Context: an optimization exercise on an open-source flow, tuned for small area. The choices shown serve that exercise and are no tape-out recipe. The RTL was checked by simulation tests, not by an equivalence proof against the original design. Not every run is shown, and edits may drop behaviour that the tests do not exercise.

### Port wiring, run 1

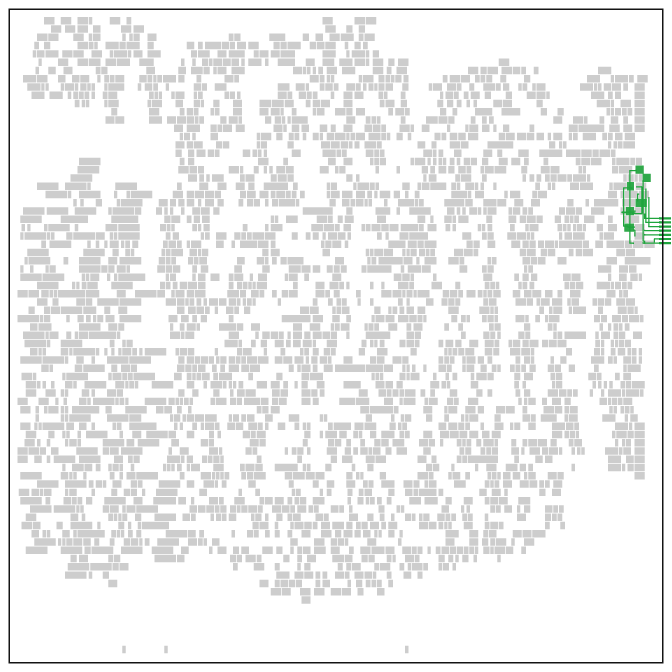
### Metal 1, run 1

The bar under the picture is 50 µm long. Supply wires on this layer in grey.
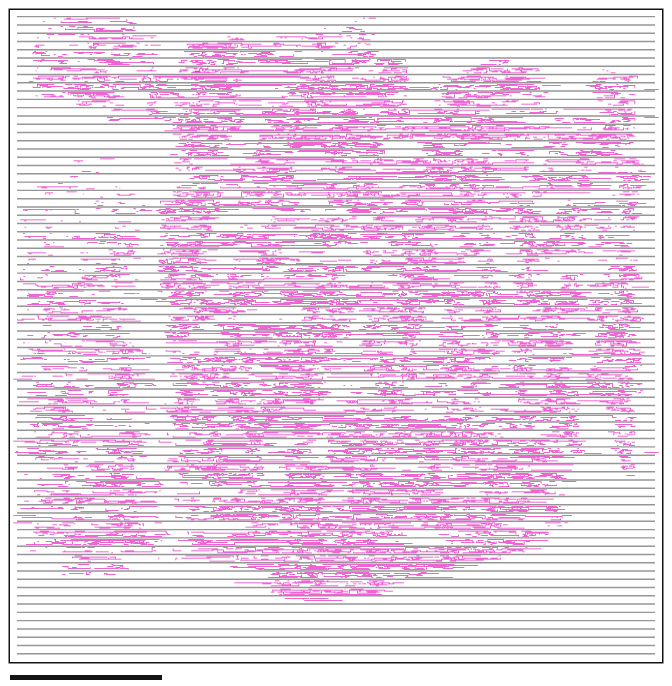
### Final layout, run 1

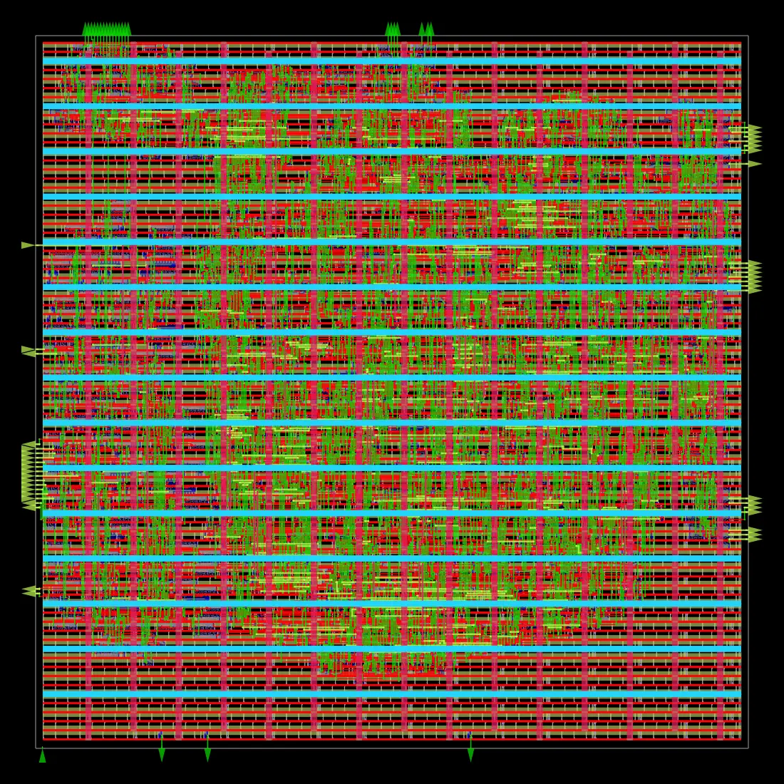
### Track usage over the die, run 1

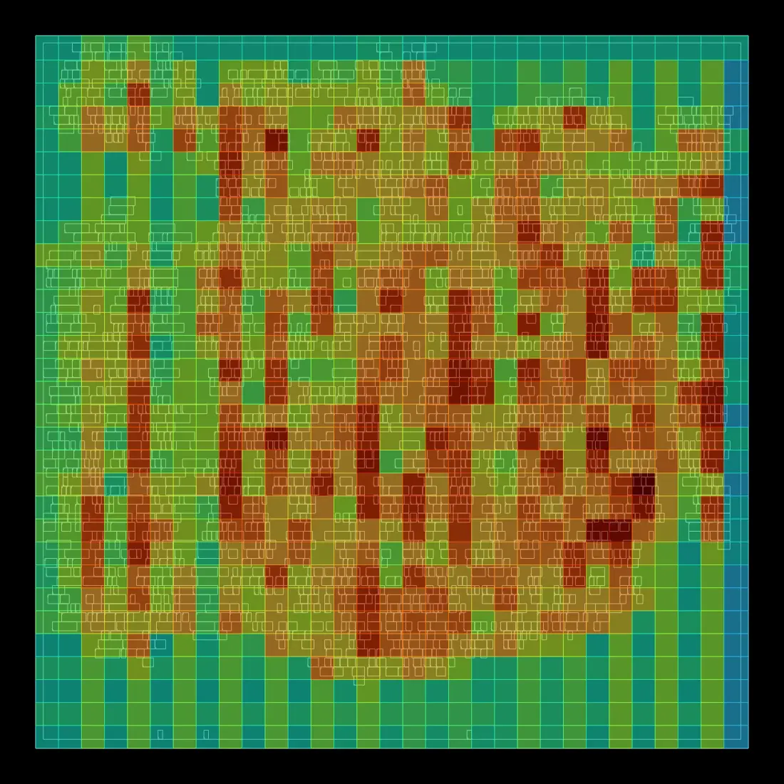
==> run.sh <==
#!/bin/bash
# synth_recipe.tcl (not shown) runs the flow's synth.tcl, then flattens the netlist and writes it again
# the make line also repeats each setting of config.mk as NAME=value (left out here)
make -C /OpenROAD-flow-scripts/flow DESIGN_CONFIG=/design/flow/config.mk WORK_HOME=/design/flow/orfs CLKGATE_MAP_FILE= SYNTH_SCRIPT=/design/flow/synth_recipe.tcl finish
==> config.mk <==
export PLATFORM = sky130hd
export DESIGN_NAME = primeFinder
export DESIGN_NICKNAME = primeFinder
export VERILOG_FILES = /design/flow/design.v
export SDC_FILE = /design/flow/constraint.sdc
export NUM_CORES = 4
export LEC_CHECK = 0
export CAP_MARGIN = 20
export CORE_MARGIN = 2
export CORE_UTILIZATION = 40
export SLEW_MARGIN = 20
==> constraint.sdc <==
create_clock -name core_clock -period 25.0 [get_ports {clk}]
set_input_delay 5.0000 -clock core_clock [delete_from_list [all_inputs] [get_ports {clk}]]
set_output_delay 5.0000 -clock core_clock [all_outputs]
set_load 0.01 [all_outputs]
==> design.v <==
module PrimeCounter(Clock, Reset_n, En, Increment, TC, Count);
	parameter width = 32;
	parameter count_limit = 1000000;
	parameter rollover = 0;
	input Clock, En, Reset_n;
	input [9:0] Increment;
	output TC;
	output reg [width - 1 : 0 ] Count;
	reg tc_reg;
	assign TC = tc_reg;		 
	always @(posedge Clock)
	begin
		if (!Reset_n) begin
			Count <= 0;
			tc_reg <= 0;
		end
		else begin
			if(Count >= (count_limit - 1) ) begin		 
				tc_reg <= 1;
				if (rollover) begin
					Count <= 0;
				end
				else begin
					Count <= Count;
				end
			end
			else if(En && (Count < (count_limit - 1) ) ) begin
				Count <= Count + Increment;
				tc_reg <= 0;
			end
			else begin
				Count <= Count;
			end
		end
	end
endmodule
module PrimeStateMachine( clk, SW, KEYS, CountBlockDone, DispSelect, LoadVal, NextState);
	input clk;
	input [9:0] SW;
	input [3:0] KEYS;
	input CountBlockDone;
	output reg [1:0] DispSelect;
	output reg [19:0] LoadVal;
	output [1:0] NextState;
	reg [1:0] state;
	wire Reset;
	wire LSB_Entry;
	wire MSB_Entry;
	reg sync_LSB;
	reg sync_MSB;
	reg sync_Reset;
	assign Reset = KEYS[3];
	assign LSB_Entry = KEYS[0];
	assign MSB_Entry = KEYS[1];
	assign NextState = state;
	always@(posedge clk) begin : StateMachine
		parameter LSB_Load = 0, MSB_Load = 1, Calculate = 3, Display = 2;		 
		sync_LSB <= LSB_Entry;
		sync_MSB <= MSB_Entry;
		sync_Reset <= Reset;
		if(!sync_Reset) begin
			state <= LSB_Load;
			LoadVal <= 0;
			DispSelect <= 0;
		end
		else begin
			case (state)
				LSB_Load : begin
					LoadVal[9:0] <= SW;
					DispSelect <= 0;
					if( !sync_LSB ) begin		 
						state <= MSB_Load;
					end
				end
				MSB_Load : begin
					LoadVal[19:10] <= SW;
					DispSelect <= 0;
					if( !sync_MSB) begin		 
						state <= Calculate;
					end
				end
				Calculate : begin
					DispSelect <= 1;
					if(CountBlockDone) begin
						state <= Display;
					end
					else begin
						state <= Calculate;
					end
				end
				Display : begin
					DispSelect <= 2;
				end
			endcase
		end
	end
endmodule
module SevenSegment(value, disp0, disp1, disp2, disp3, disp4, disp5);
	input [19:0] value;
	output [6:0] disp0;
	output [6:0] disp1;
	output [6:0] disp2;
	output [6:0] disp3;
	output [6:0] disp4;
	output [6:0] disp5;
	wire [ 3:0 ] DispValues [  5 : 0 ];		 
	assign DispValues[0] = value % 10;					
	assign DispValues[1] = (value/10) % 10;
	assign DispValues[2] = (value/100) % 10;
	assign DispValues[3] = (value/1000) % 10;
	assign DispValues[4] = (value/10000) % 10;
	assign DispValues[5] = (value/100000) % 10;
	BCD Disp_0( .value(DispValues[0]) , .disp(disp0) );
	BCD Disp_1( .value(DispValues[1]) , .disp(disp1) );
	BCD Disp_2( .value(DispValues[2]) , .disp(disp2) );
	BCD Disp_3( .value(DispValues[3]) , .disp(disp3) );
	BCD Disp_4( .value(DispValues[4]) , .disp(disp4) );
	BCD Disp_5( .value(DispValues[5]) , .disp(disp5) );	
endmodule
module BCD(value, disp);
	input [3:0] value;
	output reg [6:0] disp;
	always @(*)
	begin
		case(value)
			4'b0000 : disp [6:0] <= 7'b1000000; 
			4'b0001 : disp [6:0] <= 7'b1111001; 
			4'b0010 : disp [6:0] <= 7'b0100100; 
			4'b0011 : disp [6:0] <= 7'b0110000; 
			4'b0100 : disp [6:0] <= 7'b0011001; 
			4'b0101 : disp [6:0] <= 7'b0010010; 
			4'b0110 : disp [6:0] <= 7'b0000010; 
			4'b0111 : disp [6:0] <= 7'b1111000; 
			4'b1000 : disp [6:0] <= 7'b0000000; 
			4'b1001 : disp [6:0] <= 7'b0011000; 
			default:	disp [6:0] <= 7'b0000001; 
		endcase
	end	
endmodule
module primeFinder(clk, SW, KEYS, LEDR, HEX0, HEX1, HEX2, HEX3, HEX4, HEX5);
	parameter DIGITS_OUT = 6;
	parameter WIDTH = 20;		 
	input clk;
	input [9:0] SW;
	input [3:0] KEYS;
	output [9:0] LEDR;
	output [6:0] HEX0;
	output [6:0] HEX1;
	output [6:0] HEX2;
	output [6:0] HEX3;
	output [6:0] HEX4;
	output [6:0] HEX5;
	wire Reset;
	assign Reset = KEYS[3];
	wire [ WIDTH - 1 : 0] InputValue;
	reg [ WIDTH - 1 : 0] TimeTaken;
	wire CounterBlockEnable;
	wire [ WIDTH - 1 : 0] LargestPrime_out;
	wire [ WIDTH - 1 : 0] LargestPrime = 20'd888888;
	reg [ WIDTH - 1 : 0] PrimeLimit;
	wire [1:0] state_out;
	wire [1:0] DisplaySelect;
	reg [WIDTH - 1 : 0 ] DisplayVal;
	wire PrimeDetermined;
	always@(posedge clk) begin
		if(~state_out[1]) begin
			DisplayVal <= InputValue;		 
		end
		else if (state_out[0]) begin
			DisplayVal <= TimeTaken;			 
		end
		else if (~state_out[0]) begin		 
			DisplayVal <= LargestPrime;
		end
		else begin
			DisplayVal <= 0;
		end
	end
	assign LEDR[0] = (~state_out[0] & ~state_out[1] );
	assign LEDR[1] = ( state_out[0] & ~state_out[1] );
	assign LEDR[2] = ( state_out[0] & state_out[1] );
	assign LEDR[3] = ( ~state_out[0] & state_out[1] );
	SevenSegment Display_0 (.value(DisplayVal[19:0]),
									.disp0(HEX0),
									.disp1(HEX1),
									.disp2(HEX2),
									.disp3(HEX3),
									.disp4(HEX4),
									.disp5(HEX5)
									);
	PrimeStateMachine SM_0(.clk(clk) ,
									.SW(SW[9:0]),
									.KEYS(KEYS[3:0]), 
									.CountBlockDone(PrimeDetermined),  
									.DispSelect(DisplaySelect),
									.LoadVal(InputValue[19:0]),
									.NextState(state_out[1:0]) 
									);
	always@(posedge clk) begin
		if(~state_out[1]) begin
			PrimeLimit <= InputValue;		 
		end
		else if (state_out[0]) begin
			PrimeLimit <= InputValue;			 
		end
		else if (~state_out[0]) begin		 
			PrimeLimit <= 0;
		end
		else begin
			PrimeLimit <= 0;
		end
	end
	wire RTC_Reset;
	wire RTC_Enable;
	wire RTC_TC;
	assign RTC_Enable = (state_out[1] & state_out[0] );
	assign RTC_Reset = KEYS[3];
	assign LEDR[9] = RTC_Enable;
	assign LEDR[8] = RTC_TC;
	assign LEDR[7:4] = 4'b0000;
	wire [25:0] RTC_Count;
	PrimeCounter CalculationTime( .Clock(clk),
											.Reset_n(RTC_Reset),
											.En(RTC_Enable),
											.Increment(1'b1),
											.TC(RTC_TC),
											.Count(RTC_Count)
											);
	defparam CalculationTime.width = 26;
	defparam CalculationTime.count_limit = 100;
	defparam CalculationTime.rollover = 1;
	assign PrimeDetermined = (TimeTaken >= 1000);
	wire RTC_TC_Rise = ~RTC_TC & (RTC_Count >= (100 - 1));
	always@(posedge clk) begin
		if(!RTC_Reset) begin
			TimeTaken <= 0;
		end
		else if(RTC_TC_Rise) begin
			TimeTaken <= TimeTaken + 1;
		end
	end
endmodule
==> impl_metrics.env, run 1 <==
export IMPL_status="timing/DRC/antenna clean"
export IMPL_finalNetCount=2550
export IMPL_nWellTaps=592
export IMPL_dp_hpwl_mm=40.2
export IMPL_wl_met2_mm=26.1
export IMPL_seq_area_um2=1840
export IMPL_start_util=0.403
export IMPL_clkbuf_count=9
export IMPL_grt_pass1_vias=18200
export IMPL_synth_cell_types=141
export IMPL_nFlopsAndLatches=92
export IMPL_reg2reg_depth=10
export IMPL_drive_gt1_frac=0.0855
export IMPL_wl_met1_mm=24.4
export IMPL_cts_resized=0
export IMPL_ant_nets=0
export IMPL_synthTopCellsByCount="257 x nand2_1, 214 x nor2_1, 147 x o21ai_0"
export IMPL_clk_pin_slew_worst_paths_ns=0.07
export IMPL_final_clk_cell_share=0.0156
export IMPL_period_share=0.744
export IMPL_ys_seq_area_frac=0.104
export IMPL_synthArstFlopShare=0
export IMPL_clock_path_buffers=2
export IMPL_htreeDepth=3
export IMPL_synth_seq_cells=92
export IMPL_slew_viol_final=0
export IMPL_synth_top_area_frac=0.104
export IMPL_hold_path_class="reg2reg"
export IMPL_grt_max_degree=62
export IMPL_cts_hold_buf=0
export IMPL_crit_cells=39
export IMPL_avgSynthCellArea_um2=6.98
Notes on 'Port wiring' above:
port	colour	bits	direction	end cells	buffers	wire
HEX4	green	7	output	7	7	150 µm
Buffers on Ports: 61
IO Count: 67

Notes on 'Metal 1' above:
nets with wire on the layer	2396
longest straight run	50.8 µm
share of all routed wire	45%
main direction	horizontal
GR met1 Demand/Resource: 0.295
drt total wl: 54.3 mm
via count: 19500

Notes on 'Final layout' above:
chip width: 214 µm
die area: 45900 µm²

Notes on 'Track usage over the die' above:
final core area utilization: 0.427
busiest grt layer: met2
met3 Track Usage GR: 0.0122
wire length per cell: 17.6 µm

run 1: per-stage QoR:
| stage | area (µm²) | setup WS (ns) | hold slack [ns] |
|---|---|---|---|
| floorplan | 17800 | 10.97 | 0.441 |
| global placement | 18500 | 7.24 | 0.459 |
| detailed placement | 18500 | 6.99 | 0.460 |
| CTS | 18800 | 6.60 | 0.470 |
| global route | 18800 | 5.18 | 0.496 |
| finish | 18800 | 6.41 | 0.466 |
run 1: kinds of logic after synthesis:
kind of cell / Yosys count / synth area share
AOI/OAI and AO/OA: 922 / 0.386
other: 1 / 0.000212
muxes: 72 / 0.0463
buffers and inverters: 257 / 0.0679
and+or+nand+nor: 1005 / 0.290
xor gates and xnor gates: 124 / 0.0637
adders and majority gates: 61 / 0.0416
DFF: 92 / 0.104
run 1: path summary, 6_finish.rpt:
kind	to	slack (ns)
worst max-delay path	HEX2[0]	6.41
worst min-delay path	SM_0.LoadVal[2]	0.47
worst max register to register	TimeTaken[19]	21.68
worst min register to register	SM_0.LoadVal[2]	0.47
### Wire density map, run 1

The bar under the picture is 50 µm long. The die is cut into 21 by 21 equal tiles; dark purple is low, yellow is high, scaled to the fullest tile. Values are wire area over tile area, all layers added.
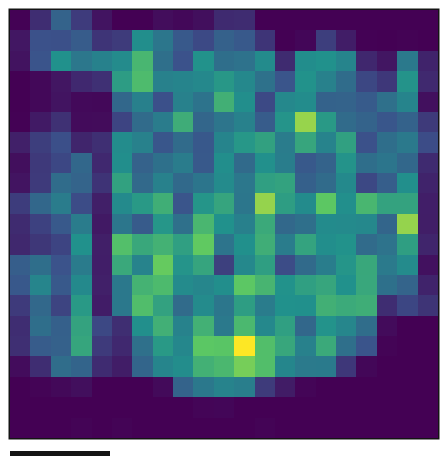

==> run 1 -> run 2 <==
==> design.v (replaced) <==
module PrimeCounter(clk, Reset_n, En, TC, T);
	input clk, Reset_n, En;
	output reg TC;
	output reg [9:0] T;
	reg [6:0] P;
	wire wrap = P[6] & P[5] & P[1] & P[0];	 
	always @(posedge clk) begin
		if (!Reset_n) begin
			P <= 7'd0;
			TC <= 1'b0;
			T <= 10'd0;
		end else if (wrap) begin
			P <= 7'd0;
			TC <= 1'b1;
			T <= T + 10'd1;		 
		end else if (En) begin
			P <= P + 7'd1;
			TC <= 1'b0;
		end
	end
endmodule
module PrimeStateMachine(clk, SW, KEYS, Done, state, V);
	input clk;
	input [9:0] SW;
	input [3:0] KEYS;
	input Done;
	output reg [1:0] state;
	output reg [19:0] V;
	reg sLO, sHI, sRST;
	always @(posedge clk) begin
		sLO <= KEYS[0];
		sHI <= KEYS[1];
		sRST <= KEYS[3];
		if (!sRST) begin
			state <= 2'b00;
			V <= 20'd0;
		end else begin
			case (state)
				2'b00: begin
					V[9:0] <= SW;
					if (!sLO) state <= 2'b01;
				end
				2'b01: begin
					V[19:10] <= SW;
					if (!sHI) state <= 2'b11;
				end
				2'b11: if (Done) state <= 2'b10;
				default: ;
			endcase
		end
	end
endmodule
module SevenSegment(value, disp0, disp1, disp2, disp3, disp4, disp5);
	input [19:0] value;
	output [6:0] disp0, disp1, disp2, disp3, disp4, disp5;
	function [3:0] add3(input [3:0] d);
		begin
			add3[3] = d[3] | (d[2] & d[1]) | (d[2] & d[0]);
			add3[2] = (d[3] & d[0]) | (d[2] & ~d[1] & ~d[0]);
			add3[1] = (d[3] & ~d[0]) | (~d[2] & d[1]) | (d[1] & d[0]);
			add3[0] = (d[3] & ~d[0]) | (~d[3] & ~d[2] & d[0]) | (d[2] & d[1] & ~d[0]);
		end
	endfunction
	reg [27:0] bcd;
	integer i, j;
	always @(*) begin
		bcd = 28'd0;
		for (i = 19; i >= 0; i = i - 1) begin
			for (j = 0; j < 7; j = j + 1)
				bcd[4*j +: 4] = add3(bcd[4*j +: 4]);
			bcd = {bcd[26:0], value[i]};
		end
	end
	BCD Disp_0(.value(bcd[3:0]),   .disp(disp0));
	BCD Disp_1(.value(bcd[7:4]),   .disp(disp1));
	BCD Disp_2(.value(bcd[11:8]),  .disp(disp2));
	BCD Disp_3(.value(bcd[15:12]), .disp(disp3));
	BCD Disp_4(.value(bcd[19:16]), .disp(disp4));
	BCD Disp_5(.value(bcd[23:20]), .disp(disp5));
endmodule
module BCD(value, disp);
	input [3:0] value;
	output reg [6:0] disp;
	always @(*) begin
		case (value)
			4'd0: disp = 7'b1000000;
			4'd1: disp = 7'b1111001;
			4'd2: disp = 7'b0100100;
			4'd3: disp = 7'b0110000;
			4'd4: disp = 7'b0011001;
			4'd5: disp = 7'b0010010;
			4'd6: disp = 7'b0000010;
			4'd7: disp = 7'b1111000;
			4'd8: disp = 7'b0000000;
			4'd9: disp = 7'b0011000;
			default: disp = 7'bxxxxxxx;
		endcase
	end
endmodule
module primeFinder(clk, SW, KEYS, LEDR, HEX0, HEX1, HEX2, HEX3, HEX4, HEX5);
	input clk;
	input [9:0] SW;
	input [3:0] KEYS;
	output [9:0] LEDR;
	output [6:0] HEX0, HEX1, HEX2, HEX3, HEX4, HEX5;
	wire [1:0] state;
	wire [19:0] V;
	wire TC;
	wire [9:0] T;
	reg [19:0] D;
	wire calc = state[1] & state[0];
	wire done = T[9] & T[8] & T[7] & T[6] & T[5] & T[3];
	PrimeStateMachine SM_0(.clk(clk), .SW(SW), .KEYS(KEYS), .Done(done), .state(state), .V(V));
	PrimeCounter CalculationTime(.clk(clk), .Reset_n(KEYS[3]), .En(calc), .TC(TC), .T(T));
	always @(posedge clk) begin
		if (!state[1]) D <= V;
		else if (state[0]) D <= {10'd0, T};
		else D <= 20'd888888;
	end
	assign LEDR[0] = ~state[1] & ~state[0];
	assign LEDR[1] = ~state[1] & state[0];
	assign LEDR[2] = calc;
	assign LEDR[3] = state[1] & ~state[0];
	assign LEDR[7:4] = 4'b0000;
	assign LEDR[8] = TC;
	assign LEDR[9] = calc;
	SevenSegment Display_0(.value(D), .disp0(HEX0), .disp1(HEX1), .disp2(HEX2),
		.disp3(HEX3), .disp4(HEX4), .disp5(HEX5));
endmodule
--- a/config.mk
+++ b/config.mk
@@ -6,4 +6,6 @@
 export NUM_CORES = 4
 export LEC_CHECK = 0
+export ABC_AREA = 1
+export ABC_CLOCK_PERIOD_IN_PS = 25000
 export CAP_MARGIN = 20
 export CORE_MARGIN = 2
### Wire density map, run 2

The bar under the picture is 50 µm long. The die is cut into 30 by 30 equal tiles; dark purple is low, yellow is high, scaled to the fullest tile. Values are wire area over tile area, all layers added.
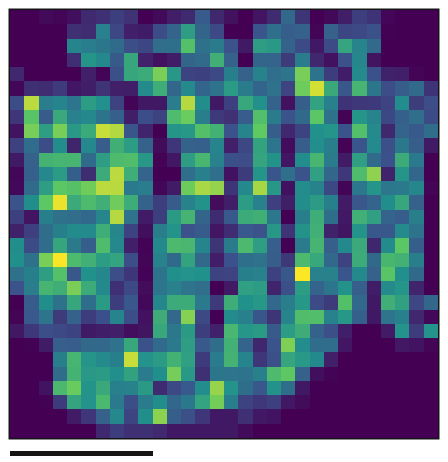
densest ninth of the die	middle left
emptiest ninth of the die	lower right
mean over tiles	0.12
nearly empty tiles	18%
fullest tile	0.40
tiles over half the peak	23%
via count: 8949
Total GRT Usage: 0.160
drt total wl: 17.8 mm
wire length per cell: 9.41 µm

### Port wiring, run 2

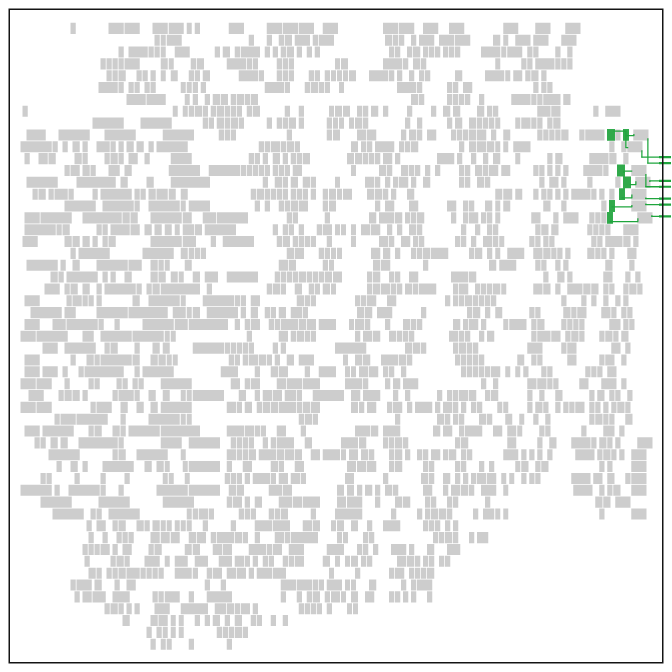
port	colour	bits	direction	end cells	buffers	wire
HEX4	green	7	output	7	7	61.4 µm

==> impl_metrics.env, run 2 <==
export IMPL_synth_top_area_frac=0.247
export IMPL_io_pins=67
export IMPL_htreeDepth=3
export IMPL_dp_hpwl_mm=14.6
export IMPL_ant_nets=0
export IMPL_placed_cell_area_um2=9370
export IMPL_ys_seq_area_frac=0.148
export IMPL_cts_resized=0
export IMPL_synth_simple_area_share=0.619
export IMPL_grt_use_met1=0.217
export IMPL_hold_path_class="reg2reg"
export IMPL_wl_met1_mm=9.25
export IMPL_min_to="D[10]"
export IMPL_avgSynthCellArea_um2=5.47
export IMPL_finalNetCount=1652
export IMPL_cts_hold_buf=0
export IMPL_preCtsSetupSlack_ns=13.65
export IMPL_grt_pass1_vias=7869
export IMPL_synth_area_mux_share=0
export IMPL_clk_pin_slew_worst_paths_ns=0.05
export IMPL_grt_busiest_layer="met2"
export IMPL_design_area_um2=9650
export IMPL_die_w_um=150
export IMPL_reg2reg_depth=7
export IMPL_drive_gt1_frac=0.159
export IMPL_synthAdderAreaFrac=0.0383
export IMPL_io_buffers=61
export IMPL_fin_ws_ns=13.27
export IMPL_status="timing/DRC/antenna clean"
export IMPL_synthArstFlopShare=0
### Sequential cells grouped by signal name, run 2

Other sequential cells in the stronger grey, the rest of the logic in the fainter grey.
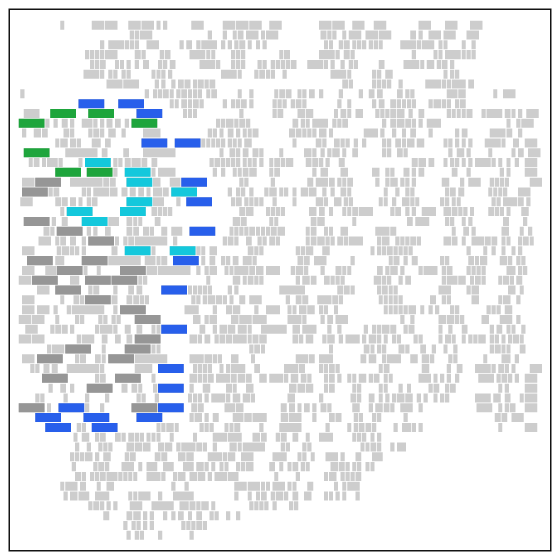
name in the netlist	colour	flops
CalculationTime.P	green	7
D	blue	20
CalculationTime.T	cyan	10
not coloured	26
Seq/total area: 0.131
final core area utilization: 0.461
Sequential Area: 1260 µm²

run 2: cell count changes after synthesis, sizes merged, moves of 49 or more:
cell,previous run,this run
a21oi,153,61
nor3,105,7
o21ai,170,67
nand2,258,676
nand3,90,193
a31oi,59,1
and2,49,0
xnor2,100,0
clkbuf,86,5
buf,83,11
mux2i,52,0
inv,82,181
run 2: tightest hold or removal path, stage by stage, from the launching register on:
cell	delay, ns
dfxtp_1	0.29
inv_1	0.06
nor2_1	0.04
run 2: layout make-up:
class / count / area, µm²
Clock buffer: 12 / 267
Clock inverter: 3 / 17.5
Fill cell: 2311 / 11300
Inverter: 184 / 691
Multi-Input combinational cell: 1292 / 6460
Sequential cell: 63 / 1260
Tap cell: 275 / 344
Timing Repair Buffer: 61 / 611
run 2: worst max path at each step:
stage                     start       to  slack [ns]  cells past startpoint
after CTS                 D[16]  HEX5[3]       13.28                     48
final                     D[18]  HEX5[3]       13.27                     48
after global routing      D[18]  HEX5[3]       12.38                     48
after global placement    D[18]  HEX5[3]       13.63                     48
after detailed placement  D[16]  HEX5[3]       13.65                     48
after floorplan           D[18]  HEX5[3]       14.95                     53
==> run 2 -> run 3 <==
==> flow/run.sh (new file) <==
#!/bin/bash
# Standard layout, unchanged; logs kept in the work folder.
bash standard.sh > standard.log 2>&1
==> standard.sh (new file) <==
#!/bin/bash
# synth_recipe.tcl (not shown) runs the flow's synth.tcl, then flattens the netlist and writes it again
# the make line also repeats each setting of config.mk as NAME=value (left out here)
make -C /OpenROAD-flow-scripts/flow DESIGN_CONFIG=/design/flow/config.mk WORK_HOME=/design/flow/orfs CLKGATE_MAP_FILE= SYNTH_SCRIPT=/design/flow/synth_recipe.tcl "${@:-finish}"
removed: run.sh
### Track usage over the die, run 3

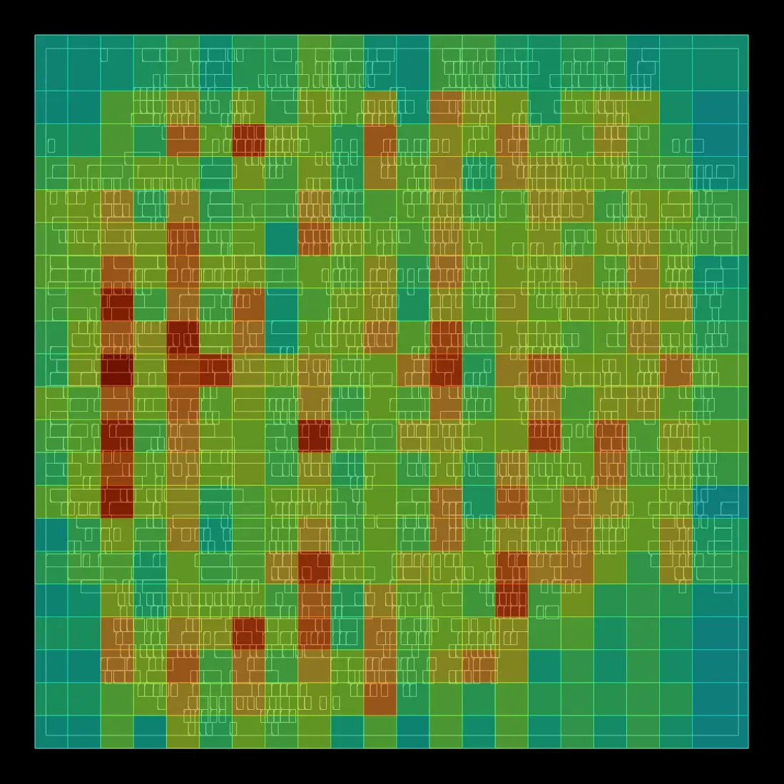
met3 Track Usage GR: 0.0134
met2 global-route usage: 0.282
GR met1 Demand/Resource: 0.217

### Final layout, run 3

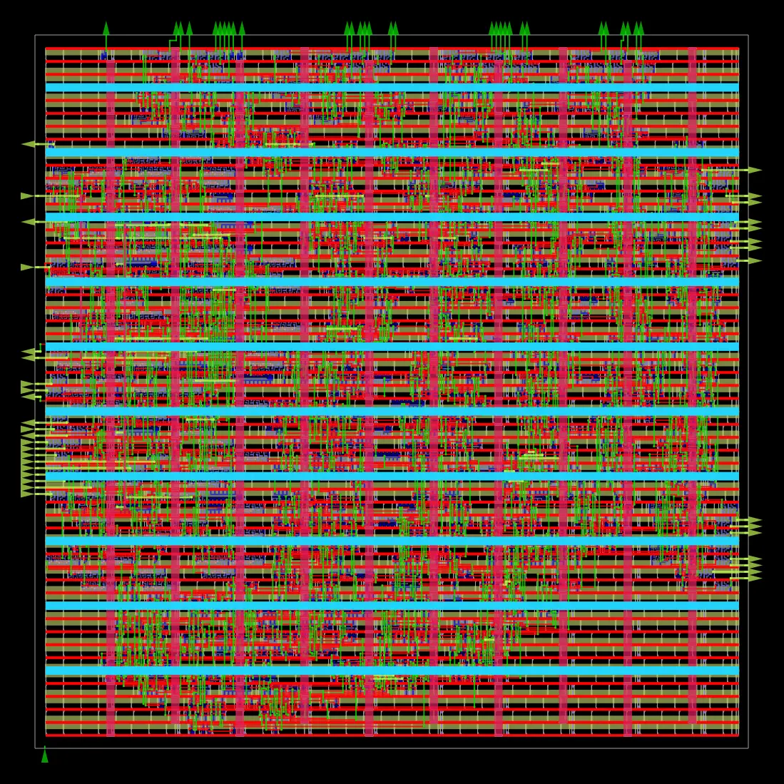
die area: 22400 µm²
Finished Cell Area: 9650 µm²
Rows: 53
chip width: 150 µm

==> impl_metrics.env, run 3 <==
export IMPL_fin_ws_ns=13.27
export IMPL_finalNetCount=1652
export IMPL_cts_resized=0
export IMPL_grt_usage=0.160
export IMPL_r2r_start="SM_0.state[1]"
export IMPL_ys_seq_area_frac=0.148
export IMPL_reg2reg_depth=7
export IMPL_grt_pass1_vias=7869
export IMPL_io_buffers=61
export IMPL_end_kind="output pin"
export IMPL_io_pins=67
export IMPL_hold_path_class="reg2reg"
export IMPL_synthAdderAreaFrac=0.0383
export IMPL_wl_mm=17.8
export IMPL_endpoint="HEX5[3]"
export IMPL_cts_hold_buf=0
export IMPL_final_util=0.461
export IMPL_ant_nets=0
export IMPL_vias=8949
export IMPL_status="timing/DRC/antenna clean"
export IMPL_drive_gt1_frac=0.159
export IMPL_synthTopCellsByCount="560 x nand2_1, 170 x nor2_1, 165 x nand3_1"
export IMPL_avgSynthCellArea_um2=5.47
export IMPL_synth_top_area_frac=0.247
export IMPL_htreeDepth=3
export IMPL_dp_hpwl_mm=14.6
export IMPL_synth_simple_area_share=0.619
export IMPL_synth_area_mux_share=0
export IMPL_fillers=2311
### Metal 1, run 3

The bar under the picture is 50 µm long. Supply wires on this layer in grey.
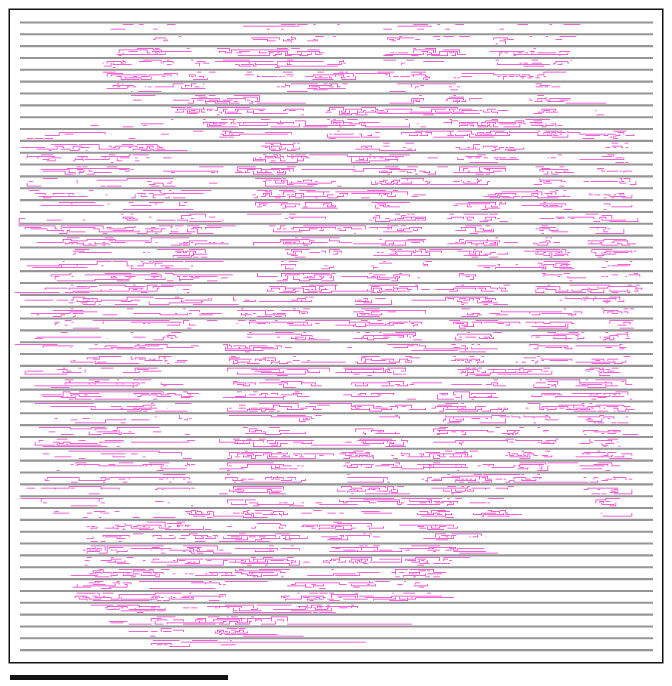
main direction	horizontal
longest straight run	42.3 µm
wire length on this layer	9250 µm
share of all routed wire	52%

==> run 3: layout make-up <==
class,instances,area [µm²],area share
Multi-Input combinational cell,1292,6460,0.670
Sequential cell,63,1260,0.131
Inverter,184,691,0.0715
Timing Repair Buffer,61,611,0.0632
Tap cell,275,344,0.0356
Clock buffer,12,267,0.0276
Clock inverter,3,17.5,0.00181
==> run 3: tightest hold or removal path: cells and delay by family, from the launching register on <==
family,cells,cell delay [ns]
buffers and inverters,1,0.06
DFF,1,0.29
and+or+nand+nor,1,0.04
==> run 3: per-layer routing <==
metal / global-route usage / wire length (µm) / share of wire
met5: 0 / 0 / 0
met4: 0.0212 / 93 / 0.0052
met3: 0.0134 / 422 / 0.024
met2: 0.282 / 8020 / 0.45
met1: 0.217 / 9250 / 0.52
==> run 3: metrics by stage <==
stage	area, µm²
floorplan	8510
global placement	9370
detailed placement	9370
CTS	9650
global route	9650
finish	9650
==> run 3 -> run 4 <==
==> flow/run.sh (replaced) <==
#!/bin/bash
# Standard synthesis, then the combinational logic is re-mapped for area
# (flip-flops untouched), then the standard layout from floorplan on, with
# the smallest buffer on the ports. Each tool's output goes to its own log here.
set -euo pipefail
HERE=$(pwd)
R=$HERE/orfs/results/$FLOW_PLATFORM/primeFinder/base
bash standard.sh synth > std_synth.log 2>&1
cp $R/1_2_yosys.v $HERE/1_2_yosys.std.v
export RS_LIB=$FLOW_HOME/platforms/sky130hd/lib/sky130_fd_sc_hd__tt_025C_1v80.lib
export RS_SCRIPT=$HERE/flow/area.abc
export RS_IN=$HERE/1_2_yosys.std.v
export RS_OUT=$HERE/1_2_yosys.rs.v
export RS_STAT=$HERE/resynth_stat.txt
export RS_DONT_USE="$(cat $HERE/flow/dont_use.txt)"
yosys -c $HERE/flow/resynth.tcl > resynth.log 2>&1
cp $RS_OUT $R/1_2_yosys.v
rm -f $R/1_synth.odb $R/1_synth.sdc
bash standard.sh BUFFER_PORTS_ARGS="-buffer_cell sky130_fd_sc_hd__buf_1" CTS_ARGS="-sink_clustering_enable -sink_clustering_size 64 -sink_clustering_max_diameter 500 -buf_list sky130_fd_sc_hd__clkbuf_4 -root_buf sky130_fd_sc_hd__clkbuf_4 -dont_use_dummy_load -repair_clock_nets" finish > std_finish.log 2>&1
==> flow/area.abc (new file) <==
strash
&get -n
&deepsyn -T 60
&put
dch -f
amap
==> flow/dont_use.txt (new file) <==
sky130_fd_sc_hd__lpflow_bleeder_1 sky130_fd_sc_hd__lpflow_clkbufkapwr_1 sky130_fd_sc_hd__lpflow_clkbufkapwr_16 sky130_fd_sc_hd__lpflow_clkbufkapwr_2 sky130_fd_sc_hd__lpflow_clkbufkapwr_4 sky130_fd_sc_hd__lpflow_clkbufkapwr_8 sky130_fd_sc_hd__lpflow_clkinvkapwr_1 sky130_fd_sc_hd__lpflow_clkinvkapwr_16 sky130_fd_sc_hd__lpflow_clkinvkapwr_2 sky130_fd_sc_hd__lpflow_clkinvkapwr_4 sky130_fd_sc_hd__lpflow_clkinvkapwr_8 sky130_fd_sc_hd__lpflow_decapkapwr_12 sky130_fd_sc_hd__lpflow_decapkapwr_3 sky130_fd_sc_hd__lpflow_decapkapwr_4 sky130_fd_sc_hd__lpflow_decapkapwr_6 sky130_fd_sc_hd__lpflow_decapkapwr_8 sky130_fd_sc_hd__lpflow_inputiso0n_1 sky130_fd_sc_hd__lpflow_inputiso0p_1 sky130_fd_sc_hd__lpflow_inputiso1n_1 sky130_fd_sc_hd__lpflow_inputiso1p_1 sky130_fd_sc_hd__lpflow_inputisolatch_1 sky130_fd_sc_hd__lpflow_isobufsrc_1 sky130_fd_sc_hd__lpflow_isobufsrc_16 sky130_fd_sc_hd__lpflow_isobufsrc_2 sky130_fd_sc_hd__lpflow_isobufsrc_4 sky130_fd_sc_hd__lpflow_isobufsrc_8 sky130_fd_sc_hd__lpflow_isobufsrckapwr_16 sky130_fd_sc_hd__lpflow_lsbuf_lh_hl_isowell_tap_1 sky130_fd_sc_hd__lpflow_lsbuf_lh_hl_isowell_tap_2 sky130_fd_sc_hd__lpflow_lsbuf_lh_hl_isowell_tap_4 sky130_fd_sc_hd__lpflow_lsbuf_lh_isowell_4 sky130_fd_sc_hd__lpflow_lsbuf_lh_isowell_tap_1 sky130_fd_sc_hd__lpflow_lsbuf_lh_isowell_tap_2 sky130_fd_sc_hd__lpflow_lsbuf_lh_isowell_tap_4 sky130_fd_sc_hd__probe_p_8 sky130_fd_sc_hd__probec_p_8
==> flow/resynth.tcl (new file) <==
# Re-map the combinational logic of a synthesized netlist for area; flip-flops kept as they are.
yosys -import
set lib $::env(RS_LIB)
set script $::env(RS_SCRIPT)
read_liberty -ignore_miss_func $lib
read_verilog $::env(RS_IN)
hierarchy -top primeFinder
# keep every flip-flop cell as it is (same instance, name and cell type)
foreach m [list sky130_fd_sc_hd__dfxtp_1 sky130_fd_sc_hd__dfxtp_2 sky130_fd_sc_hd__dfxtp_4 sky130_fd_sc_hd__edfxtp_1 sky130_fd_sc_hd__dfrtp_1 sky130_fd_sc_hd__dfstp_1] { if {[llength [tee -q -s result.string select -list =$m]]} { blackbox =$m } }
flatten
hierarchy -top primeFinder
opt -purge
set du {}
foreach c $::env(RS_DONT_USE) { lappend du -dont_use $c }
abc -script $script -liberty $lib {*}$du
opt_clean -purge
read_liberty -lib -overwrite $lib
hilomap -singleton -hicell sky130_fd_sc_hd__conb_1 HI -locell sky130_fd_sc_hd__conb_1 LO
splitnets
opt_clean -purge
tee -o $::env(RS_STAT) stat -liberty $lib
check -assert
write_verilog -noattr -nohex -nodec $::env(RS_OUT)
### Track usage over the die, run 4

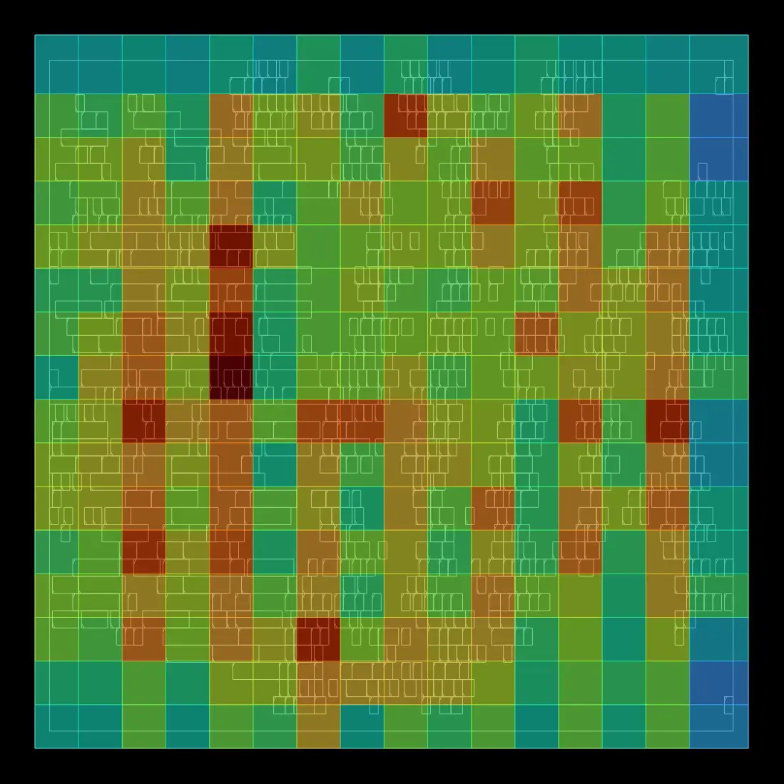
GR met1 Demand/Resource: 0.224
final core area utilization: 0.455

### Final layout, run 4

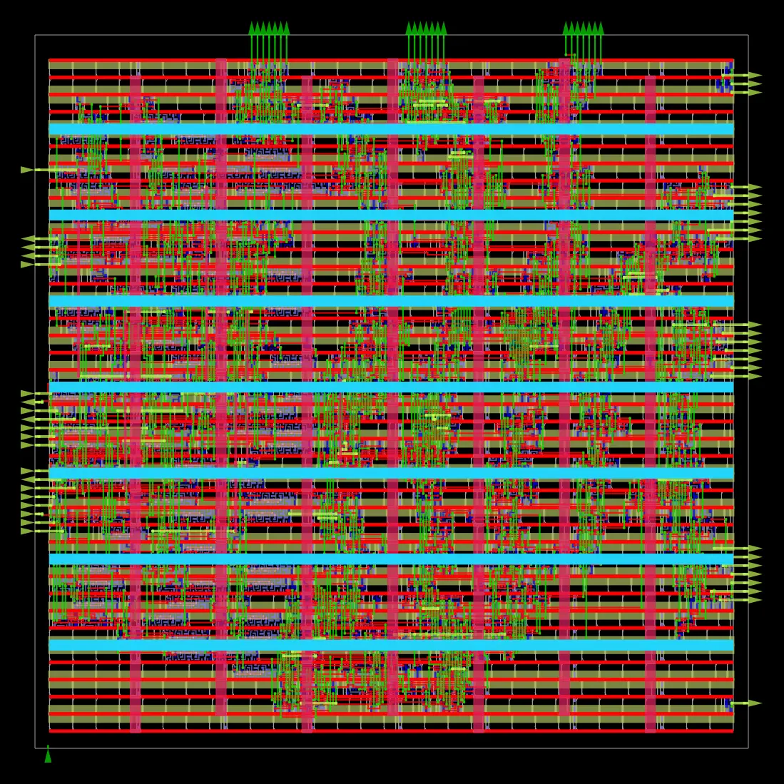
die area: 12700 µm²
chip width: 113 µm
Finished Cell Area: 5220 µm²
Rows: 39
fin cells: 986

==> impl_metrics.env, run 4 <==
export IMPL_reg2reg_depth=6
export IMPL_io_pins=67
export IMPL_multi_input_area_um2=3080
export IMPL_vias=5357
export IMPL_wl_per_cell_um=11.2
export IMPL_cts_tree="built"
export IMPL_slew_viol_final=0
export IMPL_avgSynthCellArea_um2=6.15
export IMPL_drive_gt1_frac=0.0107
export IMPL_end_kind="output pin"
export IMPL_hold_path_class="reg2reg"
export IMPL_cp_common_cell="nor2_1"
export IMPL_r2r_start="SM_0.state[1]"
export IMPL_crit_cells=71
export IMPL_grt_pass1_vias=4850
export IMPL_status="timing/DRC/antenna clean"
export IMPL_wl_mm=11.0
export IMPL_ant_nets=0
export IMPL_cts_resized=0
export IMPL_seq_area_um2=1260
export IMPL_io_buffers=61
export IMPL_slowest_stage="o31ai_1"
export IMPL_grt_usage=0.178
export IMPL_cts_hold_buf=0
export IMPL_fillers=1211
export IMPL_htreeDepth=3
export IMPL_start_kind="register"
export IMPL_finalNetCount=860
export IMPL_dp_hpwl_mm=8.97
export IMPL_drv_cap=0
### Sequential cells grouped by signal name, run 4

Other sequential cells in the stronger grey, the rest of the logic in the fainter grey.
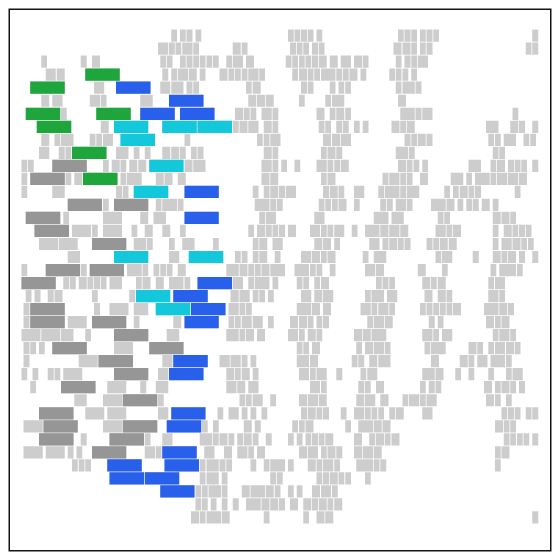
name in the netlist	colour	flops
D	blue	20
CalculationTime.T	cyan	10
CalculationTime.P	green	7
not coloured	26
Seq/total area: 0.242

run 4: metrics by stage:
step / util / area, µm² / cells
floorplan: - / 4750 / 773
global route: 0.455 / 5220 / 986
global placement: 0.449 / 5150 / 977
finish: 0.455 / 5220 / 986
CTS: 0.455 / 5220 / 986
detailed placement: 0.449 / 5150 / 977
run 4: worst max path at each step:
stage / slack [ns] / startpoint / to
after floorplan: 7.71 / D[19] / HEX4[0]
after global placement: 5.79 / D[19] / HEX4[0]
after detailed placement: 4.96 / D[19] / HEX4[0]
after CTS: 4.55 / D[19] / HEX4[0]
after global routing: 2.11 / D[19] / HEX4[0]
final: 4.26 / D[19] / HEX4[0]
run 4: area by class of cell:
cell class,count,area share
Clock buffer,9,0.0129
Multi-Input combinational cell,603,0.590
Inverter,107,0.0769
Timing Repair Buffer,61,0.0439
Sequential cell,63,0.242
Tap cell,143,0.0343
run 4: layer usage:
layer,GRT usage,vias up,part of all wire
met2,0.319,123,0.48
met3,0.0161,14,0.033
li1,-,2837,-
met1,0.224,2383,0.47
met4,0.0569,0,0.014
met5,0,-,0
### Wire density map, run 4

The bar under the picture is 20 µm long. The die is cut into 23 by 23 equal tiles; dark purple is low, yellow is high, scaled to the fullest tile. Values are wire area over tile area, all layers added.
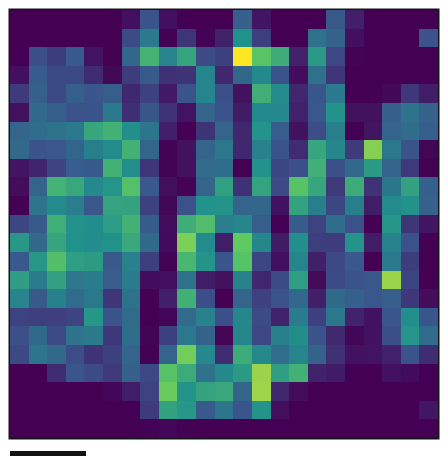

==> run 4 -> run 5 <==
--- a/flow/run.sh
+++ b/flow/run.sh
@@ -17,3 +17,3 @@
 cp $RS_OUT $R/1_2_yosys.v
 rm -f $R/1_synth.odb $R/1_synth.sdc
-bash standard.sh BUFFER_PORTS_ARGS="-buffer_cell sky130_fd_sc_hd__buf_1" CTS_ARGS="-sink_clustering_enable -sink_clustering_size 64 -sink_clustering_max_diameter 500 -buf_list sky130_fd_sc_hd__clkbuf_4 -root_buf sky130_fd_sc_hd__clkbuf_4 -dont_use_dummy_load -repair_clock_nets" finish > std_finish.log 2>&1
+bash standard.sh BUFFER_PORTS_ARGS="-buffer_cell sky130_fd_sc_hd__buf_1" finish > std_finish.log 2>&1
### Wire density map, run 5

The bar under the picture is 20 µm long. The die is cut into 23 by 23 equal tiles; dark purple is low, yellow is high, scaled to the fullest tile. Values are wire area over tile area, all layers added.
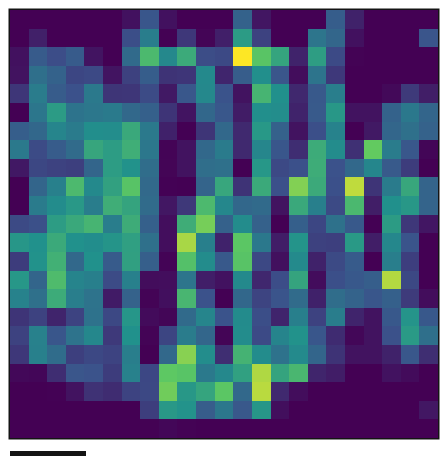
densest ninth of the die	middle left
mean over tiles	0.14
nearly empty tiles	22%
fullest tile	0.53
emptiest ninth of the die	lower right
via count: 5366
wire length per cell: 11.3 µm
Total GRT Usage: 0.181
drt total wl: 11.2 mm

### Final layout, run 5

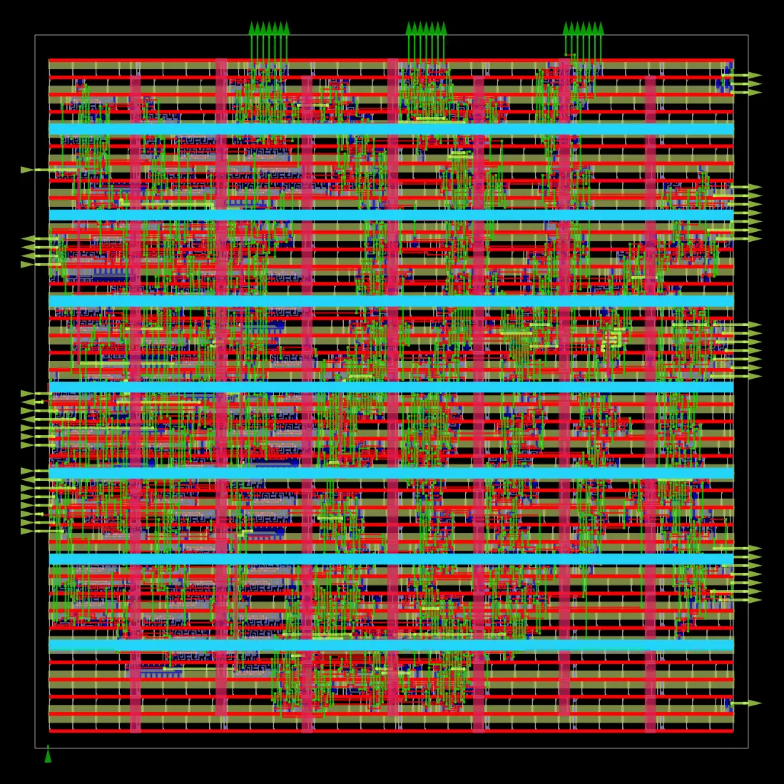
Finished Cell Area: 5480 µm²
Die H: 113 µm
fin cells: 993

==> impl_metrics.env, run 5 <==
export IMPL_grt_pass1_vias=4880
export IMPL_reg2reg_depth=6
export IMPL_htreeDepth=3
export IMPL_multi_input_area_um2=3080
export IMPL_slew_viol_final=0
export IMPL_endpoint="HEX4[0]"
export IMPL_layout_common_cells="226 x nor2_1, 107 x clkinv_1, 94 x o21ai_0, 63 x dfxtp_1, 61 x buf_1"
export IMPL_avgSynthCellArea_um2=6.15
export IMPL_cts_tree="built"
export IMPL_worstPathMaxFanout=7
export IMPL_seq_area_um2=1260
export IMPL_end_kind="output pin"
export IMPL_top_regs="D x20, SM_0.V x20, CalculationTime.T x10"
export IMPL_start_kind="register"
export IMPL_die_area_um2=12700
export IMPL_wl_met2_mm=5.39
export IMPL_viasPerCell=5.40
export IMPL_hp_start="SM_0.sHI"
export IMPL_drv_cap=0
export IMPL_slowest_stage="o31ai_1"
export IMPL_cp_common_cell="nor2_1"
export IMPL_wl_met3_um=365
export IMPL_fillers=1170
export IMPL_clock_skew_ns=0.00576
export IMPL_die_w_um=113
export IMPL_worst_slew_pin_slew_ns=0.979
export IMPL_cts_hold_buf=0
export IMPL_drive_gt1_frac=0.0165
export IMPL_finalNetCount=860
export IMPL_crit_start="D[19]"
export IMPL_wl_met1_mm=5.34
export IMPL_ant_nets=0
export IMPL_io_pins=67
export IMPL_hold_path_class="reg2reg"
export IMPL_rows=39
export IMPL_placed_cells=977
export IMPL_placed_cell_area_um2=5150
export IMPL_dp_hpwl_mm=8.97
export IMPL_io_buffers=61
export IMPL_r2r_start="SM_0.state[1]"
export IMPL_highest_layer="met4"
export IMPL_status="timing/DRC/antenna clean"
export IMPL_dr_pass1_iters=4
export IMPL_cts_resized=0
### Sequential cells grouped by signal name, run 5

Other sequential cells in the stronger grey, the rest of the logic in the fainter grey.
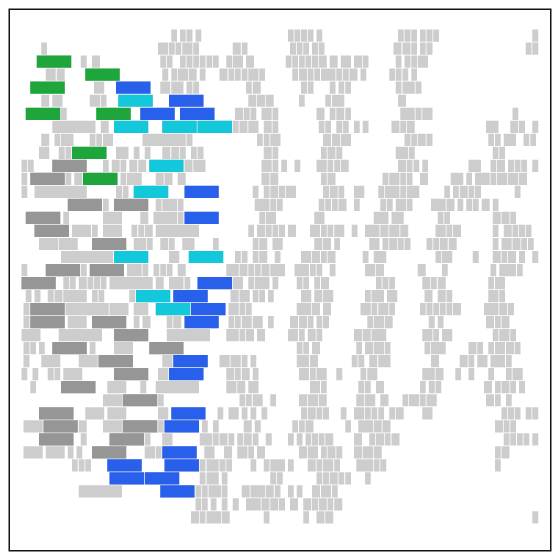
Seq/total area: 0.230
final core area utilization: 0.478

## run 5: per-layer routing
layer / GRT usage / vias to the layer above
met1: 0.227 / 2392
li1: - / 2841
met4: 0.0504 / 0
met5: 0 / -
met3: 0.0193 / 12
met2: 0.327 / 121
## run 5: final cells by class
type                    count  area share
multi-input cells         603       0.563
clock buffers              13      0.0475
clock inverters             3      0.0119
repair buffers             61      0.0418
inverters                 107      0.0733
flip-flops and latches     63       0.230
well taps                 143      0.0327
## run 5: metrics by stage
stage / hold slack (ns) / utilization
floorplan: 0.387 / -
global placement: 0.390 / 0.449
detailed placement: 0.401 / 0.449
CTS: 0.409 / 0.478
global route: 0.416 / 0.478
finish: 0.410 / 0.478
## run 5: critical path: cells and delay by family, from the launching register on
kind | cells | cell delay [ns]
buf+inv | 14 | 2.37
flops | 1 | 0.36
compound gates | 29 | 8.89
simple gates | 28 | 3.65
### Metal 1, run 5

The bar under the picture is 20 µm long. Supply wires on this layer in grey.
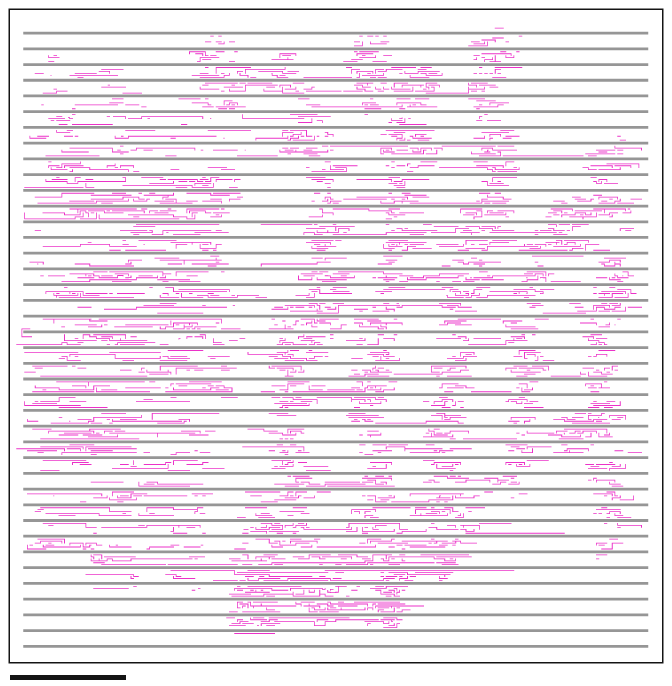

==> run 5 -> run 6 <==
==> design.v (replaced) <==
module PrimeCounter(clk, Reset_n, En, TC);
	input clk, Reset_n, En;
	output reg TC;
	reg [6:0] P;
	wire wrap = P[6] & P[5] & P[1] & P[0];	 
	always @(posedge clk) begin
		if (!Reset_n) begin
			P <= 7'd0;
			TC <= 1'b0;
		end else if (wrap) begin
			P <= 7'd0;
			TC <= 1'b1;
		end else if (En) begin
			P <= P + 7'd1;
			TC <= 1'b0;
		end
	end
endmodule
module PrimeStateMachine(clk, KEYS, Done, sRST, state, F);
	input clk;
	input [3:0] KEYS;
	input Done;
	output reg sRST;
	output reg [1:0] state;
	output reg F;
	reg sKEY;
	reg [1:0] next;
	always @(*) begin
		next = state;
		if (!sRST) next = 2'b00;
		else case (state)
			2'b00: if (!sKEY) next = 2'b01;
			2'b01: if (!sKEY) next = 2'b11;
			2'b11: if (Done) next = 2'b10;
			default: ;
		endcase
	end
	always @(posedge clk) begin
		sRST <= KEYS[3];
		sKEY <= (next == 2'b00) ? KEYS[0] : KEYS[1];
		state <= next;
		F <= (next == state);
	end
endmodule
module SevenSegment(hi, lo, disp0, disp1, disp2, disp3, disp4, disp5);
	input [9:0] hi, lo;
	output [6:0] disp0, disp1, disp2, disp3, disp4, disp5;
	function [3:0] add3(input [3:0] d);
		case (d)
			4'd0: add3 = 4'd0; 4'd1: add3 = 4'd1; 4'd2: add3 = 4'd2; 4'd3: add3 = 4'd3; 4'd4: add3 = 4'd4;
			4'd5: add3 = 4'd8; 4'd6: add3 = 4'd9; 4'd7: add3 = 4'd10; 4'd8: add3 = 4'd11; 4'd9: add3 = 4'd12;
			default: add3 = 4'bxxxx;
		endcase
	endfunction
	wire [9:0] H = hi;
	wire [9:0] L = lo;
	wire [14:0] M = {H, 4'b0} + {H, 3'b0} + L;	 
	wire [4:0] mh = M[14:10];
	wire [10:0] N = {mh, 4'b0} + {mh, 3'b0} + M[9:0];	 
	wire [10:0] Q0 = H + mh;	 
	reg [12:0] dl;
	wire [10:0] Q = Q0 + dl[12];
	reg [11:0] dh;
	integer i, j;
	always @(*) begin
		dl = 13'd0;
		for (i = 10; i >= 0; i = i - 1) begin
			for (j = 0; j < 3; j = j + 1) dl[4*j +: 4] = add3(dl[4*j +: 4]);
			dl = {dl[11:0], N[i]};
		end
		dh = 12'd0;
		for (i = 10; i >= 0; i = i - 1) begin
			for (j = 0; j < 3; j = j + 1) dh[4*j +: 4] = add3(dh[4*j +: 4]);
			dh = {dh[10:0], Q[i]};
		end
	end
	BCD Disp_0(.value(dl[3:0]),   .disp(disp0));
	BCD Disp_1(.value(dl[7:4]),   .disp(disp1));
	BCD Disp_2(.value(dl[11:8]),  .disp(disp2));
	BCD Disp_3(.value(dh[3:0]),   .disp(disp3));
	BCD Disp_4(.value(dh[7:4]),   .disp(disp4));
	BCD Disp_5(.value(dh[11:8]),  .disp(disp5));
endmodule
module BCD(value, disp);
	input [3:0] value;
	output reg [6:0] disp;
	always @(*) begin
		case (value)
			4'd0: disp = 7'b1000000;
			4'd1: disp = 7'b1111001;
			4'd2: disp = 7'b0100100;
			4'd3: disp = 7'b0110000;
			4'd4: disp = 7'b0011001;
			4'd5: disp = 7'b0010010;
			4'd6: disp = 7'b0000010;
			4'd7: disp = 7'b1111000;
			4'd8: disp = 7'b0000000;
			4'd9: disp = 7'b0011000;
			default: disp = 7'bxxxxxxx;
		endcase
	end
endmodule
module primeFinder(clk, SW, KEYS, LEDR, HEX0, HEX1, HEX2, HEX3, HEX4, HEX5);
	input clk;
	input [9:0] SW;
	input [3:0] KEYS;
	output [9:0] LEDR;
	output [6:0] HEX0, HEX1, HEX2, HEX3, HEX4, HEX5;
	wire sRST, F, TC;
	wire [1:0] state;
	reg [9:0] X, Y, Z;
	wire load_lo = ~state[1] & ~state[0];
	wire load_hi = ~state[1] & state[0];
	wire calc = state[1] & state[0];
	wire show = state[1] & ~state[0];
	wire done = TC & Y[9] & Y[8] & Y[7] & Y[6] & Y[5] & Y[2] & Y[1] & Y[0];
	PrimeStateMachine SM_0(.clk(clk), .KEYS(KEYS), .Done(done), .sRST(sRST), .state(state), .F(F));
	PrimeCounter CalculationTime(.clk(clk), .Reset_n(KEYS[3]), .En(calc), .TC(TC));
	always @(posedge clk) begin
		Z <= sRST ? SW : 10'd0;
		X <= (load_hi & F) ? Z : show ? 10'd868 : 10'd0;
		if (load_lo | (load_hi & ~F)) Y <= Z;
		else if (calc) Y <= (F & sRST) ? Y + {9'd0, TC} : 10'd0;
		else if (show) Y <= 10'd56;
	end
	assign LEDR[0] = load_lo;
	assign LEDR[1] = load_hi;
	assign LEDR[2] = calc;
	assign LEDR[3] = show;
	assign LEDR[7:4] = 4'b0000;
	assign LEDR[8] = TC;
	assign LEDR[9] = calc;
	SevenSegment Display_0(.hi(X), .lo(Y), .disp0(HEX0), .disp1(HEX1), .disp2(HEX2),
		.disp3(HEX3), .disp4(HEX4), .disp5(HEX5));
endmodule
--- a/flow/run.sh
+++ b/flow/run.sh
@@ -17,3 +17,3 @@
 cp $RS_OUT $R/1_2_yosys.v
 rm -f $R/1_synth.odb $R/1_synth.sdc
-bash standard.sh BUFFER_PORTS_ARGS="-buffer_cell sky130_fd_sc_hd__buf_1" finish > std_finish.log 2>&1
+bash standard.sh BUFFER_PORTS_ARGS="-buffer_cell sky130_fd_sc_hd__buf_1" CTS_ARGS="-sink_clustering_enable -sink_clustering_size 64 -sink_clustering_max_diameter 500 -buf_list sky130_fd_sc_hd__clkbuf_4 -root_buf sky130_fd_sc_hd__clkbuf_4 -dont_use_dummy_load -repair_clock_nets" finish > std_finish.log 2>&1
### Metal 1, run 6

The bar under the picture is 20 µm long. Supply wires on this layer in grey.
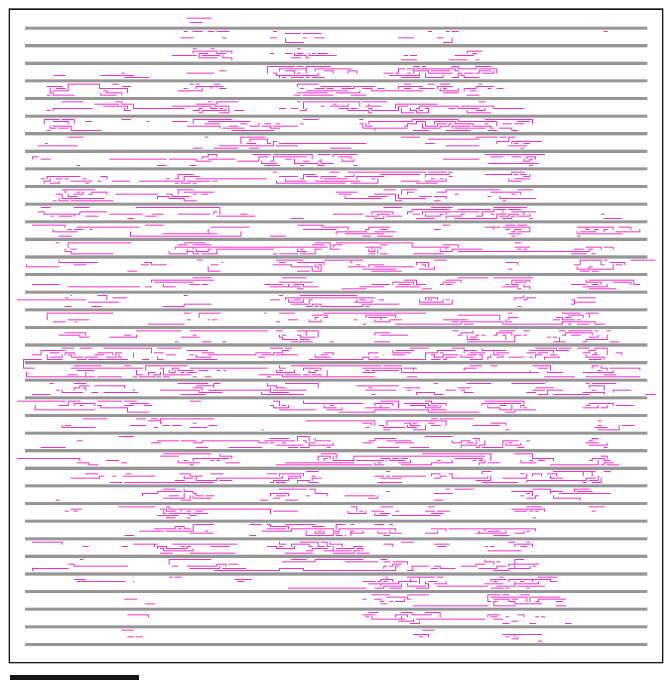
wire length on this layer	4140 µm
nets with wire on the layer	657
share of all routed wire	49%
longest straight run	23.5 µm
main direction	horizontal
GR met1 Demand/Resource: 0.216
drt total wl: 8.44 mm
via count: 4162

### Sequential cells grouped by signal name, run 6

Other sequential cells in the stronger grey, the rest of the logic in the fainter grey.
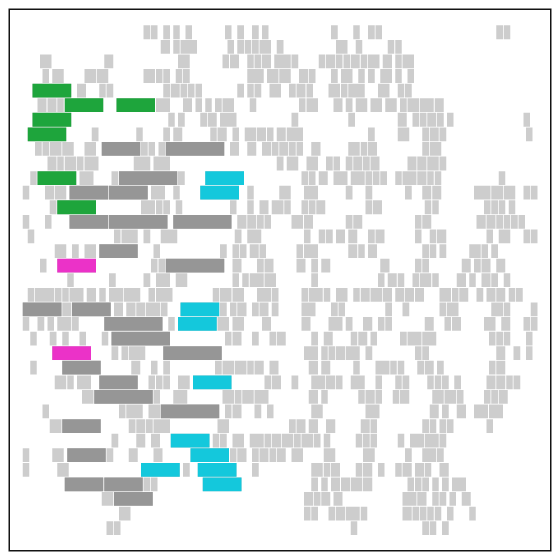
name in the netlist	colour	flops
SM_0.state	magenta	2
CalculationTime.P	green	7
X	cyan	10
not coloured	24
Seq/total area: 0.231
final core area utilization: 0.454
Sequential Area: 961 µm²

### Final layout, run 6

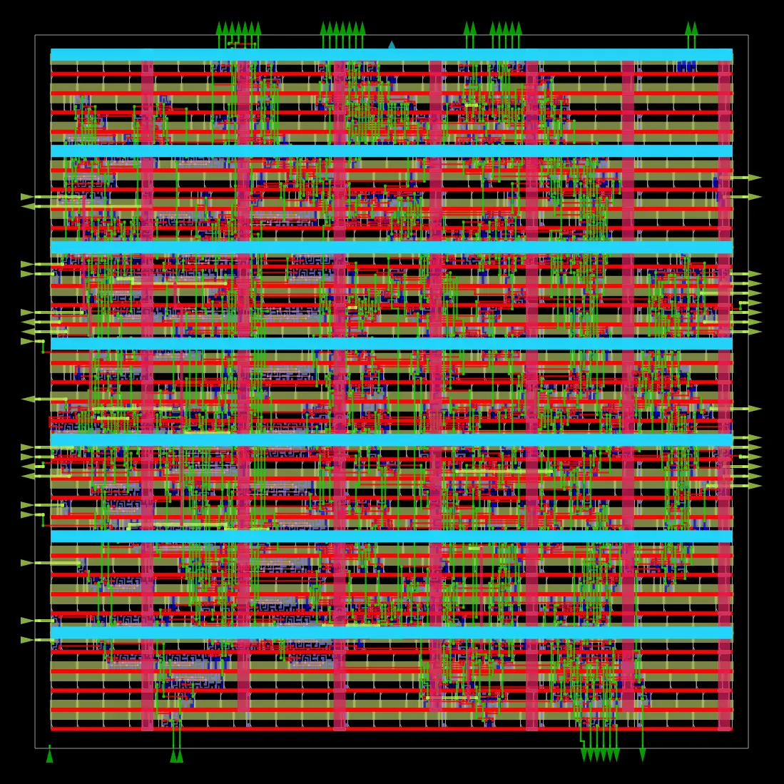
Die H: 101 µm
fin cells: 802
Rows: 35
die area: 10100 µm²
chip width: 101 µm

==> impl_metrics.env, run 6 <==
export IMPL_viasPerCell=5.19
export IMPL_cp_top_family="compound AO/OA/AOI/OAI gates"
export IMPL_path_buf_inv=14
export IMPL_status="timing/DRC/antenna clean"
export IMPL_dp_hpwl_mm=7.04
export IMPL_drive_gt1_frac=0.00724
export IMPL_worst_slew_pin_slew_ns=0.741
export IMPL_cts_tree="built"
export IMPL_worstPathMaxFanout=5
export IMPL_avgSynthCellArea_um2=6.01
export IMPL_grt_pass1_vias=3647
export IMPL_reg2reg_depth=13
export IMPL_cts_resized=0
export IMPL_cts_hold_buf=0
export IMPL_multi_input_area_um2=2450
export IMPL_hold_path_class="reg2reg"
export IMPL_slew_viol_final=0
export IMPL_end_kind="output pin"
export IMPL_cp_common_cell="o21ai_0"
export IMPL_drv_cap=0
export IMPL_ant_nets=0
export IMPL_top_regs="X x10, Y x10, Z x10"
export IMPL_design_area_um2=4160
export IMPL_fillers=981
==> run 6: final cells by class <==
cell class	count	share of cell area
multi-input combinational	492	0.590
sequential	43	0.231
inverter	90	0.0813
timing repair buffer	61	0.0551
tap	111	0.0334
clock buffer	5	0.00903
==> run 6: final timing paths <==
| kind | startpoint | to | slack (ns) |
|---|---|---|---|
| max | X[3] | HEX3[3] | 3.93 |
| min | Z[7] | X[7] | 0.44 |
| max reg2reg | Y[0] | Y[9] | 22.40 |
| min reg2reg | Z[7] | X[7] | 0.44 |
==> run 6: worst min-delay path, delay by kind of cell, from the launching register on <==
kind / cells / cell delay [ns]
flip-flops: 1 / 0.32
AND/OR/NAND/NOR: 1 / 0.04
buffers and inverters: 1 / 0.05
==> run 6: routing by layer <==
layer,share of wire,track usage
met5,0,0
met4,0.010,0.0369
met3,0.025,0.0160
met2,0.47,0.306
met1,0.49,0.216
### Wire density map, run 6

The bar under the picture is 20 µm long. The die is cut into 20 by 20 equal tiles; dark purple is low, yellow is high, scaled to the fullest tile. Values are wire area over tile area, all layers added.
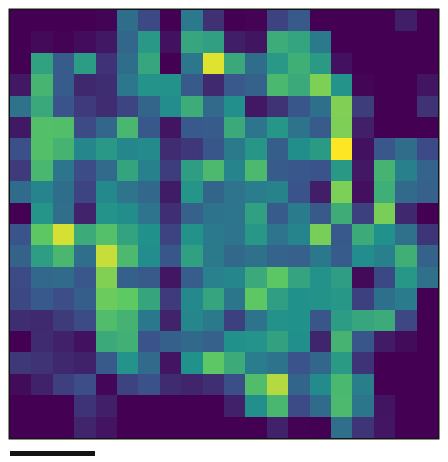

==> run 6 -> run 7 <==
--- a/design.v
+++ b/design.v
@@ -1,21 +1,26 @@
-module PrimeCounter(clk, Reset_n, En, TC);
+module PrimeCounter(clk, Reset_n, En, Act, Phi, Pnext, TC, P0);
 	input clk, Reset_n, En;
+	input Act;	 
+	input [6:1] Phi;
+	output [6:1] Pnext;	 
 	output reg TC;
-	reg [6:0] P;
-	wire wrap = P[6] & P[5] & P[1] & P[0];	 
+	output reg P0;
+	wire wrap = Act & Phi[6] & Phi[4] & Phi[3] & ~Phi[2] & Phi[1] & P0;	 
+	wire step = Reset_n & ~wrap & En;
+	assign Pnext = step ? {Phi[5:1], P0} : 6'd0;
 	always @(posedge clk) begin
 		if (!Reset_n) begin
-			P <= 7'd0;
+			P0 <= 1'b0;
 			TC <= 1'b0;
 		end else if (wrap) begin
-			P <= 7'd0;
+			P0 <= 1'b0;
 			TC <= 1'b1;
 		end else if (En) begin
-			P <= P + 7'd1;
+			P0 <= ~(Phi[6] ^ Phi[2]);
 			TC <= 1'b0;
 		end
 	end
 endmodule
-module PrimeStateMachine(clk, KEYS, Done, sRST, state, F);
+module PrimeStateMachine(clk, KEYS, Done, sRST, state, next, F);
 	input clk;
 	input [3:0] KEYS;
@@ -23,7 +28,7 @@
 	output reg sRST;
 	output reg [1:0] state;
+	output reg [1:0] next;
 	output reg F;
 	reg sKEY;
-	reg [1:0] next;
 	always @(*) begin
 		next = state;
@@ -40,5 +45,5 @@
 		sKEY <= (next == 2'b00) ? KEYS[0] : KEYS[1];
 		state <= next;
-		F <= (next == state);
+		F <= (next == state) & sRST;
 	end
 endmodule
@@ -107,6 +112,7 @@
 	output [9:0] LEDR;
 	output [6:0] HEX0, HEX1, HEX2, HEX3, HEX4, HEX5;
-	wire sRST, F, TC;
-	wire [1:0] state;
+	wire sRST, F, TC, P0;
+	wire [1:0] state, next;
+	wire [6:1] Pnext;
 	reg [9:0] X, Y, Z;
 	wire load_lo = ~state[1] & ~state[0];
@@ -115,10 +121,14 @@
 	wire show = state[1] & ~state[0];
 	wire done = TC & Y[9] & Y[8] & Y[7] & Y[6] & Y[5] & Y[2] & Y[1] & Y[0];
-	PrimeStateMachine SM_0(.clk(clk), .KEYS(KEYS), .Done(done), .sRST(sRST), .state(state), .F(F));
-	PrimeCounter CalculationTime(.clk(clk), .Reset_n(KEYS[3]), .En(calc), .TC(TC));
+	PrimeStateMachine SM_0(.clk(clk), .KEYS(KEYS), .Done(done), .sRST(sRST), .state(state),
+		.next(next), .F(F));
+	PrimeCounter CalculationTime(.clk(clk), .Reset_n(KEYS[3]), .En(calc), .Act(state[1]), .Phi(Z[5:0]),
+		.Pnext(Pnext), .TC(TC), .P0(P0));
 	always @(posedge clk) begin
-		Z <= sRST ? SW : 10'd0;
+		Z[9:6] <= SW[9:6];
+		Z[5:0] <= next[1] ? Pnext : SW[5:0];
 		X <= (load_hi & F) ? Z : show ? 10'd868 : 10'd0;
-		if (load_lo | (load_hi & ~F)) Y <= Z;
+		if (load_lo) Y <= F ? Z : 10'd0;
+		else if (load_hi & ~F) Y <= Z;
 		else if (calc) Y <= (F & sRST) ? Y + {9'd0, TC} : 10'd0;
 		else if (show) Y <= 10'd56;
### Wire density map, run 7

The bar under the picture is 20 µm long. The die is cut into 20 by 20 equal tiles; dark purple is low, yellow is high, scaled to the fullest tile. Values are wire area over tile area, all layers added.
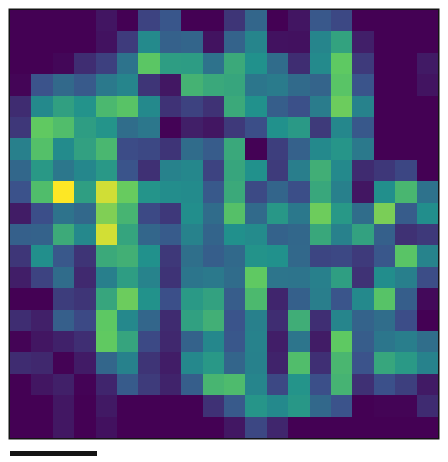
emptiest ninth of the die	lower left
tiles over half the peak	22%
mean over tiles	0.13
fullest tile	0.43
nearly empty tiles	18%
densest ninth of the die	middle left
wire length per cell: 10.5 µm
Total GRT Usage: 0.172
via count: 4101
drt total wl: 8.29 mm

### Sequential cells grouped by signal name, run 7

Other sequential cells in the stronger grey, the rest of the logic in the fainter grey.
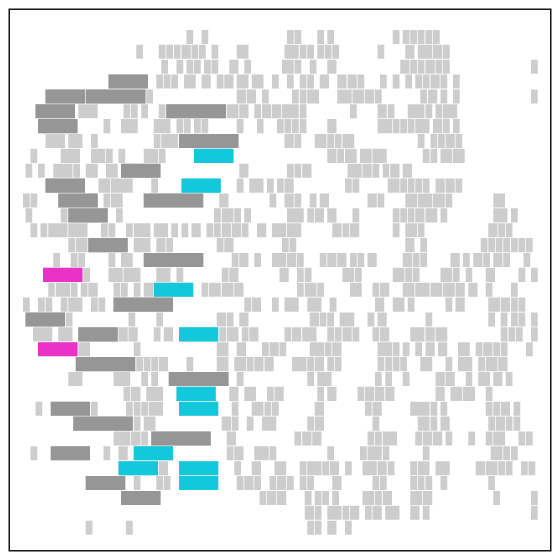
name in the netlist	colour	flops
SM_0.state	magenta	2
X	cyan	10
not coloured	25
Sequential Area: 841 µm²
Seq/total area: 0.210

### Metal 1, run 7

The bar under the picture is 20 µm long. Supply wires on this layer in grey.
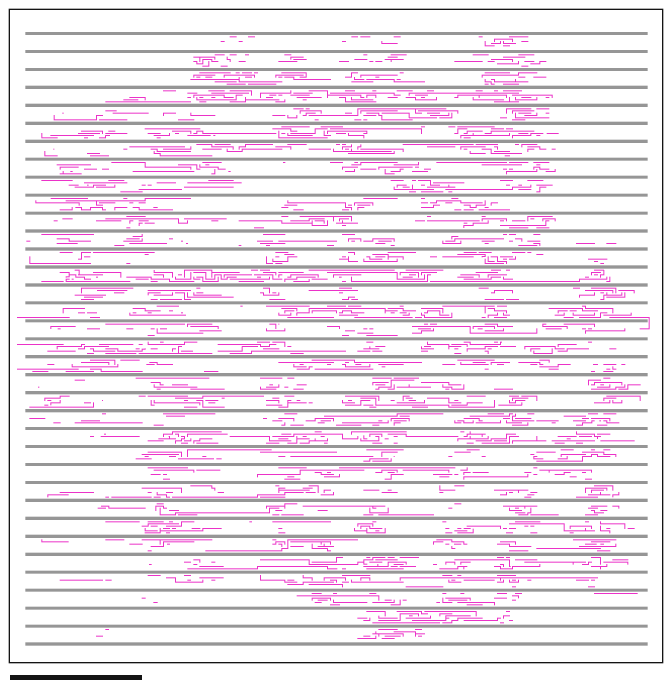
nets with wire on the layer	638
wire length on this layer	4060 µm
share of all routed wire	49%
longest straight run	29.9 µm
main direction	horizontal
GR met1 Demand/Resource: 0.218

==> impl_metrics.env, run 7 <==
export IMPL_status="timing/DRC/antenna clean"
export IMPL_rows=34
export IMPL_grt_pass1_vias=3590
export IMPL_multi_input_area_share=0.604
export IMPL_nFlopsAndLatches=37
export IMPL_min_to="X[7]"
export IMPL_clkbuf_count=5
export IMPL_cp_top_family="simple AND/OR/NAND/NOR gates"
export IMPL_ant_nets=0
export IMPL_slew_viol_final=0
export IMPL_multi_input_gates=488
export IMPL_cts_hold_buf=0
export IMPL_fillers=957
export IMPL_multi_input_area_um2=2420
export IMPL_reg2reg_slack_ns=22.47
export IMPL_layoutNonFillerInstCount=790
export IMPL_fp_dieH_um=98.8
export IMPL_dp_hpwl_mm=7.01
export IMPL_cp_common_cell="nor2_1"
export IMPL_reg2reg_depth=11
export IMPL_top_regs="X x10, Y x10, Z x10"
export IMPL_buffers_excl_clock=62
export IMPL_final_clk_cell_share=0.00935
export IMPL_nWellTaps=108
export IMPL_r2r_end="Y[8]"
export IMPL_hold_path_class="reg2reg"
export IMPL_end_kind="output pin"
export IMPL_hp_start="Z[7]"
-- run 7: routing by layer --
layer  up-vias  wire, µm  GRT usage
li1       2270         -          -
met1      1758      4060      0.218
met3         5       208     0.0135
met2        68      3950      0.319
met5         -         0          0
met4         0        70     0.0358
-- run 7: tightest hold or removal path, stage by stage (launching register included) --
cell and delay [ns]:
dfxtp_1 0.31, clkinv_1 0.05, nor2_1 0.04
-- run 7: through the flow --
step	util
6_report	0.460
5_1_grt	0.460
4_1_cts	0.460
3_5_place_dp	0.456
3_3_place_gp	0.456
2_1_floorplan	-
-- run 7: worst max-delay path by stage --
| stage | start | to | slack, ns |
|---|---|---|---|
| after detailed placement | X[3] | HEX4[0] | 5.24 |
| after floorplan | X[3] | HEX4[0] | 7.17 |
| final | X[2] | HEX4[0] | 4.78 |
| after global placement | X[3] | HEX4[0] | 5.63 |
| after global routing | X[2] | HEX4[0] | 2.16 |
| after CTS | X[3] | HEX4[0] | 4.78 |
### Track usage over the die, run 7

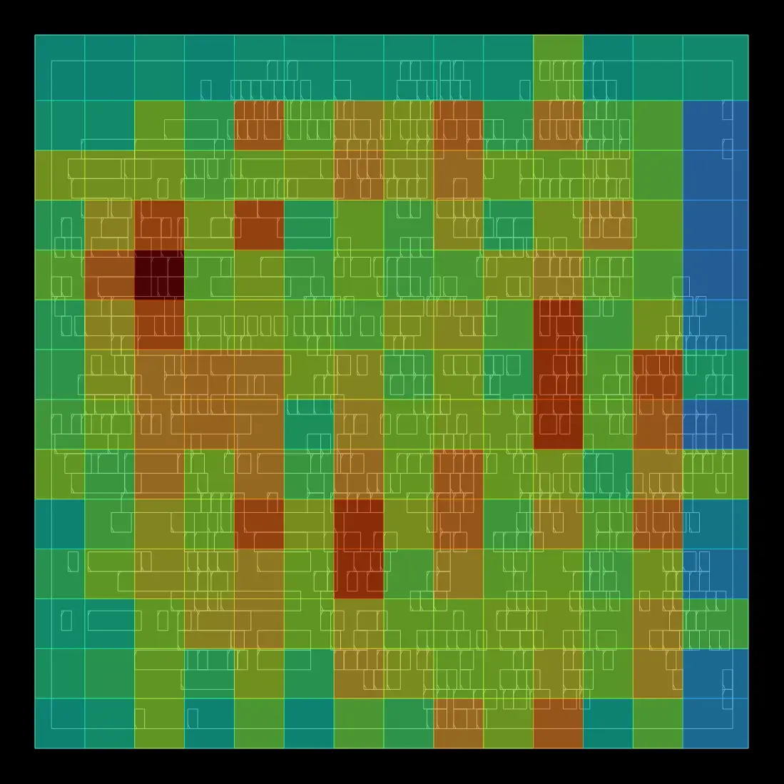

==> run 7 -> run 8 <==
--- a/design.v
+++ b/design.v
@@ -10,14 +10,7 @@
 	assign Pnext = step ? {Phi[5:1], P0} : 6'd0;
 	always @(posedge clk) begin
-		if (!Reset_n) begin
-			P0 <= 1'b0;
-			TC <= 1'b0;
-		end else if (wrap) begin
-			P0 <= 1'b0;
-			TC <= 1'b1;
-		end else if (En) begin
-			P0 <= ~(Phi[6] ^ Phi[2]);
-			TC <= 1'b0;
-		end
+		TC <= Reset_n & wrap;
+		if (!Reset_n | wrap) P0 <= 1'b0;
+		else if (En) P0 <= ~(Phi[6] ^ Phi[2]);
 	end
 endmodule
@@ -129,8 +122,8 @@
 		Z[5:0] <= next[1] ? Pnext : SW[5:0];
 		X <= (load_hi & F) ? Z : show ? 10'd868 : 10'd0;
-		if (load_lo) Y <= F ? Z : 10'd0;
-		else if (load_hi & ~F) Y <= Z;
-		else if (calc) Y <= (F & sRST) ? Y + {9'd0, TC} : 10'd0;
+		if ((load_lo & F) | (load_hi & ~F)) Y <= Z;
+		else if ((load_hi & F) | (calc & F & sRST)) Y <= Y + {9'd0, TC};
 		else if (show) Y <= 10'd56;
+		else Y <= 10'd0;
 	end
 	assign LEDR[0] = load_lo;
--- a/config.mk
+++ b/config.mk
@@ -10,4 +10,5 @@
 export CAP_MARGIN = 20
 export CORE_MARGIN = 2
-export CORE_UTILIZATION = 40
+export CORE_UTILIZATION = 65
+export PLACE_DENSITY = 0.75
 export SLEW_MARGIN = 20
### Track usage over the die, run 8

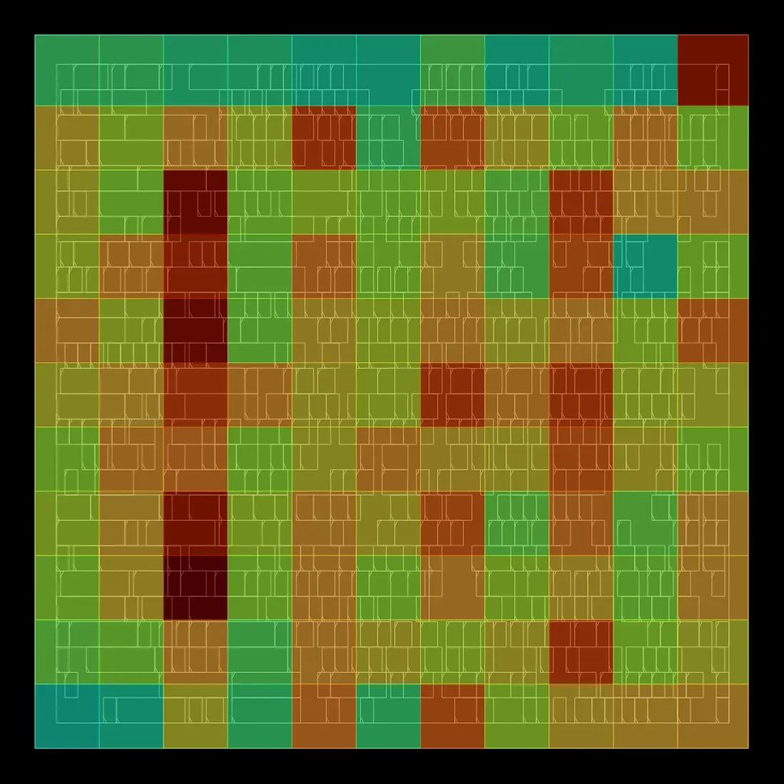
final core area utilization: 0.744
GR met1 Demand/Resource: 0.302
Total GRT Usage: 0.269

### Wire density map, run 8

The bar under the picture is 20 µm long. The die is cut into 15 by 15 equal tiles; dark purple is low, yellow is high, scaled to the fullest tile. Values are wire area over tile area, all layers added.
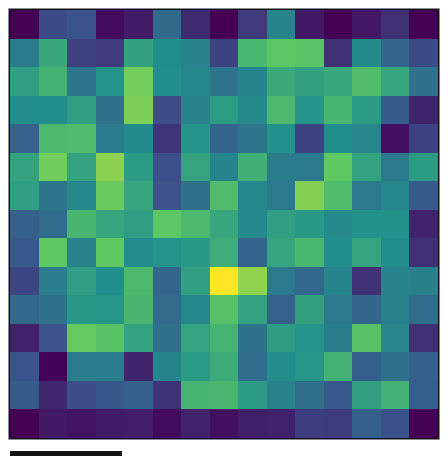
nearly empty tiles	3.1%
emptiest ninth of the die	lower left
fullest tile	0.50
mean over tiles	0.21
wire length per cell: 10.6 µm
via count: 4160

==> impl_metrics.env, run 8 <==
export IMPL_min_to="X[7]"
export IMPL_fp_coreArea_um2=5110
export IMPL_cts_sinks=37
export IMPL_clk_pin_slew_worst_paths_ns=0.09
export IMPL_hold_path_class="reg2reg"
export IMPL_netlist_instances=604
export IMPL_dp_hpwl_mm=6.57
export IMPL_status="timing/DRC/antenna clean"
export IMPL_grt_pass1_vias=3527
export IMPL_cts_hold_buf=0
export IMPL_cts_inserted_buffers=5
export IMPL_ant_nets=0
export IMPL_top_regs="X x10, Y x10, Z x10"
export IMPL_postCtsSetupBuffers=0
export IMPL_layoutNonFillerInstCount=744
export IMPL_cts_tree="built"
export IMPL_reg2reg_slack_ns=22.84
export IMPL_worstSetupPathType="reg2out"
export IMPL_rows=26
export IMPL_reg2reg_depth=5
export IMPL_syn2layout_area_growth_pct=10.9
export IMPL_fin_ws_ns=4.60
export IMPL_final_common_cell="nor2_1"
export IMPL_path_buf_inv=10
export IMPL_end_kind="output pin"
export IMPL_cp_common_cell="nand2_1"
export IMPL_cp_top_family="compound AO/OA/AOI/OAI gates"
export IMPL_period_share=0.816
export IMPL_dr_first_iter_drc_count=205
export IMPL_hp_start="Z[7]"
export IMPL_finalHoldViolCount=0
export IMPL_worstPathRequired_ns=20.00
export IMPL_slew_viol_final=0
export IMPL_r2r_end="Y[3]"
### Final layout, run 8

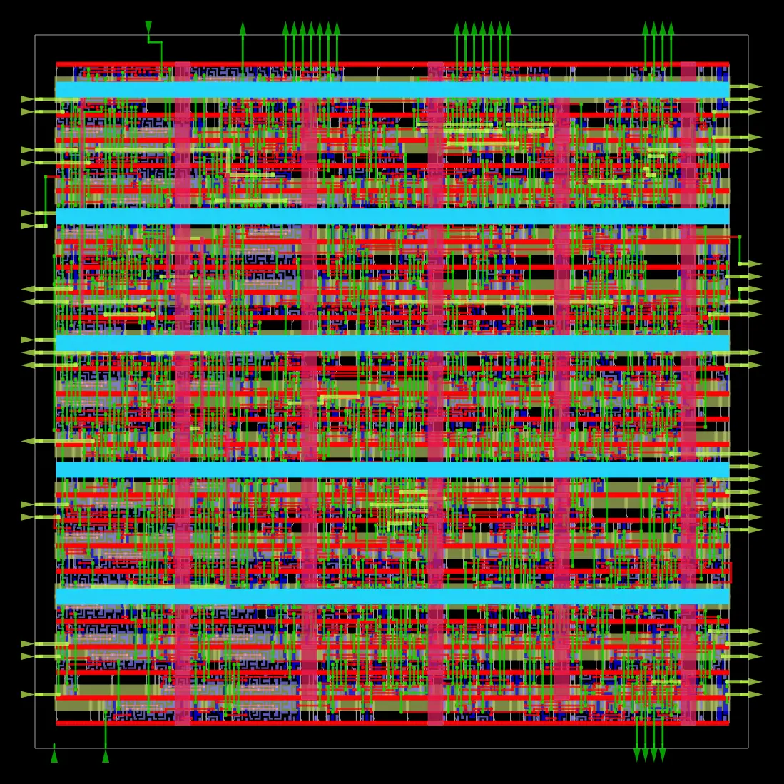
Die H: 76.6 µm
die area: 5870 µm²
Finished Cell Area: 3800 µm²
drt total wl: 7.87 mm

## run 8: worst max-delay path by stage
stage,from,end,slack [ns]
floorplan,X[1],HEX4[0],7.45
global placement,X[1],HEX5[3],5.83
detailed placement,X[1],HEX5[3],5.18
CTS,X[1],HEX5[3],4.75
global route,X[1],HEX5[3],2.15
finish,X[1],HEX5[3],4.60
## run 8: layer usage
| layer | wire length, µm | track usage | up-vias |
|---|---|---|---|
| li1 | - | - | 2242 |
| met1 | 3480 | 0.302 | 1815 |
| met2 | 4020 | 0.527 | 94 |
| met3 | 279 | 0.0296 | 9 |
| met4 | 94 | 0.0764 | 0 |
| met5 | 0 | 0 | - |
## run 8: worst reg2reg max path: stages, from the launching register on
cell and delay (ns):
dfxtp_1 0.40, clkinv_1 0.22, o21ai_0 0.78, clkinv_1 0.36, o211ai_1 0.19, o211ai_1 0.10
## run 8: layout make-up
type	count	area, µm²
timing repair buffer	62	236
fill	445	1310
tap	70	87.6
multi-input combinational	476	2340
clock buffer	5	37.5
inverter	94	353
sequential	37	741
### Metal 1, run 8

The bar under the picture is 20 µm long. Supply wires on this layer in grey.
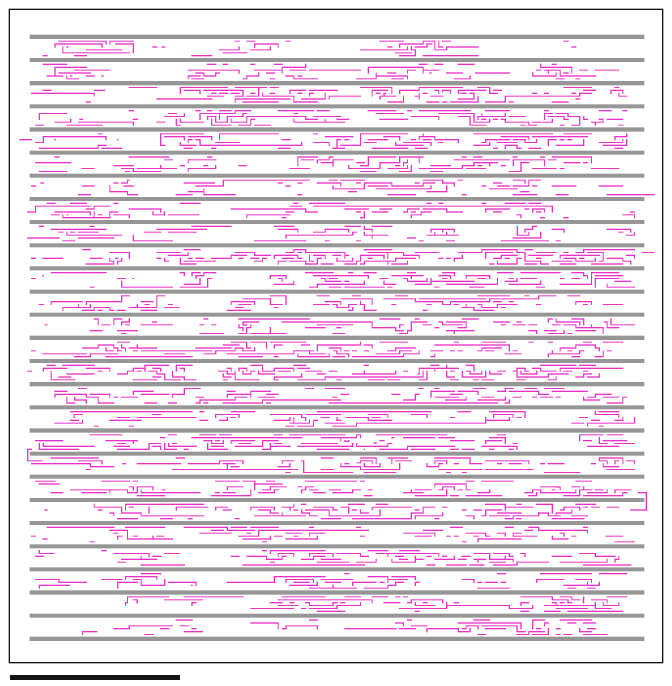

==> run 8 -> run 9 <==
--- a/config.mk
+++ b/config.mk
@@ -10,5 +10,4 @@
 export CAP_MARGIN = 20
 export CORE_MARGIN = 2
-export CORE_UTILIZATION = 65
-export PLACE_DENSITY = 0.75
+export CORE_UTILIZATION = 40
 export SLEW_MARGIN = 20
### Metal 1, run 9

The bar under the picture is 20 µm long. Supply wires on this layer in grey.
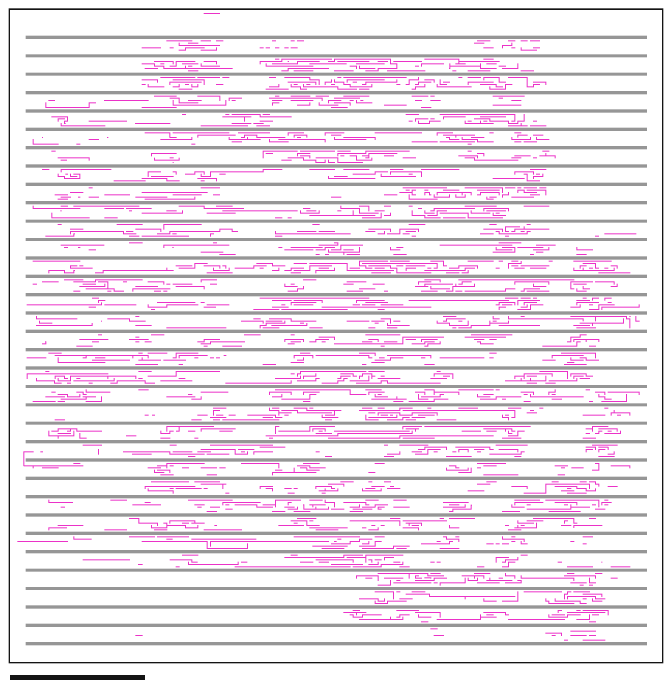
GR met1 Demand/Resource: 0.219
drt total wl: 8.06 mm

### Port wiring, run 9

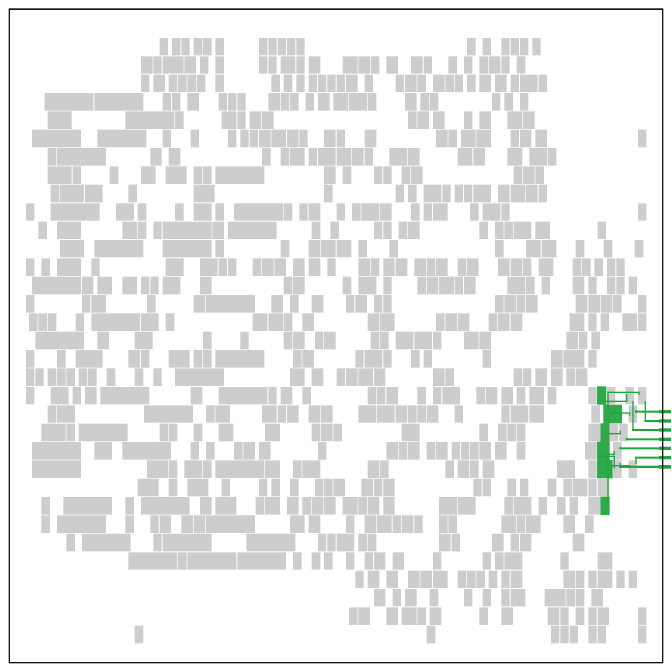

### Track usage over the die, run 9

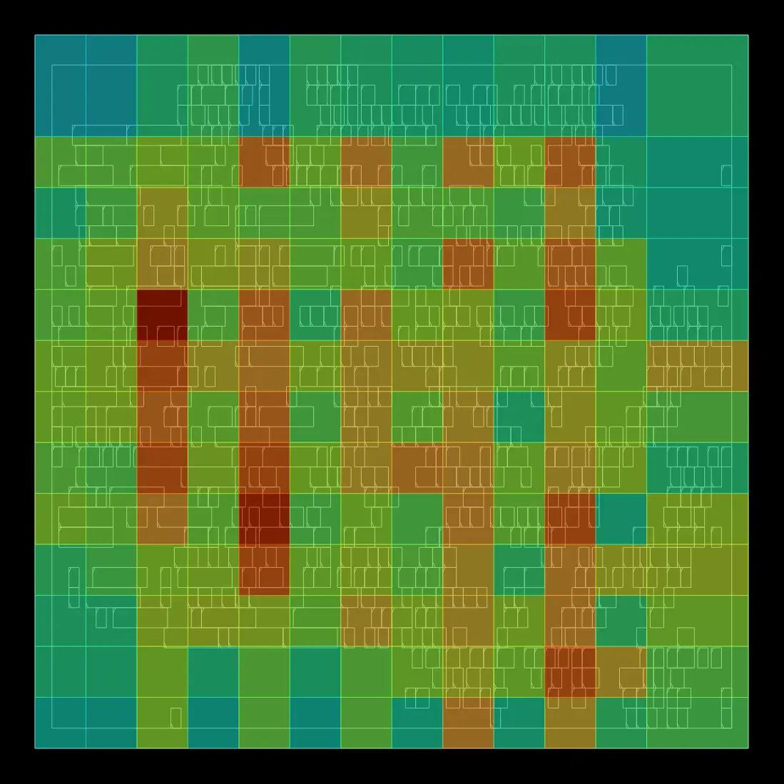
Total GRT Usage: 0.175
met2 global-route usage: 0.326
met3 Track Usage GR: 0.0186
wire length per cell: 10.3 µm
final core area utilization: 0.465

==> impl_metrics.env, run 9 <==
export IMPL_status="timing/DRC/antenna clean"
export IMPL_ant_nets=0
export IMPL_dp_hpwl_mm=6.78
export IMPL_postCtsSetupBuffers=0
export IMPL_cp_top_family="compound AO/OA/AOI/OAI gates"
export IMPL_final_common_cell="nor2_1"
export IMPL_period_share=0.811
export IMPL_design_area_um2=3840
export IMPL_grt_pass1_vias=3417
export IMPL_cts_tree="built"
export IMPL_dr_first_iter_drc_count=114
export IMPL_cts_sinks=37
export IMPL_cts_hold_buf=0
export IMPL_syn2layout_area_growth_pct=12.2
export IMPL_fin_ws_ns=4.72
export IMPL_hp_start="Z[7]"
export IMPL_cts_inserted_buffers=5
export IMPL_end_kind="output pin"
export IMPL_top_regs="X x10, Y x10, Z x10"
export IMPL_hold_path_class="reg2reg"
export IMPL_clk_pin_slew_worst_paths_ns=0.12
export IMPL_rows=33
export IMPL_slew_viol_final=0
==> run 9: cell counts in the layout (fill, tap and decap cells not counted) <==
Identical to the previous run, type by type.
==> run 9: area by class of cell <==
type / count / area [µm²]
clock buffers: 5 / 37.5
fillers: 946 / 4420
inverters: 94 / 353
multi-input cells: 476 / 2340
flip-flops and latches: 37 / 741
well taps: 105 / 131
repair buffers: 62 / 236
==> run 9: worst paths after layout <==
| check | endpoint | slack [ns] | cells after the start |
|---|---|---|---|
| setup / recovery | HEX5[3] | 4.72 | 92 |
| hold / removal | X[7] | 0.39 | 2 |
| setup reg to reg | Y[3] | 22.90 | 5 |
| hold reg to reg | X[7] | 0.39 | 2 |
==> run 9: metal layers <==
| metal | GRT usage | part of all wire |
|---|---|---|
| met5 | 0 | 0 |
| met4 | 0.0305 | 0.0082 |
| met3 | 0.0186 | 0.029 |
| met2 | 0.326 | 0.47 |
| met1 | 0.219 | 0.49 |
### Sequential cells grouped by signal name, run 9

Other sequential cells in the stronger grey, the rest of the logic in the fainter grey.
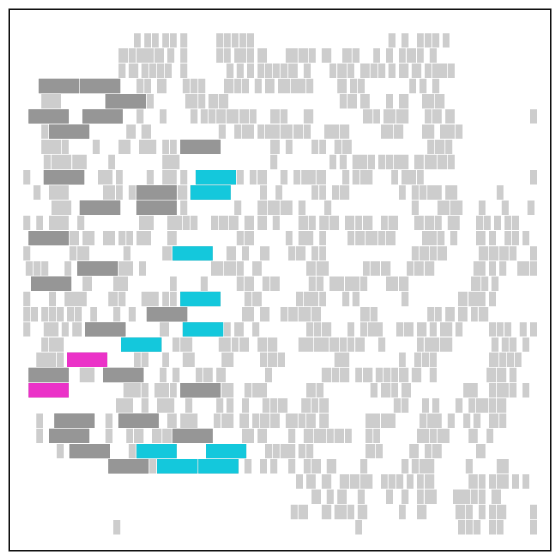

==> run 9 -> run 10 <==
--- a/flow/run.sh
+++ b/flow/run.sh
@@ -17,3 +17,3 @@
 cp $RS_OUT $R/1_2_yosys.v
 rm -f $R/1_synth.odb $R/1_synth.sdc
-bash standard.sh BUFFER_PORTS_ARGS="-buffer_cell sky130_fd_sc_hd__buf_1" CTS_ARGS="-sink_clustering_enable -sink_clustering_size 64 -sink_clustering_max_diameter 500 -buf_list sky130_fd_sc_hd__clkbuf_4 -root_buf sky130_fd_sc_hd__clkbuf_4 -dont_use_dummy_load -repair_clock_nets" finish > std_finish.log 2>&1
+bash standard.sh BUFFER_PORTS_ARGS="-buffer_cell sky130_fd_sc_hd__buf_1" CTS_ARGS="-sink_clustering_enable -sink_clustering_size 64 -sink_clustering_max_diameter 500 -buf_list sky130_fd_sc_hd__clkbuf_8 -root_buf sky130_fd_sc_hd__clkbuf_8 -dont_use_dummy_load -repair_clock_nets" finish > std_finish.log 2>&1
### Sequential cells grouped by signal name, run 10

Other sequential cells in the stronger grey, the rest of the logic in the fainter grey.
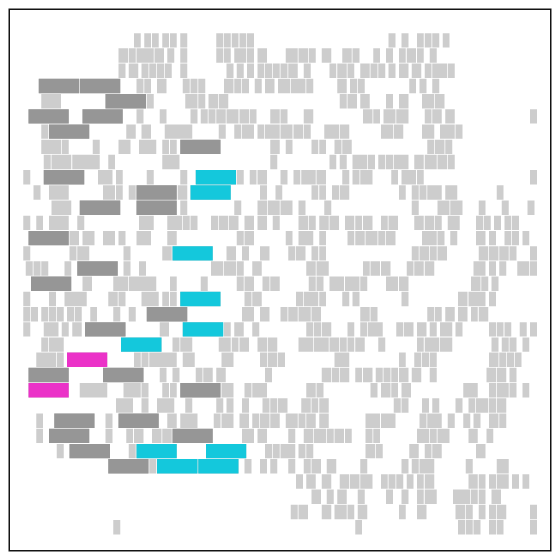
name in the netlist	colour	flops
SM_0.state	magenta	2
X	cyan	10
Seq/total area: 0.191
Sequential Area: 741 µm²
final core area utilization: 0.469

### Metal 1, run 10

The bar under the picture is 20 µm long. Supply wires on this layer in grey.
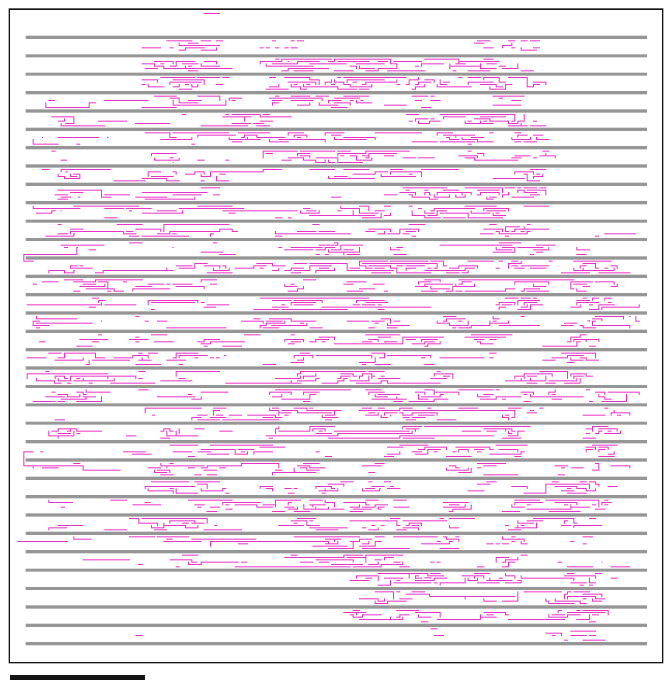
nets with wire on the layer	633
share of all routed wire	49%
longest straight run	17.5 µm
via count: 4027
GR met1 Demand/Resource: 0.218

==> impl_metrics.env, run 10 <==
export IMPL_status="timing/DRC/antenna clean"
export IMPL_dr_first_iter_drc_count=110
export IMPL_wl_mm=8.06
export IMPL_grt_pass1_vias=3432
export IMPL_cts_hold_buf=0
export IMPL_top_regs="X x10, Y x10, Z x10"
export IMPL_rows=33
export IMPL_hp_start="Z[7]"
export IMPL_hold_path_class="reg2reg"
export IMPL_clk_pin_slew_worst_paths_ns=0.08
export IMPL_cts_tree="built"
export IMPL_design_area_um2=3870
export IMPL_slew_viol_final=0
export IMPL_syn2layout_area_growth_pct=13.1
export IMPL_timing_hold_ws_ns=0.403
export IMPL_period_share=0.809
export IMPL_max_slew_margin=0.401
export IMPL_final_common_cell="nor2_1"
export IMPL_postCtsSetupBuffers=0
export IMPL_end_kind="output pin"
export IMPL_dp_hpwl_mm=6.78
export IMPL_cts_sinks=37
### Track usage over the die, run 10

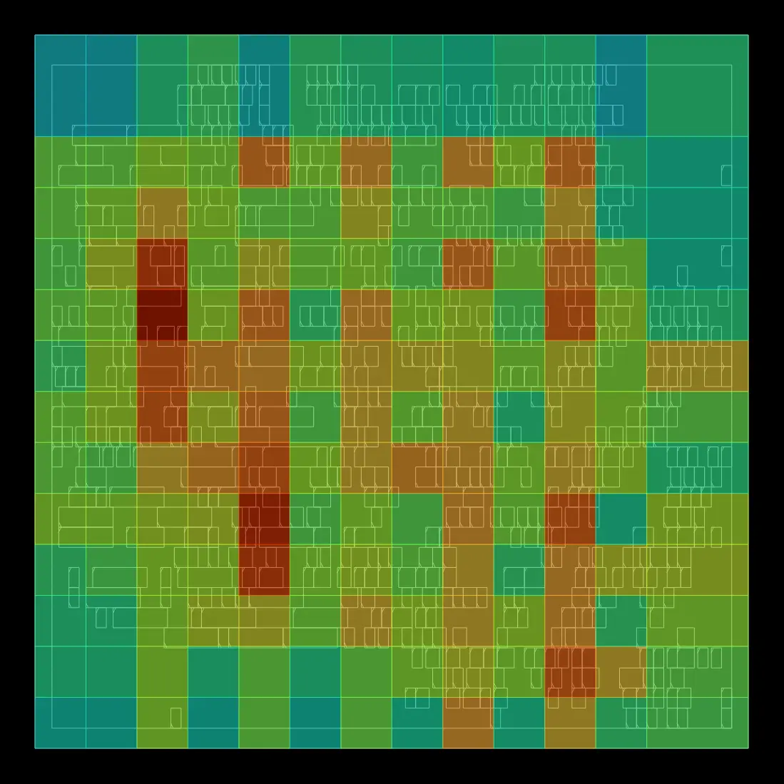
met3 Track Usage GR: 0.0209
met2 global-route usage: 0.328
Total GRT Usage: 0.176
wire length per cell: 10.4 µm

==> run 10: worst max-delay path, delay by kind of cell, from the launching register on <==
family                 cells  cell delay (ns)
DFF                        1             0.40
AOI/OAI and AO/OA         36             7.57
and+or+nand+nor           46             5.60
buffers and inverters     10             1.47
==> run 10: routing by layer <==
metal / vias to the layer above / routed length, µm / part of all wire / global-route usage
met5: - / 0 / 0 / 0
met4: 0 / 71 / 0.0088 / 0.0376
met1: 1726 / 3910 / 0.48 / 0.218
li1: 2237 / - / - / -
met2: 56 / 3820 / 0.47 / 0.328
met3: 8 / 265 / 0.033 / 0.0209
==> run 10: final timing paths <==
check / slack, ns / endpoint
worst min register to register: 0.40 / X[7]
worst max register to register: 22.90 / Y[3]
worst min-delay path: 0.40 / X[7]
worst max-delay path: 4.76 / HEX5[3]
==> run 10: area by class of cell <==
class / instances / area (µm²)
fill: 942 / 4380
sequential: 37 / 741
inverter: 94 / 353
clock buffer: 5 / 68.8
timing repair buffer: 62 / 236
multi-input combinational: 476 / 2340
tap: 105 / 131
==> run 10 -> run 11 <==
--- a/flow/run.sh
+++ b/flow/run.sh
@@ -17,3 +17,3 @@
 cp $RS_OUT $R/1_2_yosys.v
 rm -f $R/1_synth.odb $R/1_synth.sdc
-bash standard.sh BUFFER_PORTS_ARGS="-buffer_cell sky130_fd_sc_hd__buf_1" CTS_ARGS="-sink_clustering_enable -sink_clustering_size 64 -sink_clustering_max_diameter 500 -buf_list sky130_fd_sc_hd__clkbuf_8 -root_buf sky130_fd_sc_hd__clkbuf_8 -dont_use_dummy_load -repair_clock_nets" finish > std_finish.log 2>&1
+bash standard.sh BUFFER_PORTS_ARGS="-buffer_cell sky130_fd_sc_hd__buf_1" CTS_ARGS="-sink_clustering_enable -sink_clustering_size 64 -sink_clustering_max_diameter 500 -buf_list sky130_fd_sc_hd__clkbuf_4 -root_buf sky130_fd_sc_hd__clkbuf_8 -dont_use_dummy_load -repair_clock_nets" finish > std_finish.log 2>&1
### Port wiring, run 11

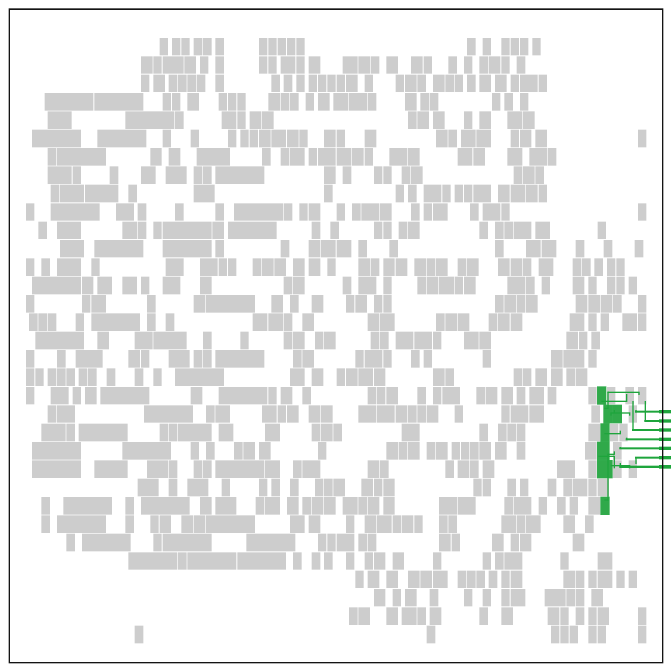
port	colour	bits	direction	end cells	buffers	wire
HEX4	green	7	output	7	7	72.7 µm

### Wire density map, run 11

The bar under the picture is 20 µm long. The die is cut into 19 by 19 equal tiles; dark purple is low, yellow is high, scaled to the fullest tile. Values are wire area over tile area, all layers added.
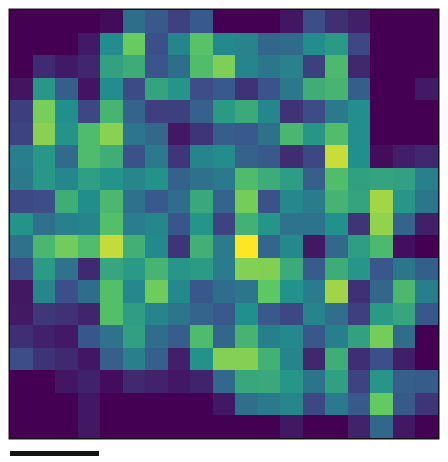
nearly empty tiles	15%
fullest tile	0.40
mean over tiles	0.14
drt total wl: 8.06 mm

==> impl_metrics.env, run 11 <==
export IMPL_final_clk_cell_share=0.0178
export IMPL_fillers=942
export IMPL_seq_area_um2=741
export IMPL_cts_hold_buf=0
export IMPL_dr_first_iter_drc_count=110
export IMPL_timing_hold_ws_ns=0.403
export IMPL_dp_hpwl_mm=6.78
export IMPL_nWellTaps=105
export IMPL_top_regs="X x10, Y x10, Z x10"
export IMPL_grt_use_met1=0.218
export IMPL_nFlopsAndLatches=37
export IMPL_final_nonclk_buf_share=0.0610
export IMPL_multi_input_gates=476
export IMPL_use_met2=0.328
export IMPL_dominant_cells="multi-input combinational cells"
export IMPL_multi_input_area_um2=2340
export IMPL_clk_pin_slew_worst_paths_ns=0.08
export IMPL_syn2layout_area_growth_pct=13.1
export IMPL_slew_viol_final=0
export IMPL_cts_sinks=37
export IMPL_clkbuf_count=5
export IMPL_grt_usage=0.176
export IMPL_wl_met1_mm=3.91
export IMPL_postCtsSetupBuffers=0
export IMPL_cts_tree="built"
export IMPL_max_slew_margin=0.401
export IMPL_wl_per_cell_um=10.4
export IMPL_final_util=0.469
export IMPL_status="timing/DRC/antenna clean"
export IMPL_sh_seq_area=0.191
export IMPL_grt_use_met3=0.0209
export IMPL_vias=4027
export IMPL_grt_pass1_vias=3432
export IMPL_end_kind="output pin"
export IMPL_highest_layer="met4"
export IMPL_hold_path_class="reg2reg"
### Final layout, run 11

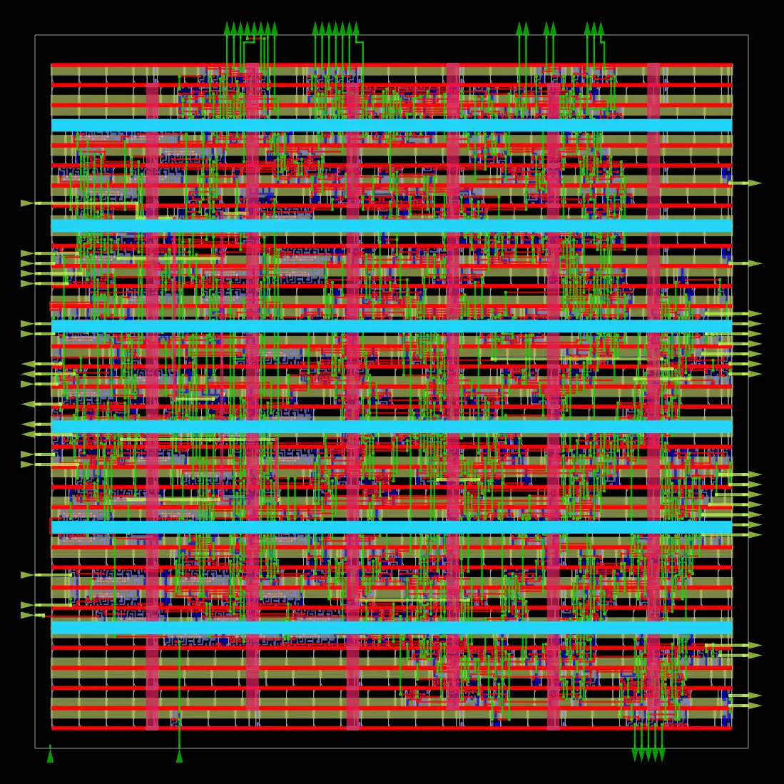
Die H: 96.5 µm
fin cells: 779
Rows: 33
chip width: 96.5 µm
die area: 9320 µm²

==> run 11: per-stage QoR <==
| step | instance area [µm²] |
|---|---|
| 2_1_floorplan | 3440 |
| 3_3_place_gp | 3800 |
| 3_5_place_dp | 3800 |
| 4_1_cts | 3870 |
| 5_1_grt | 3870 |
| 6_report | 3870 |
==> run 11: worst min path at each step <==
stage | end | cells after the start | slack (ns)
after floorplan | X[7] | 2 | 0.40
after global placement | X[7] | 2 | 0.43
after detailed placement | X[7] | 2 | 0.42
after CTS | X[7] | 2 | 0.41
after global routing | X[7] | 2 | 0.43
final | X[7] | 2 | 0.40
==> run 11: worst max-delay path, delay by kind of cell (launching register included) <==
kind / cells / cell delay [ns]
DFF: 1 / 0.40
buffers and inverters: 10 / 1.47
and+or+nand+nor: 46 / 5.60
AOI/OAI and AO/OA: 36 / 7.57
==> run 11 -> run 12 <==
==> flow/run.sh (replaced) <==
#!/bin/bash
# Standard synthesis; then the combinational logic is re-mapped for area with a
# few ABC scripts (flip-flops untouched) and the smallest result is kept; then the
# standard layout from floorplan on, with the smallest buffer on the ports and a
# small clock tree. Each tool's output goes to its own log in this folder.
set -euo pipefail
HERE=$(pwd)
R=$HERE/orfs/results/$FLOW_PLATFORM/primeFinder/base
bash standard.sh synth > std_synth.log 2>&1
cp $R/1_2_yosys.v $HERE/1_2_yosys.std.v
export RS_LIB=$FLOW_HOME/platforms/sky130hd/lib/sky130_fd_sc_hd__tt_025C_1v80.lib
export RS_IN=$HERE/1_2_yosys.std.v
export RS_DONT_USE="$(cat $HERE/flow/dont_use.txt)"
for s in $HERE/flow/abc*.abc; do
  n=$(basename $s .abc)
  RS_SCRIPT=$s RS_OUT=$HERE/rs_$n.v RS_STAT=$HERE/rs_$n.stat \
    yosys -c $HERE/flow/resynth.tcl > resynth_$n.log 2>&1 &
done
wait
best=""; bestarea=""
for s in $HERE/flow/abc*.abc; do
  n=$(basename $s .abc)
  [ -f $HERE/rs_$n.v ] || continue
  a=$(awk '/Chip area/ {print $NF}' $HERE/rs_$n.stat)
  echo "$n $a" >> resynth_areas.txt
  if [ -z "$best" ] || awk -v a=$a -v b=$bestarea 'BEGIN{exit !(a<b)}'; then best=$n; bestarea=$a; fi
done
echo "chosen $best $bestarea" >> resynth_areas.txt
cp $HERE/rs_$best.v $R/1_2_yosys.v
rm -f $R/1_synth.odb $R/1_synth.sdc
bash standard.sh BUFFER_PORTS_ARGS="-buffer_cell sky130_fd_sc_hd__buf_1" CTS_ARGS="-sink_clustering_enable -sink_clustering_size 64 -sink_clustering_max_diameter 500 -buf_list sky130_fd_sc_hd__clkbuf_4 -root_buf sky130_fd_sc_hd__clkbuf_4 -dont_use_dummy_load -repair_clock_nets" finish > std_finish.log 2>&1
==> flow/abc1.abc (new file) <==
strash
&get -n
&deepsyn -T 60
&put
dch -f
amap
==> flow/abc2.abc (new file) <==
strash
&get -n
&deepsyn -T 30
&deepsyn -T 30 -S 3
&put
dch -f
amap
==> flow/abc3.abc (new file) <==
strash
&get -n
&deepsyn -T 30
&deepsyn -T 30 -S 3
&put
dch -f
amap -m -F 2
==> flow/abc4.abc (new file) <==
strash
dc2
&get -n
&deepsyn -T 30
&deepsyn -T 30 -S 3
&put
dch -f
amap
removed: flow/area.abc
### Port wiring, run 12

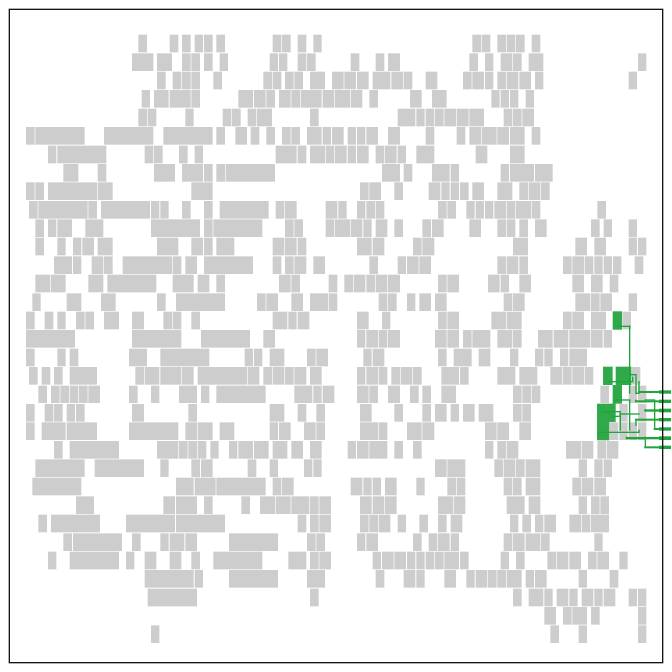
port	colour	bits	direction	end cells	buffers	wire
HEX4	green	7	output	7	7	73.4 µm

### Track usage over the die, run 12

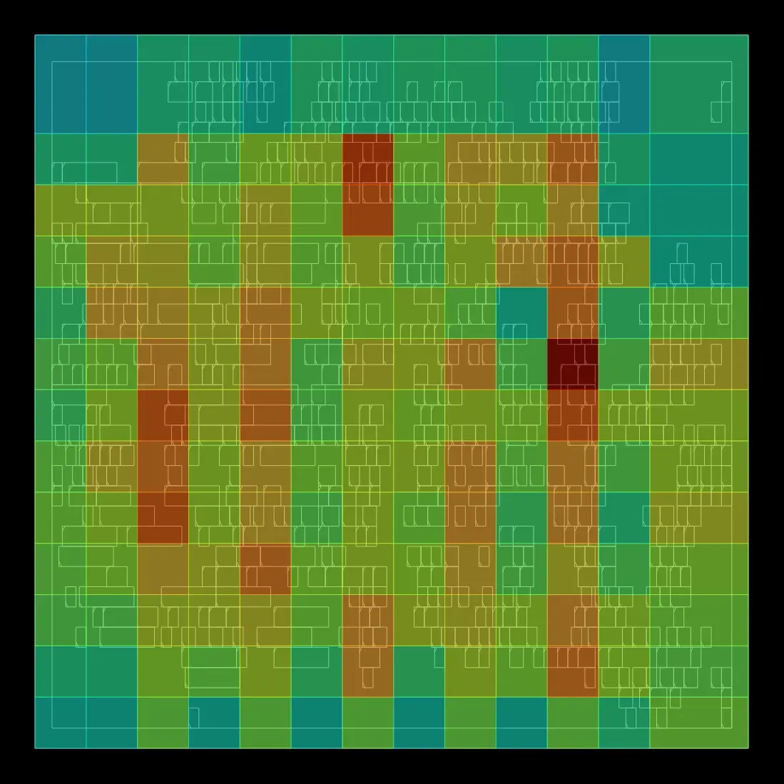
met2 global-route usage: 0.330
Total GRT Usage: 0.177
GR met1 Demand/Resource: 0.217
wire length per cell: 10.1 µm
final core area utilization: 0.463

==> impl_metrics.env, run 12 <==
export IMPL_fin_ws_ns=4.47
export IMPL_timing_hold_ws_ns=0.434
export IMPL_vias=3986
export IMPL_seq_area_um2=741
export IMPL_layoutNonFillerInstCount=775
export IMPL_cts_sinks=37
export IMPL_top_regs="X x10, Y x10, Z x10"
export IMPL_die_area_um2=9230
export IMPL_cts_hold_buf=0
export IMPL_wl_mm=7.86
export IMPL_clk_pin_slew_worst_paths_ns=0.11
export IMPL_gp_routability_congestion=0.769
export IMPL_dp_hpwl_mm=6.62
export IMPL_dr_first_iter_drc_count=120
export IMPL_postCtsSetupBuffers=0
export IMPL_rows=33
export IMPL_end_kind="output pin"
export IMPL_start_kind="register"
export IMPL_hold_path_class="reg2reg"
export IMPL_slew_viol_final=0
export IMPL_multi_input_area_um2=2320
export IMPL_placed_cell_area_um2=3760
export IMPL_cp_common_cell="o21ai_0"
export IMPL_grt_pass1_wl_mm=13.7
export IMPL_drive_gt1_frac=0.00896
export IMPL_start_util=0.413
export IMPL_rsz0062_at_grt="no"
export IMPL_fillers=932
export IMPL_synth_warnings=5
export IMPL_syn2layout_area_growth_pct=12.2
export IMPL_max_slew_margin=0.480
export IMPL_cts_tree="built"
export IMPL_min_delay_path_depth=2
export IMPL_slowest_stage="o21ai_0"
export IMPL_status="timing/DRC/antenna clean"
export IMPL_grt_pass1_vias=3421
### Final layout, run 12

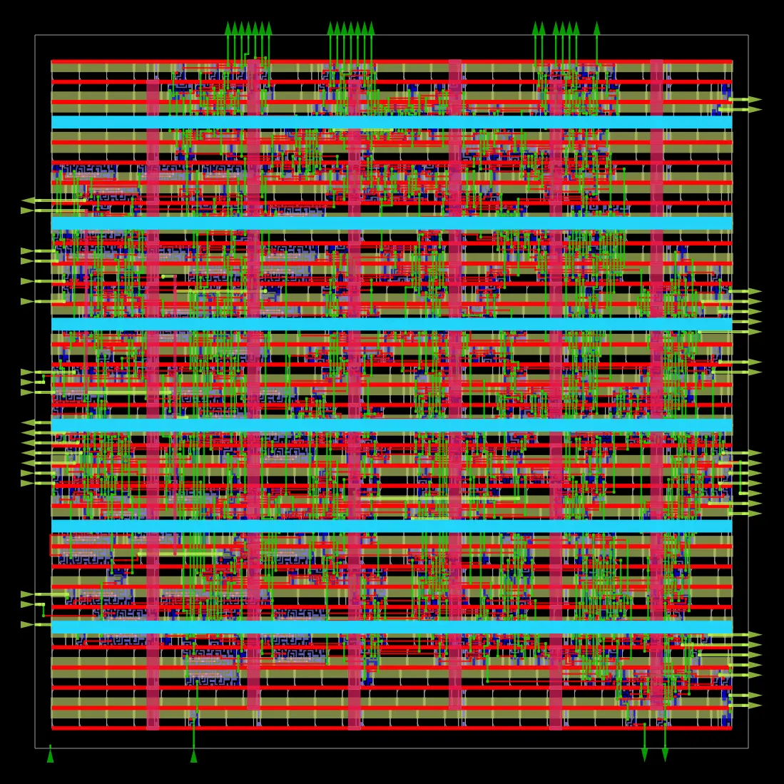
chip width: 96.1 µm
Die H: 96.1 µm
Finished Cell Area: 3800 µm²

run 12: worst max-delay path: cells and delay by family (launching register included):
kind | cells | cell delay [ns]
flops | 1 | 0.47
compound gates | 38 | 8.12
buf+inv | 10 | 1.30
simple gates | 44 | 5.30
run 12: area by class of cell:
| cell class | count | share of cell area |
|---|---|---|
| multi-input cells | 475 | 0.610 |
| clock buffers | 5 | 0.00987 |
| inverters | 92 | 0.0908 |
| flip-flops and latches | 37 | 0.195 |
| well taps | 105 | 0.0345 |
| repair buffers | 61 | 0.0602 |
run 12: worst paths after layout:
path / from / to / slack [ns]
max: X[1] / HEX5[4] / 4.47
max reg2reg: Y[1] / Y[9] / 22.97
min: Z[7] / X[7] / 0.43
min reg2reg: Z[7] / X[7] / 0.43
run 12: layer usage:
layer  global-route usage  routed length, µm
met1                0.217               3860
met2                0.330               3720
met3               0.0164                222
met4               0.0429                 61
met5                    0                  0

==> screenshots <==
Port wiring.
(a)
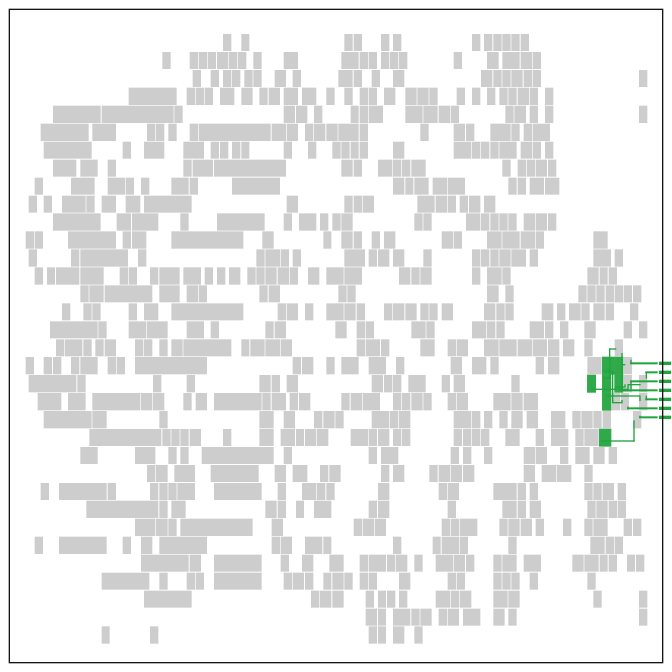
(b)
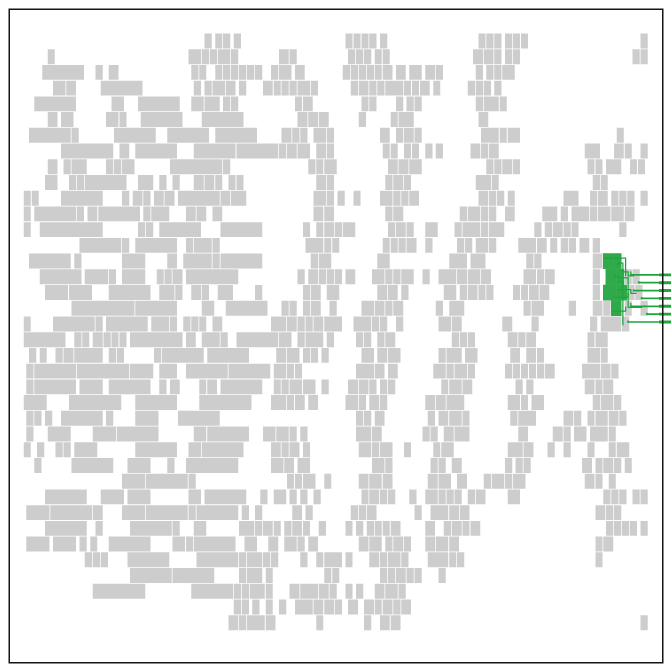
Run 5 is (b).
Run 7 is (a).
The one with the most cells is (b).


==> screenshots <==
Port wiring.
panel A
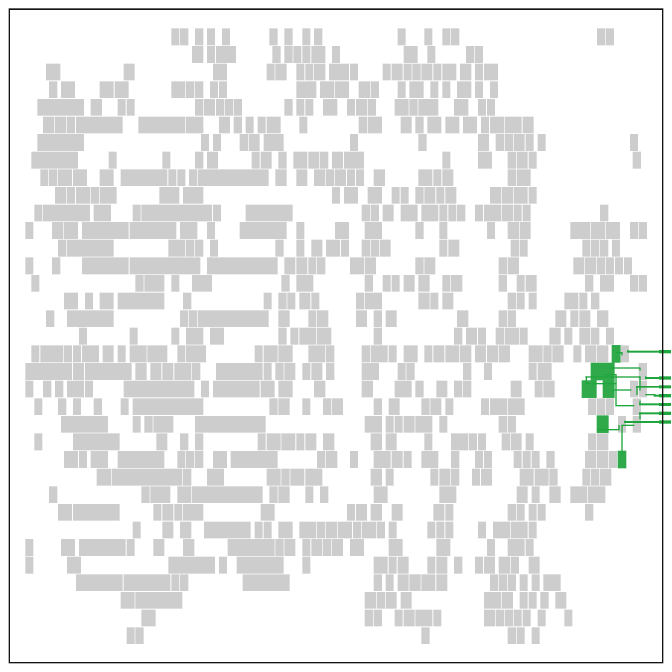
panel B
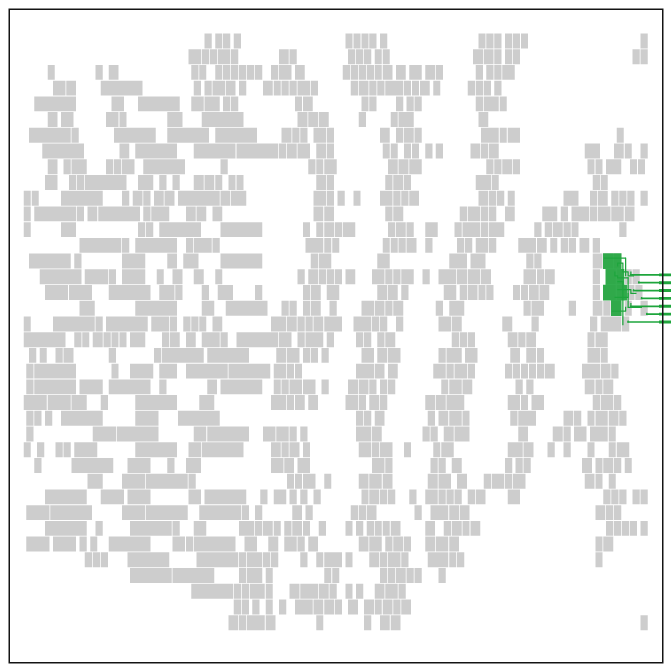
| picture | from |
|---|---|
| panel A | run 6 |
| panel B | run 4 |

Key to panel B:
port	colour	bits	direction	end cells	buffers	wire
HEX4	green	7	output	7	7	72.0 µm

afterwards: timing with drivers on the ports:
How much do the figures lean on ideal ports? The routed layouts below were timed once more, with nothing changed but the port constraints. Step 1 (the two cells are an assumption about what drives the block):
set clk [get_ports {clk}]
set_driving_cell -lib_cell sky130_fd_sc_hd__clkbuf_16 $clk
set_driving_cell -lib_cell sky130_fd_sc_hd__buf_2 [delete_from_list [all_inputs] $clk]
Step 2 adds t to the input delays and takes it off the output delays; t is the mean of the earliest and latest rising clock arrival at the registers after step 1. Input paths then give back, and output paths get back, about the clock's delay inside the block. a / b / c = no drivers / after step 1 / after step 2; a / b = the first two.
| run | t (ns) | slack for setup (ns) | hold WS [ns] | worst data-port slew with drivers (ns) |
|---|---|---|---|---|
| run 1 | 0.372 | 6.412 / 6.380 / 6.753 | 0.466 / 0.466 / 0.466 | 0.04 |
| run 2 | 0.348 | 13.272 / 13.239 / 13.587 | 0.430 / 0.430 / 0.430 | 0.04 |
| run 3 | 0.348 | 13.272 / 13.239 / 13.587 | 0.430 / 0.430 / 0.430 | 0.04 |
| run 4 | 0.394 | 4.263 / 4.239 / 4.633 | 0.422 / 0.422 / 0.422 | 0.03 |
| run 5 | 0.350 | 4.379 / 4.348 / 4.698 | 0.410 / 0.410 / 0.410 | 0.04 |
| run 6 | 0.361 | 3.925 / 3.902 / 4.263 | 0.437 / 0.437 / 0.437 | 0.03 |
| run 7 | 0.354 | 4.776 / 4.753 / 5.107 | 0.400 / 0.400 / 0.400 | 0.03 |
| run 8 | 0.358 | 4.599 / 4.578 / 4.936 | 0.426 / 0.426 / 0.426 | 0.03 |
| run 9 | 0.346 | 4.718 / 4.696 / 5.042 | 0.393 / 0.393 / 0.393 | 0.03 |
| run 10 | 0.303 | 4.764 / 4.738 / 5.041 | 0.403 / 0.403 / 0.403 | 0.03 |
| run 11 | 0.303 | 4.764 / 4.738 / 5.041 | 0.403 / 0.403 / 0.403 | 0.03 |
| run 12 | 0.347 | 4.474 / 4.452 / 4.799 | 0.434 / 0.434 / 0.434 | 0.03 |
After both steps setup and hold are still met in every run listed.
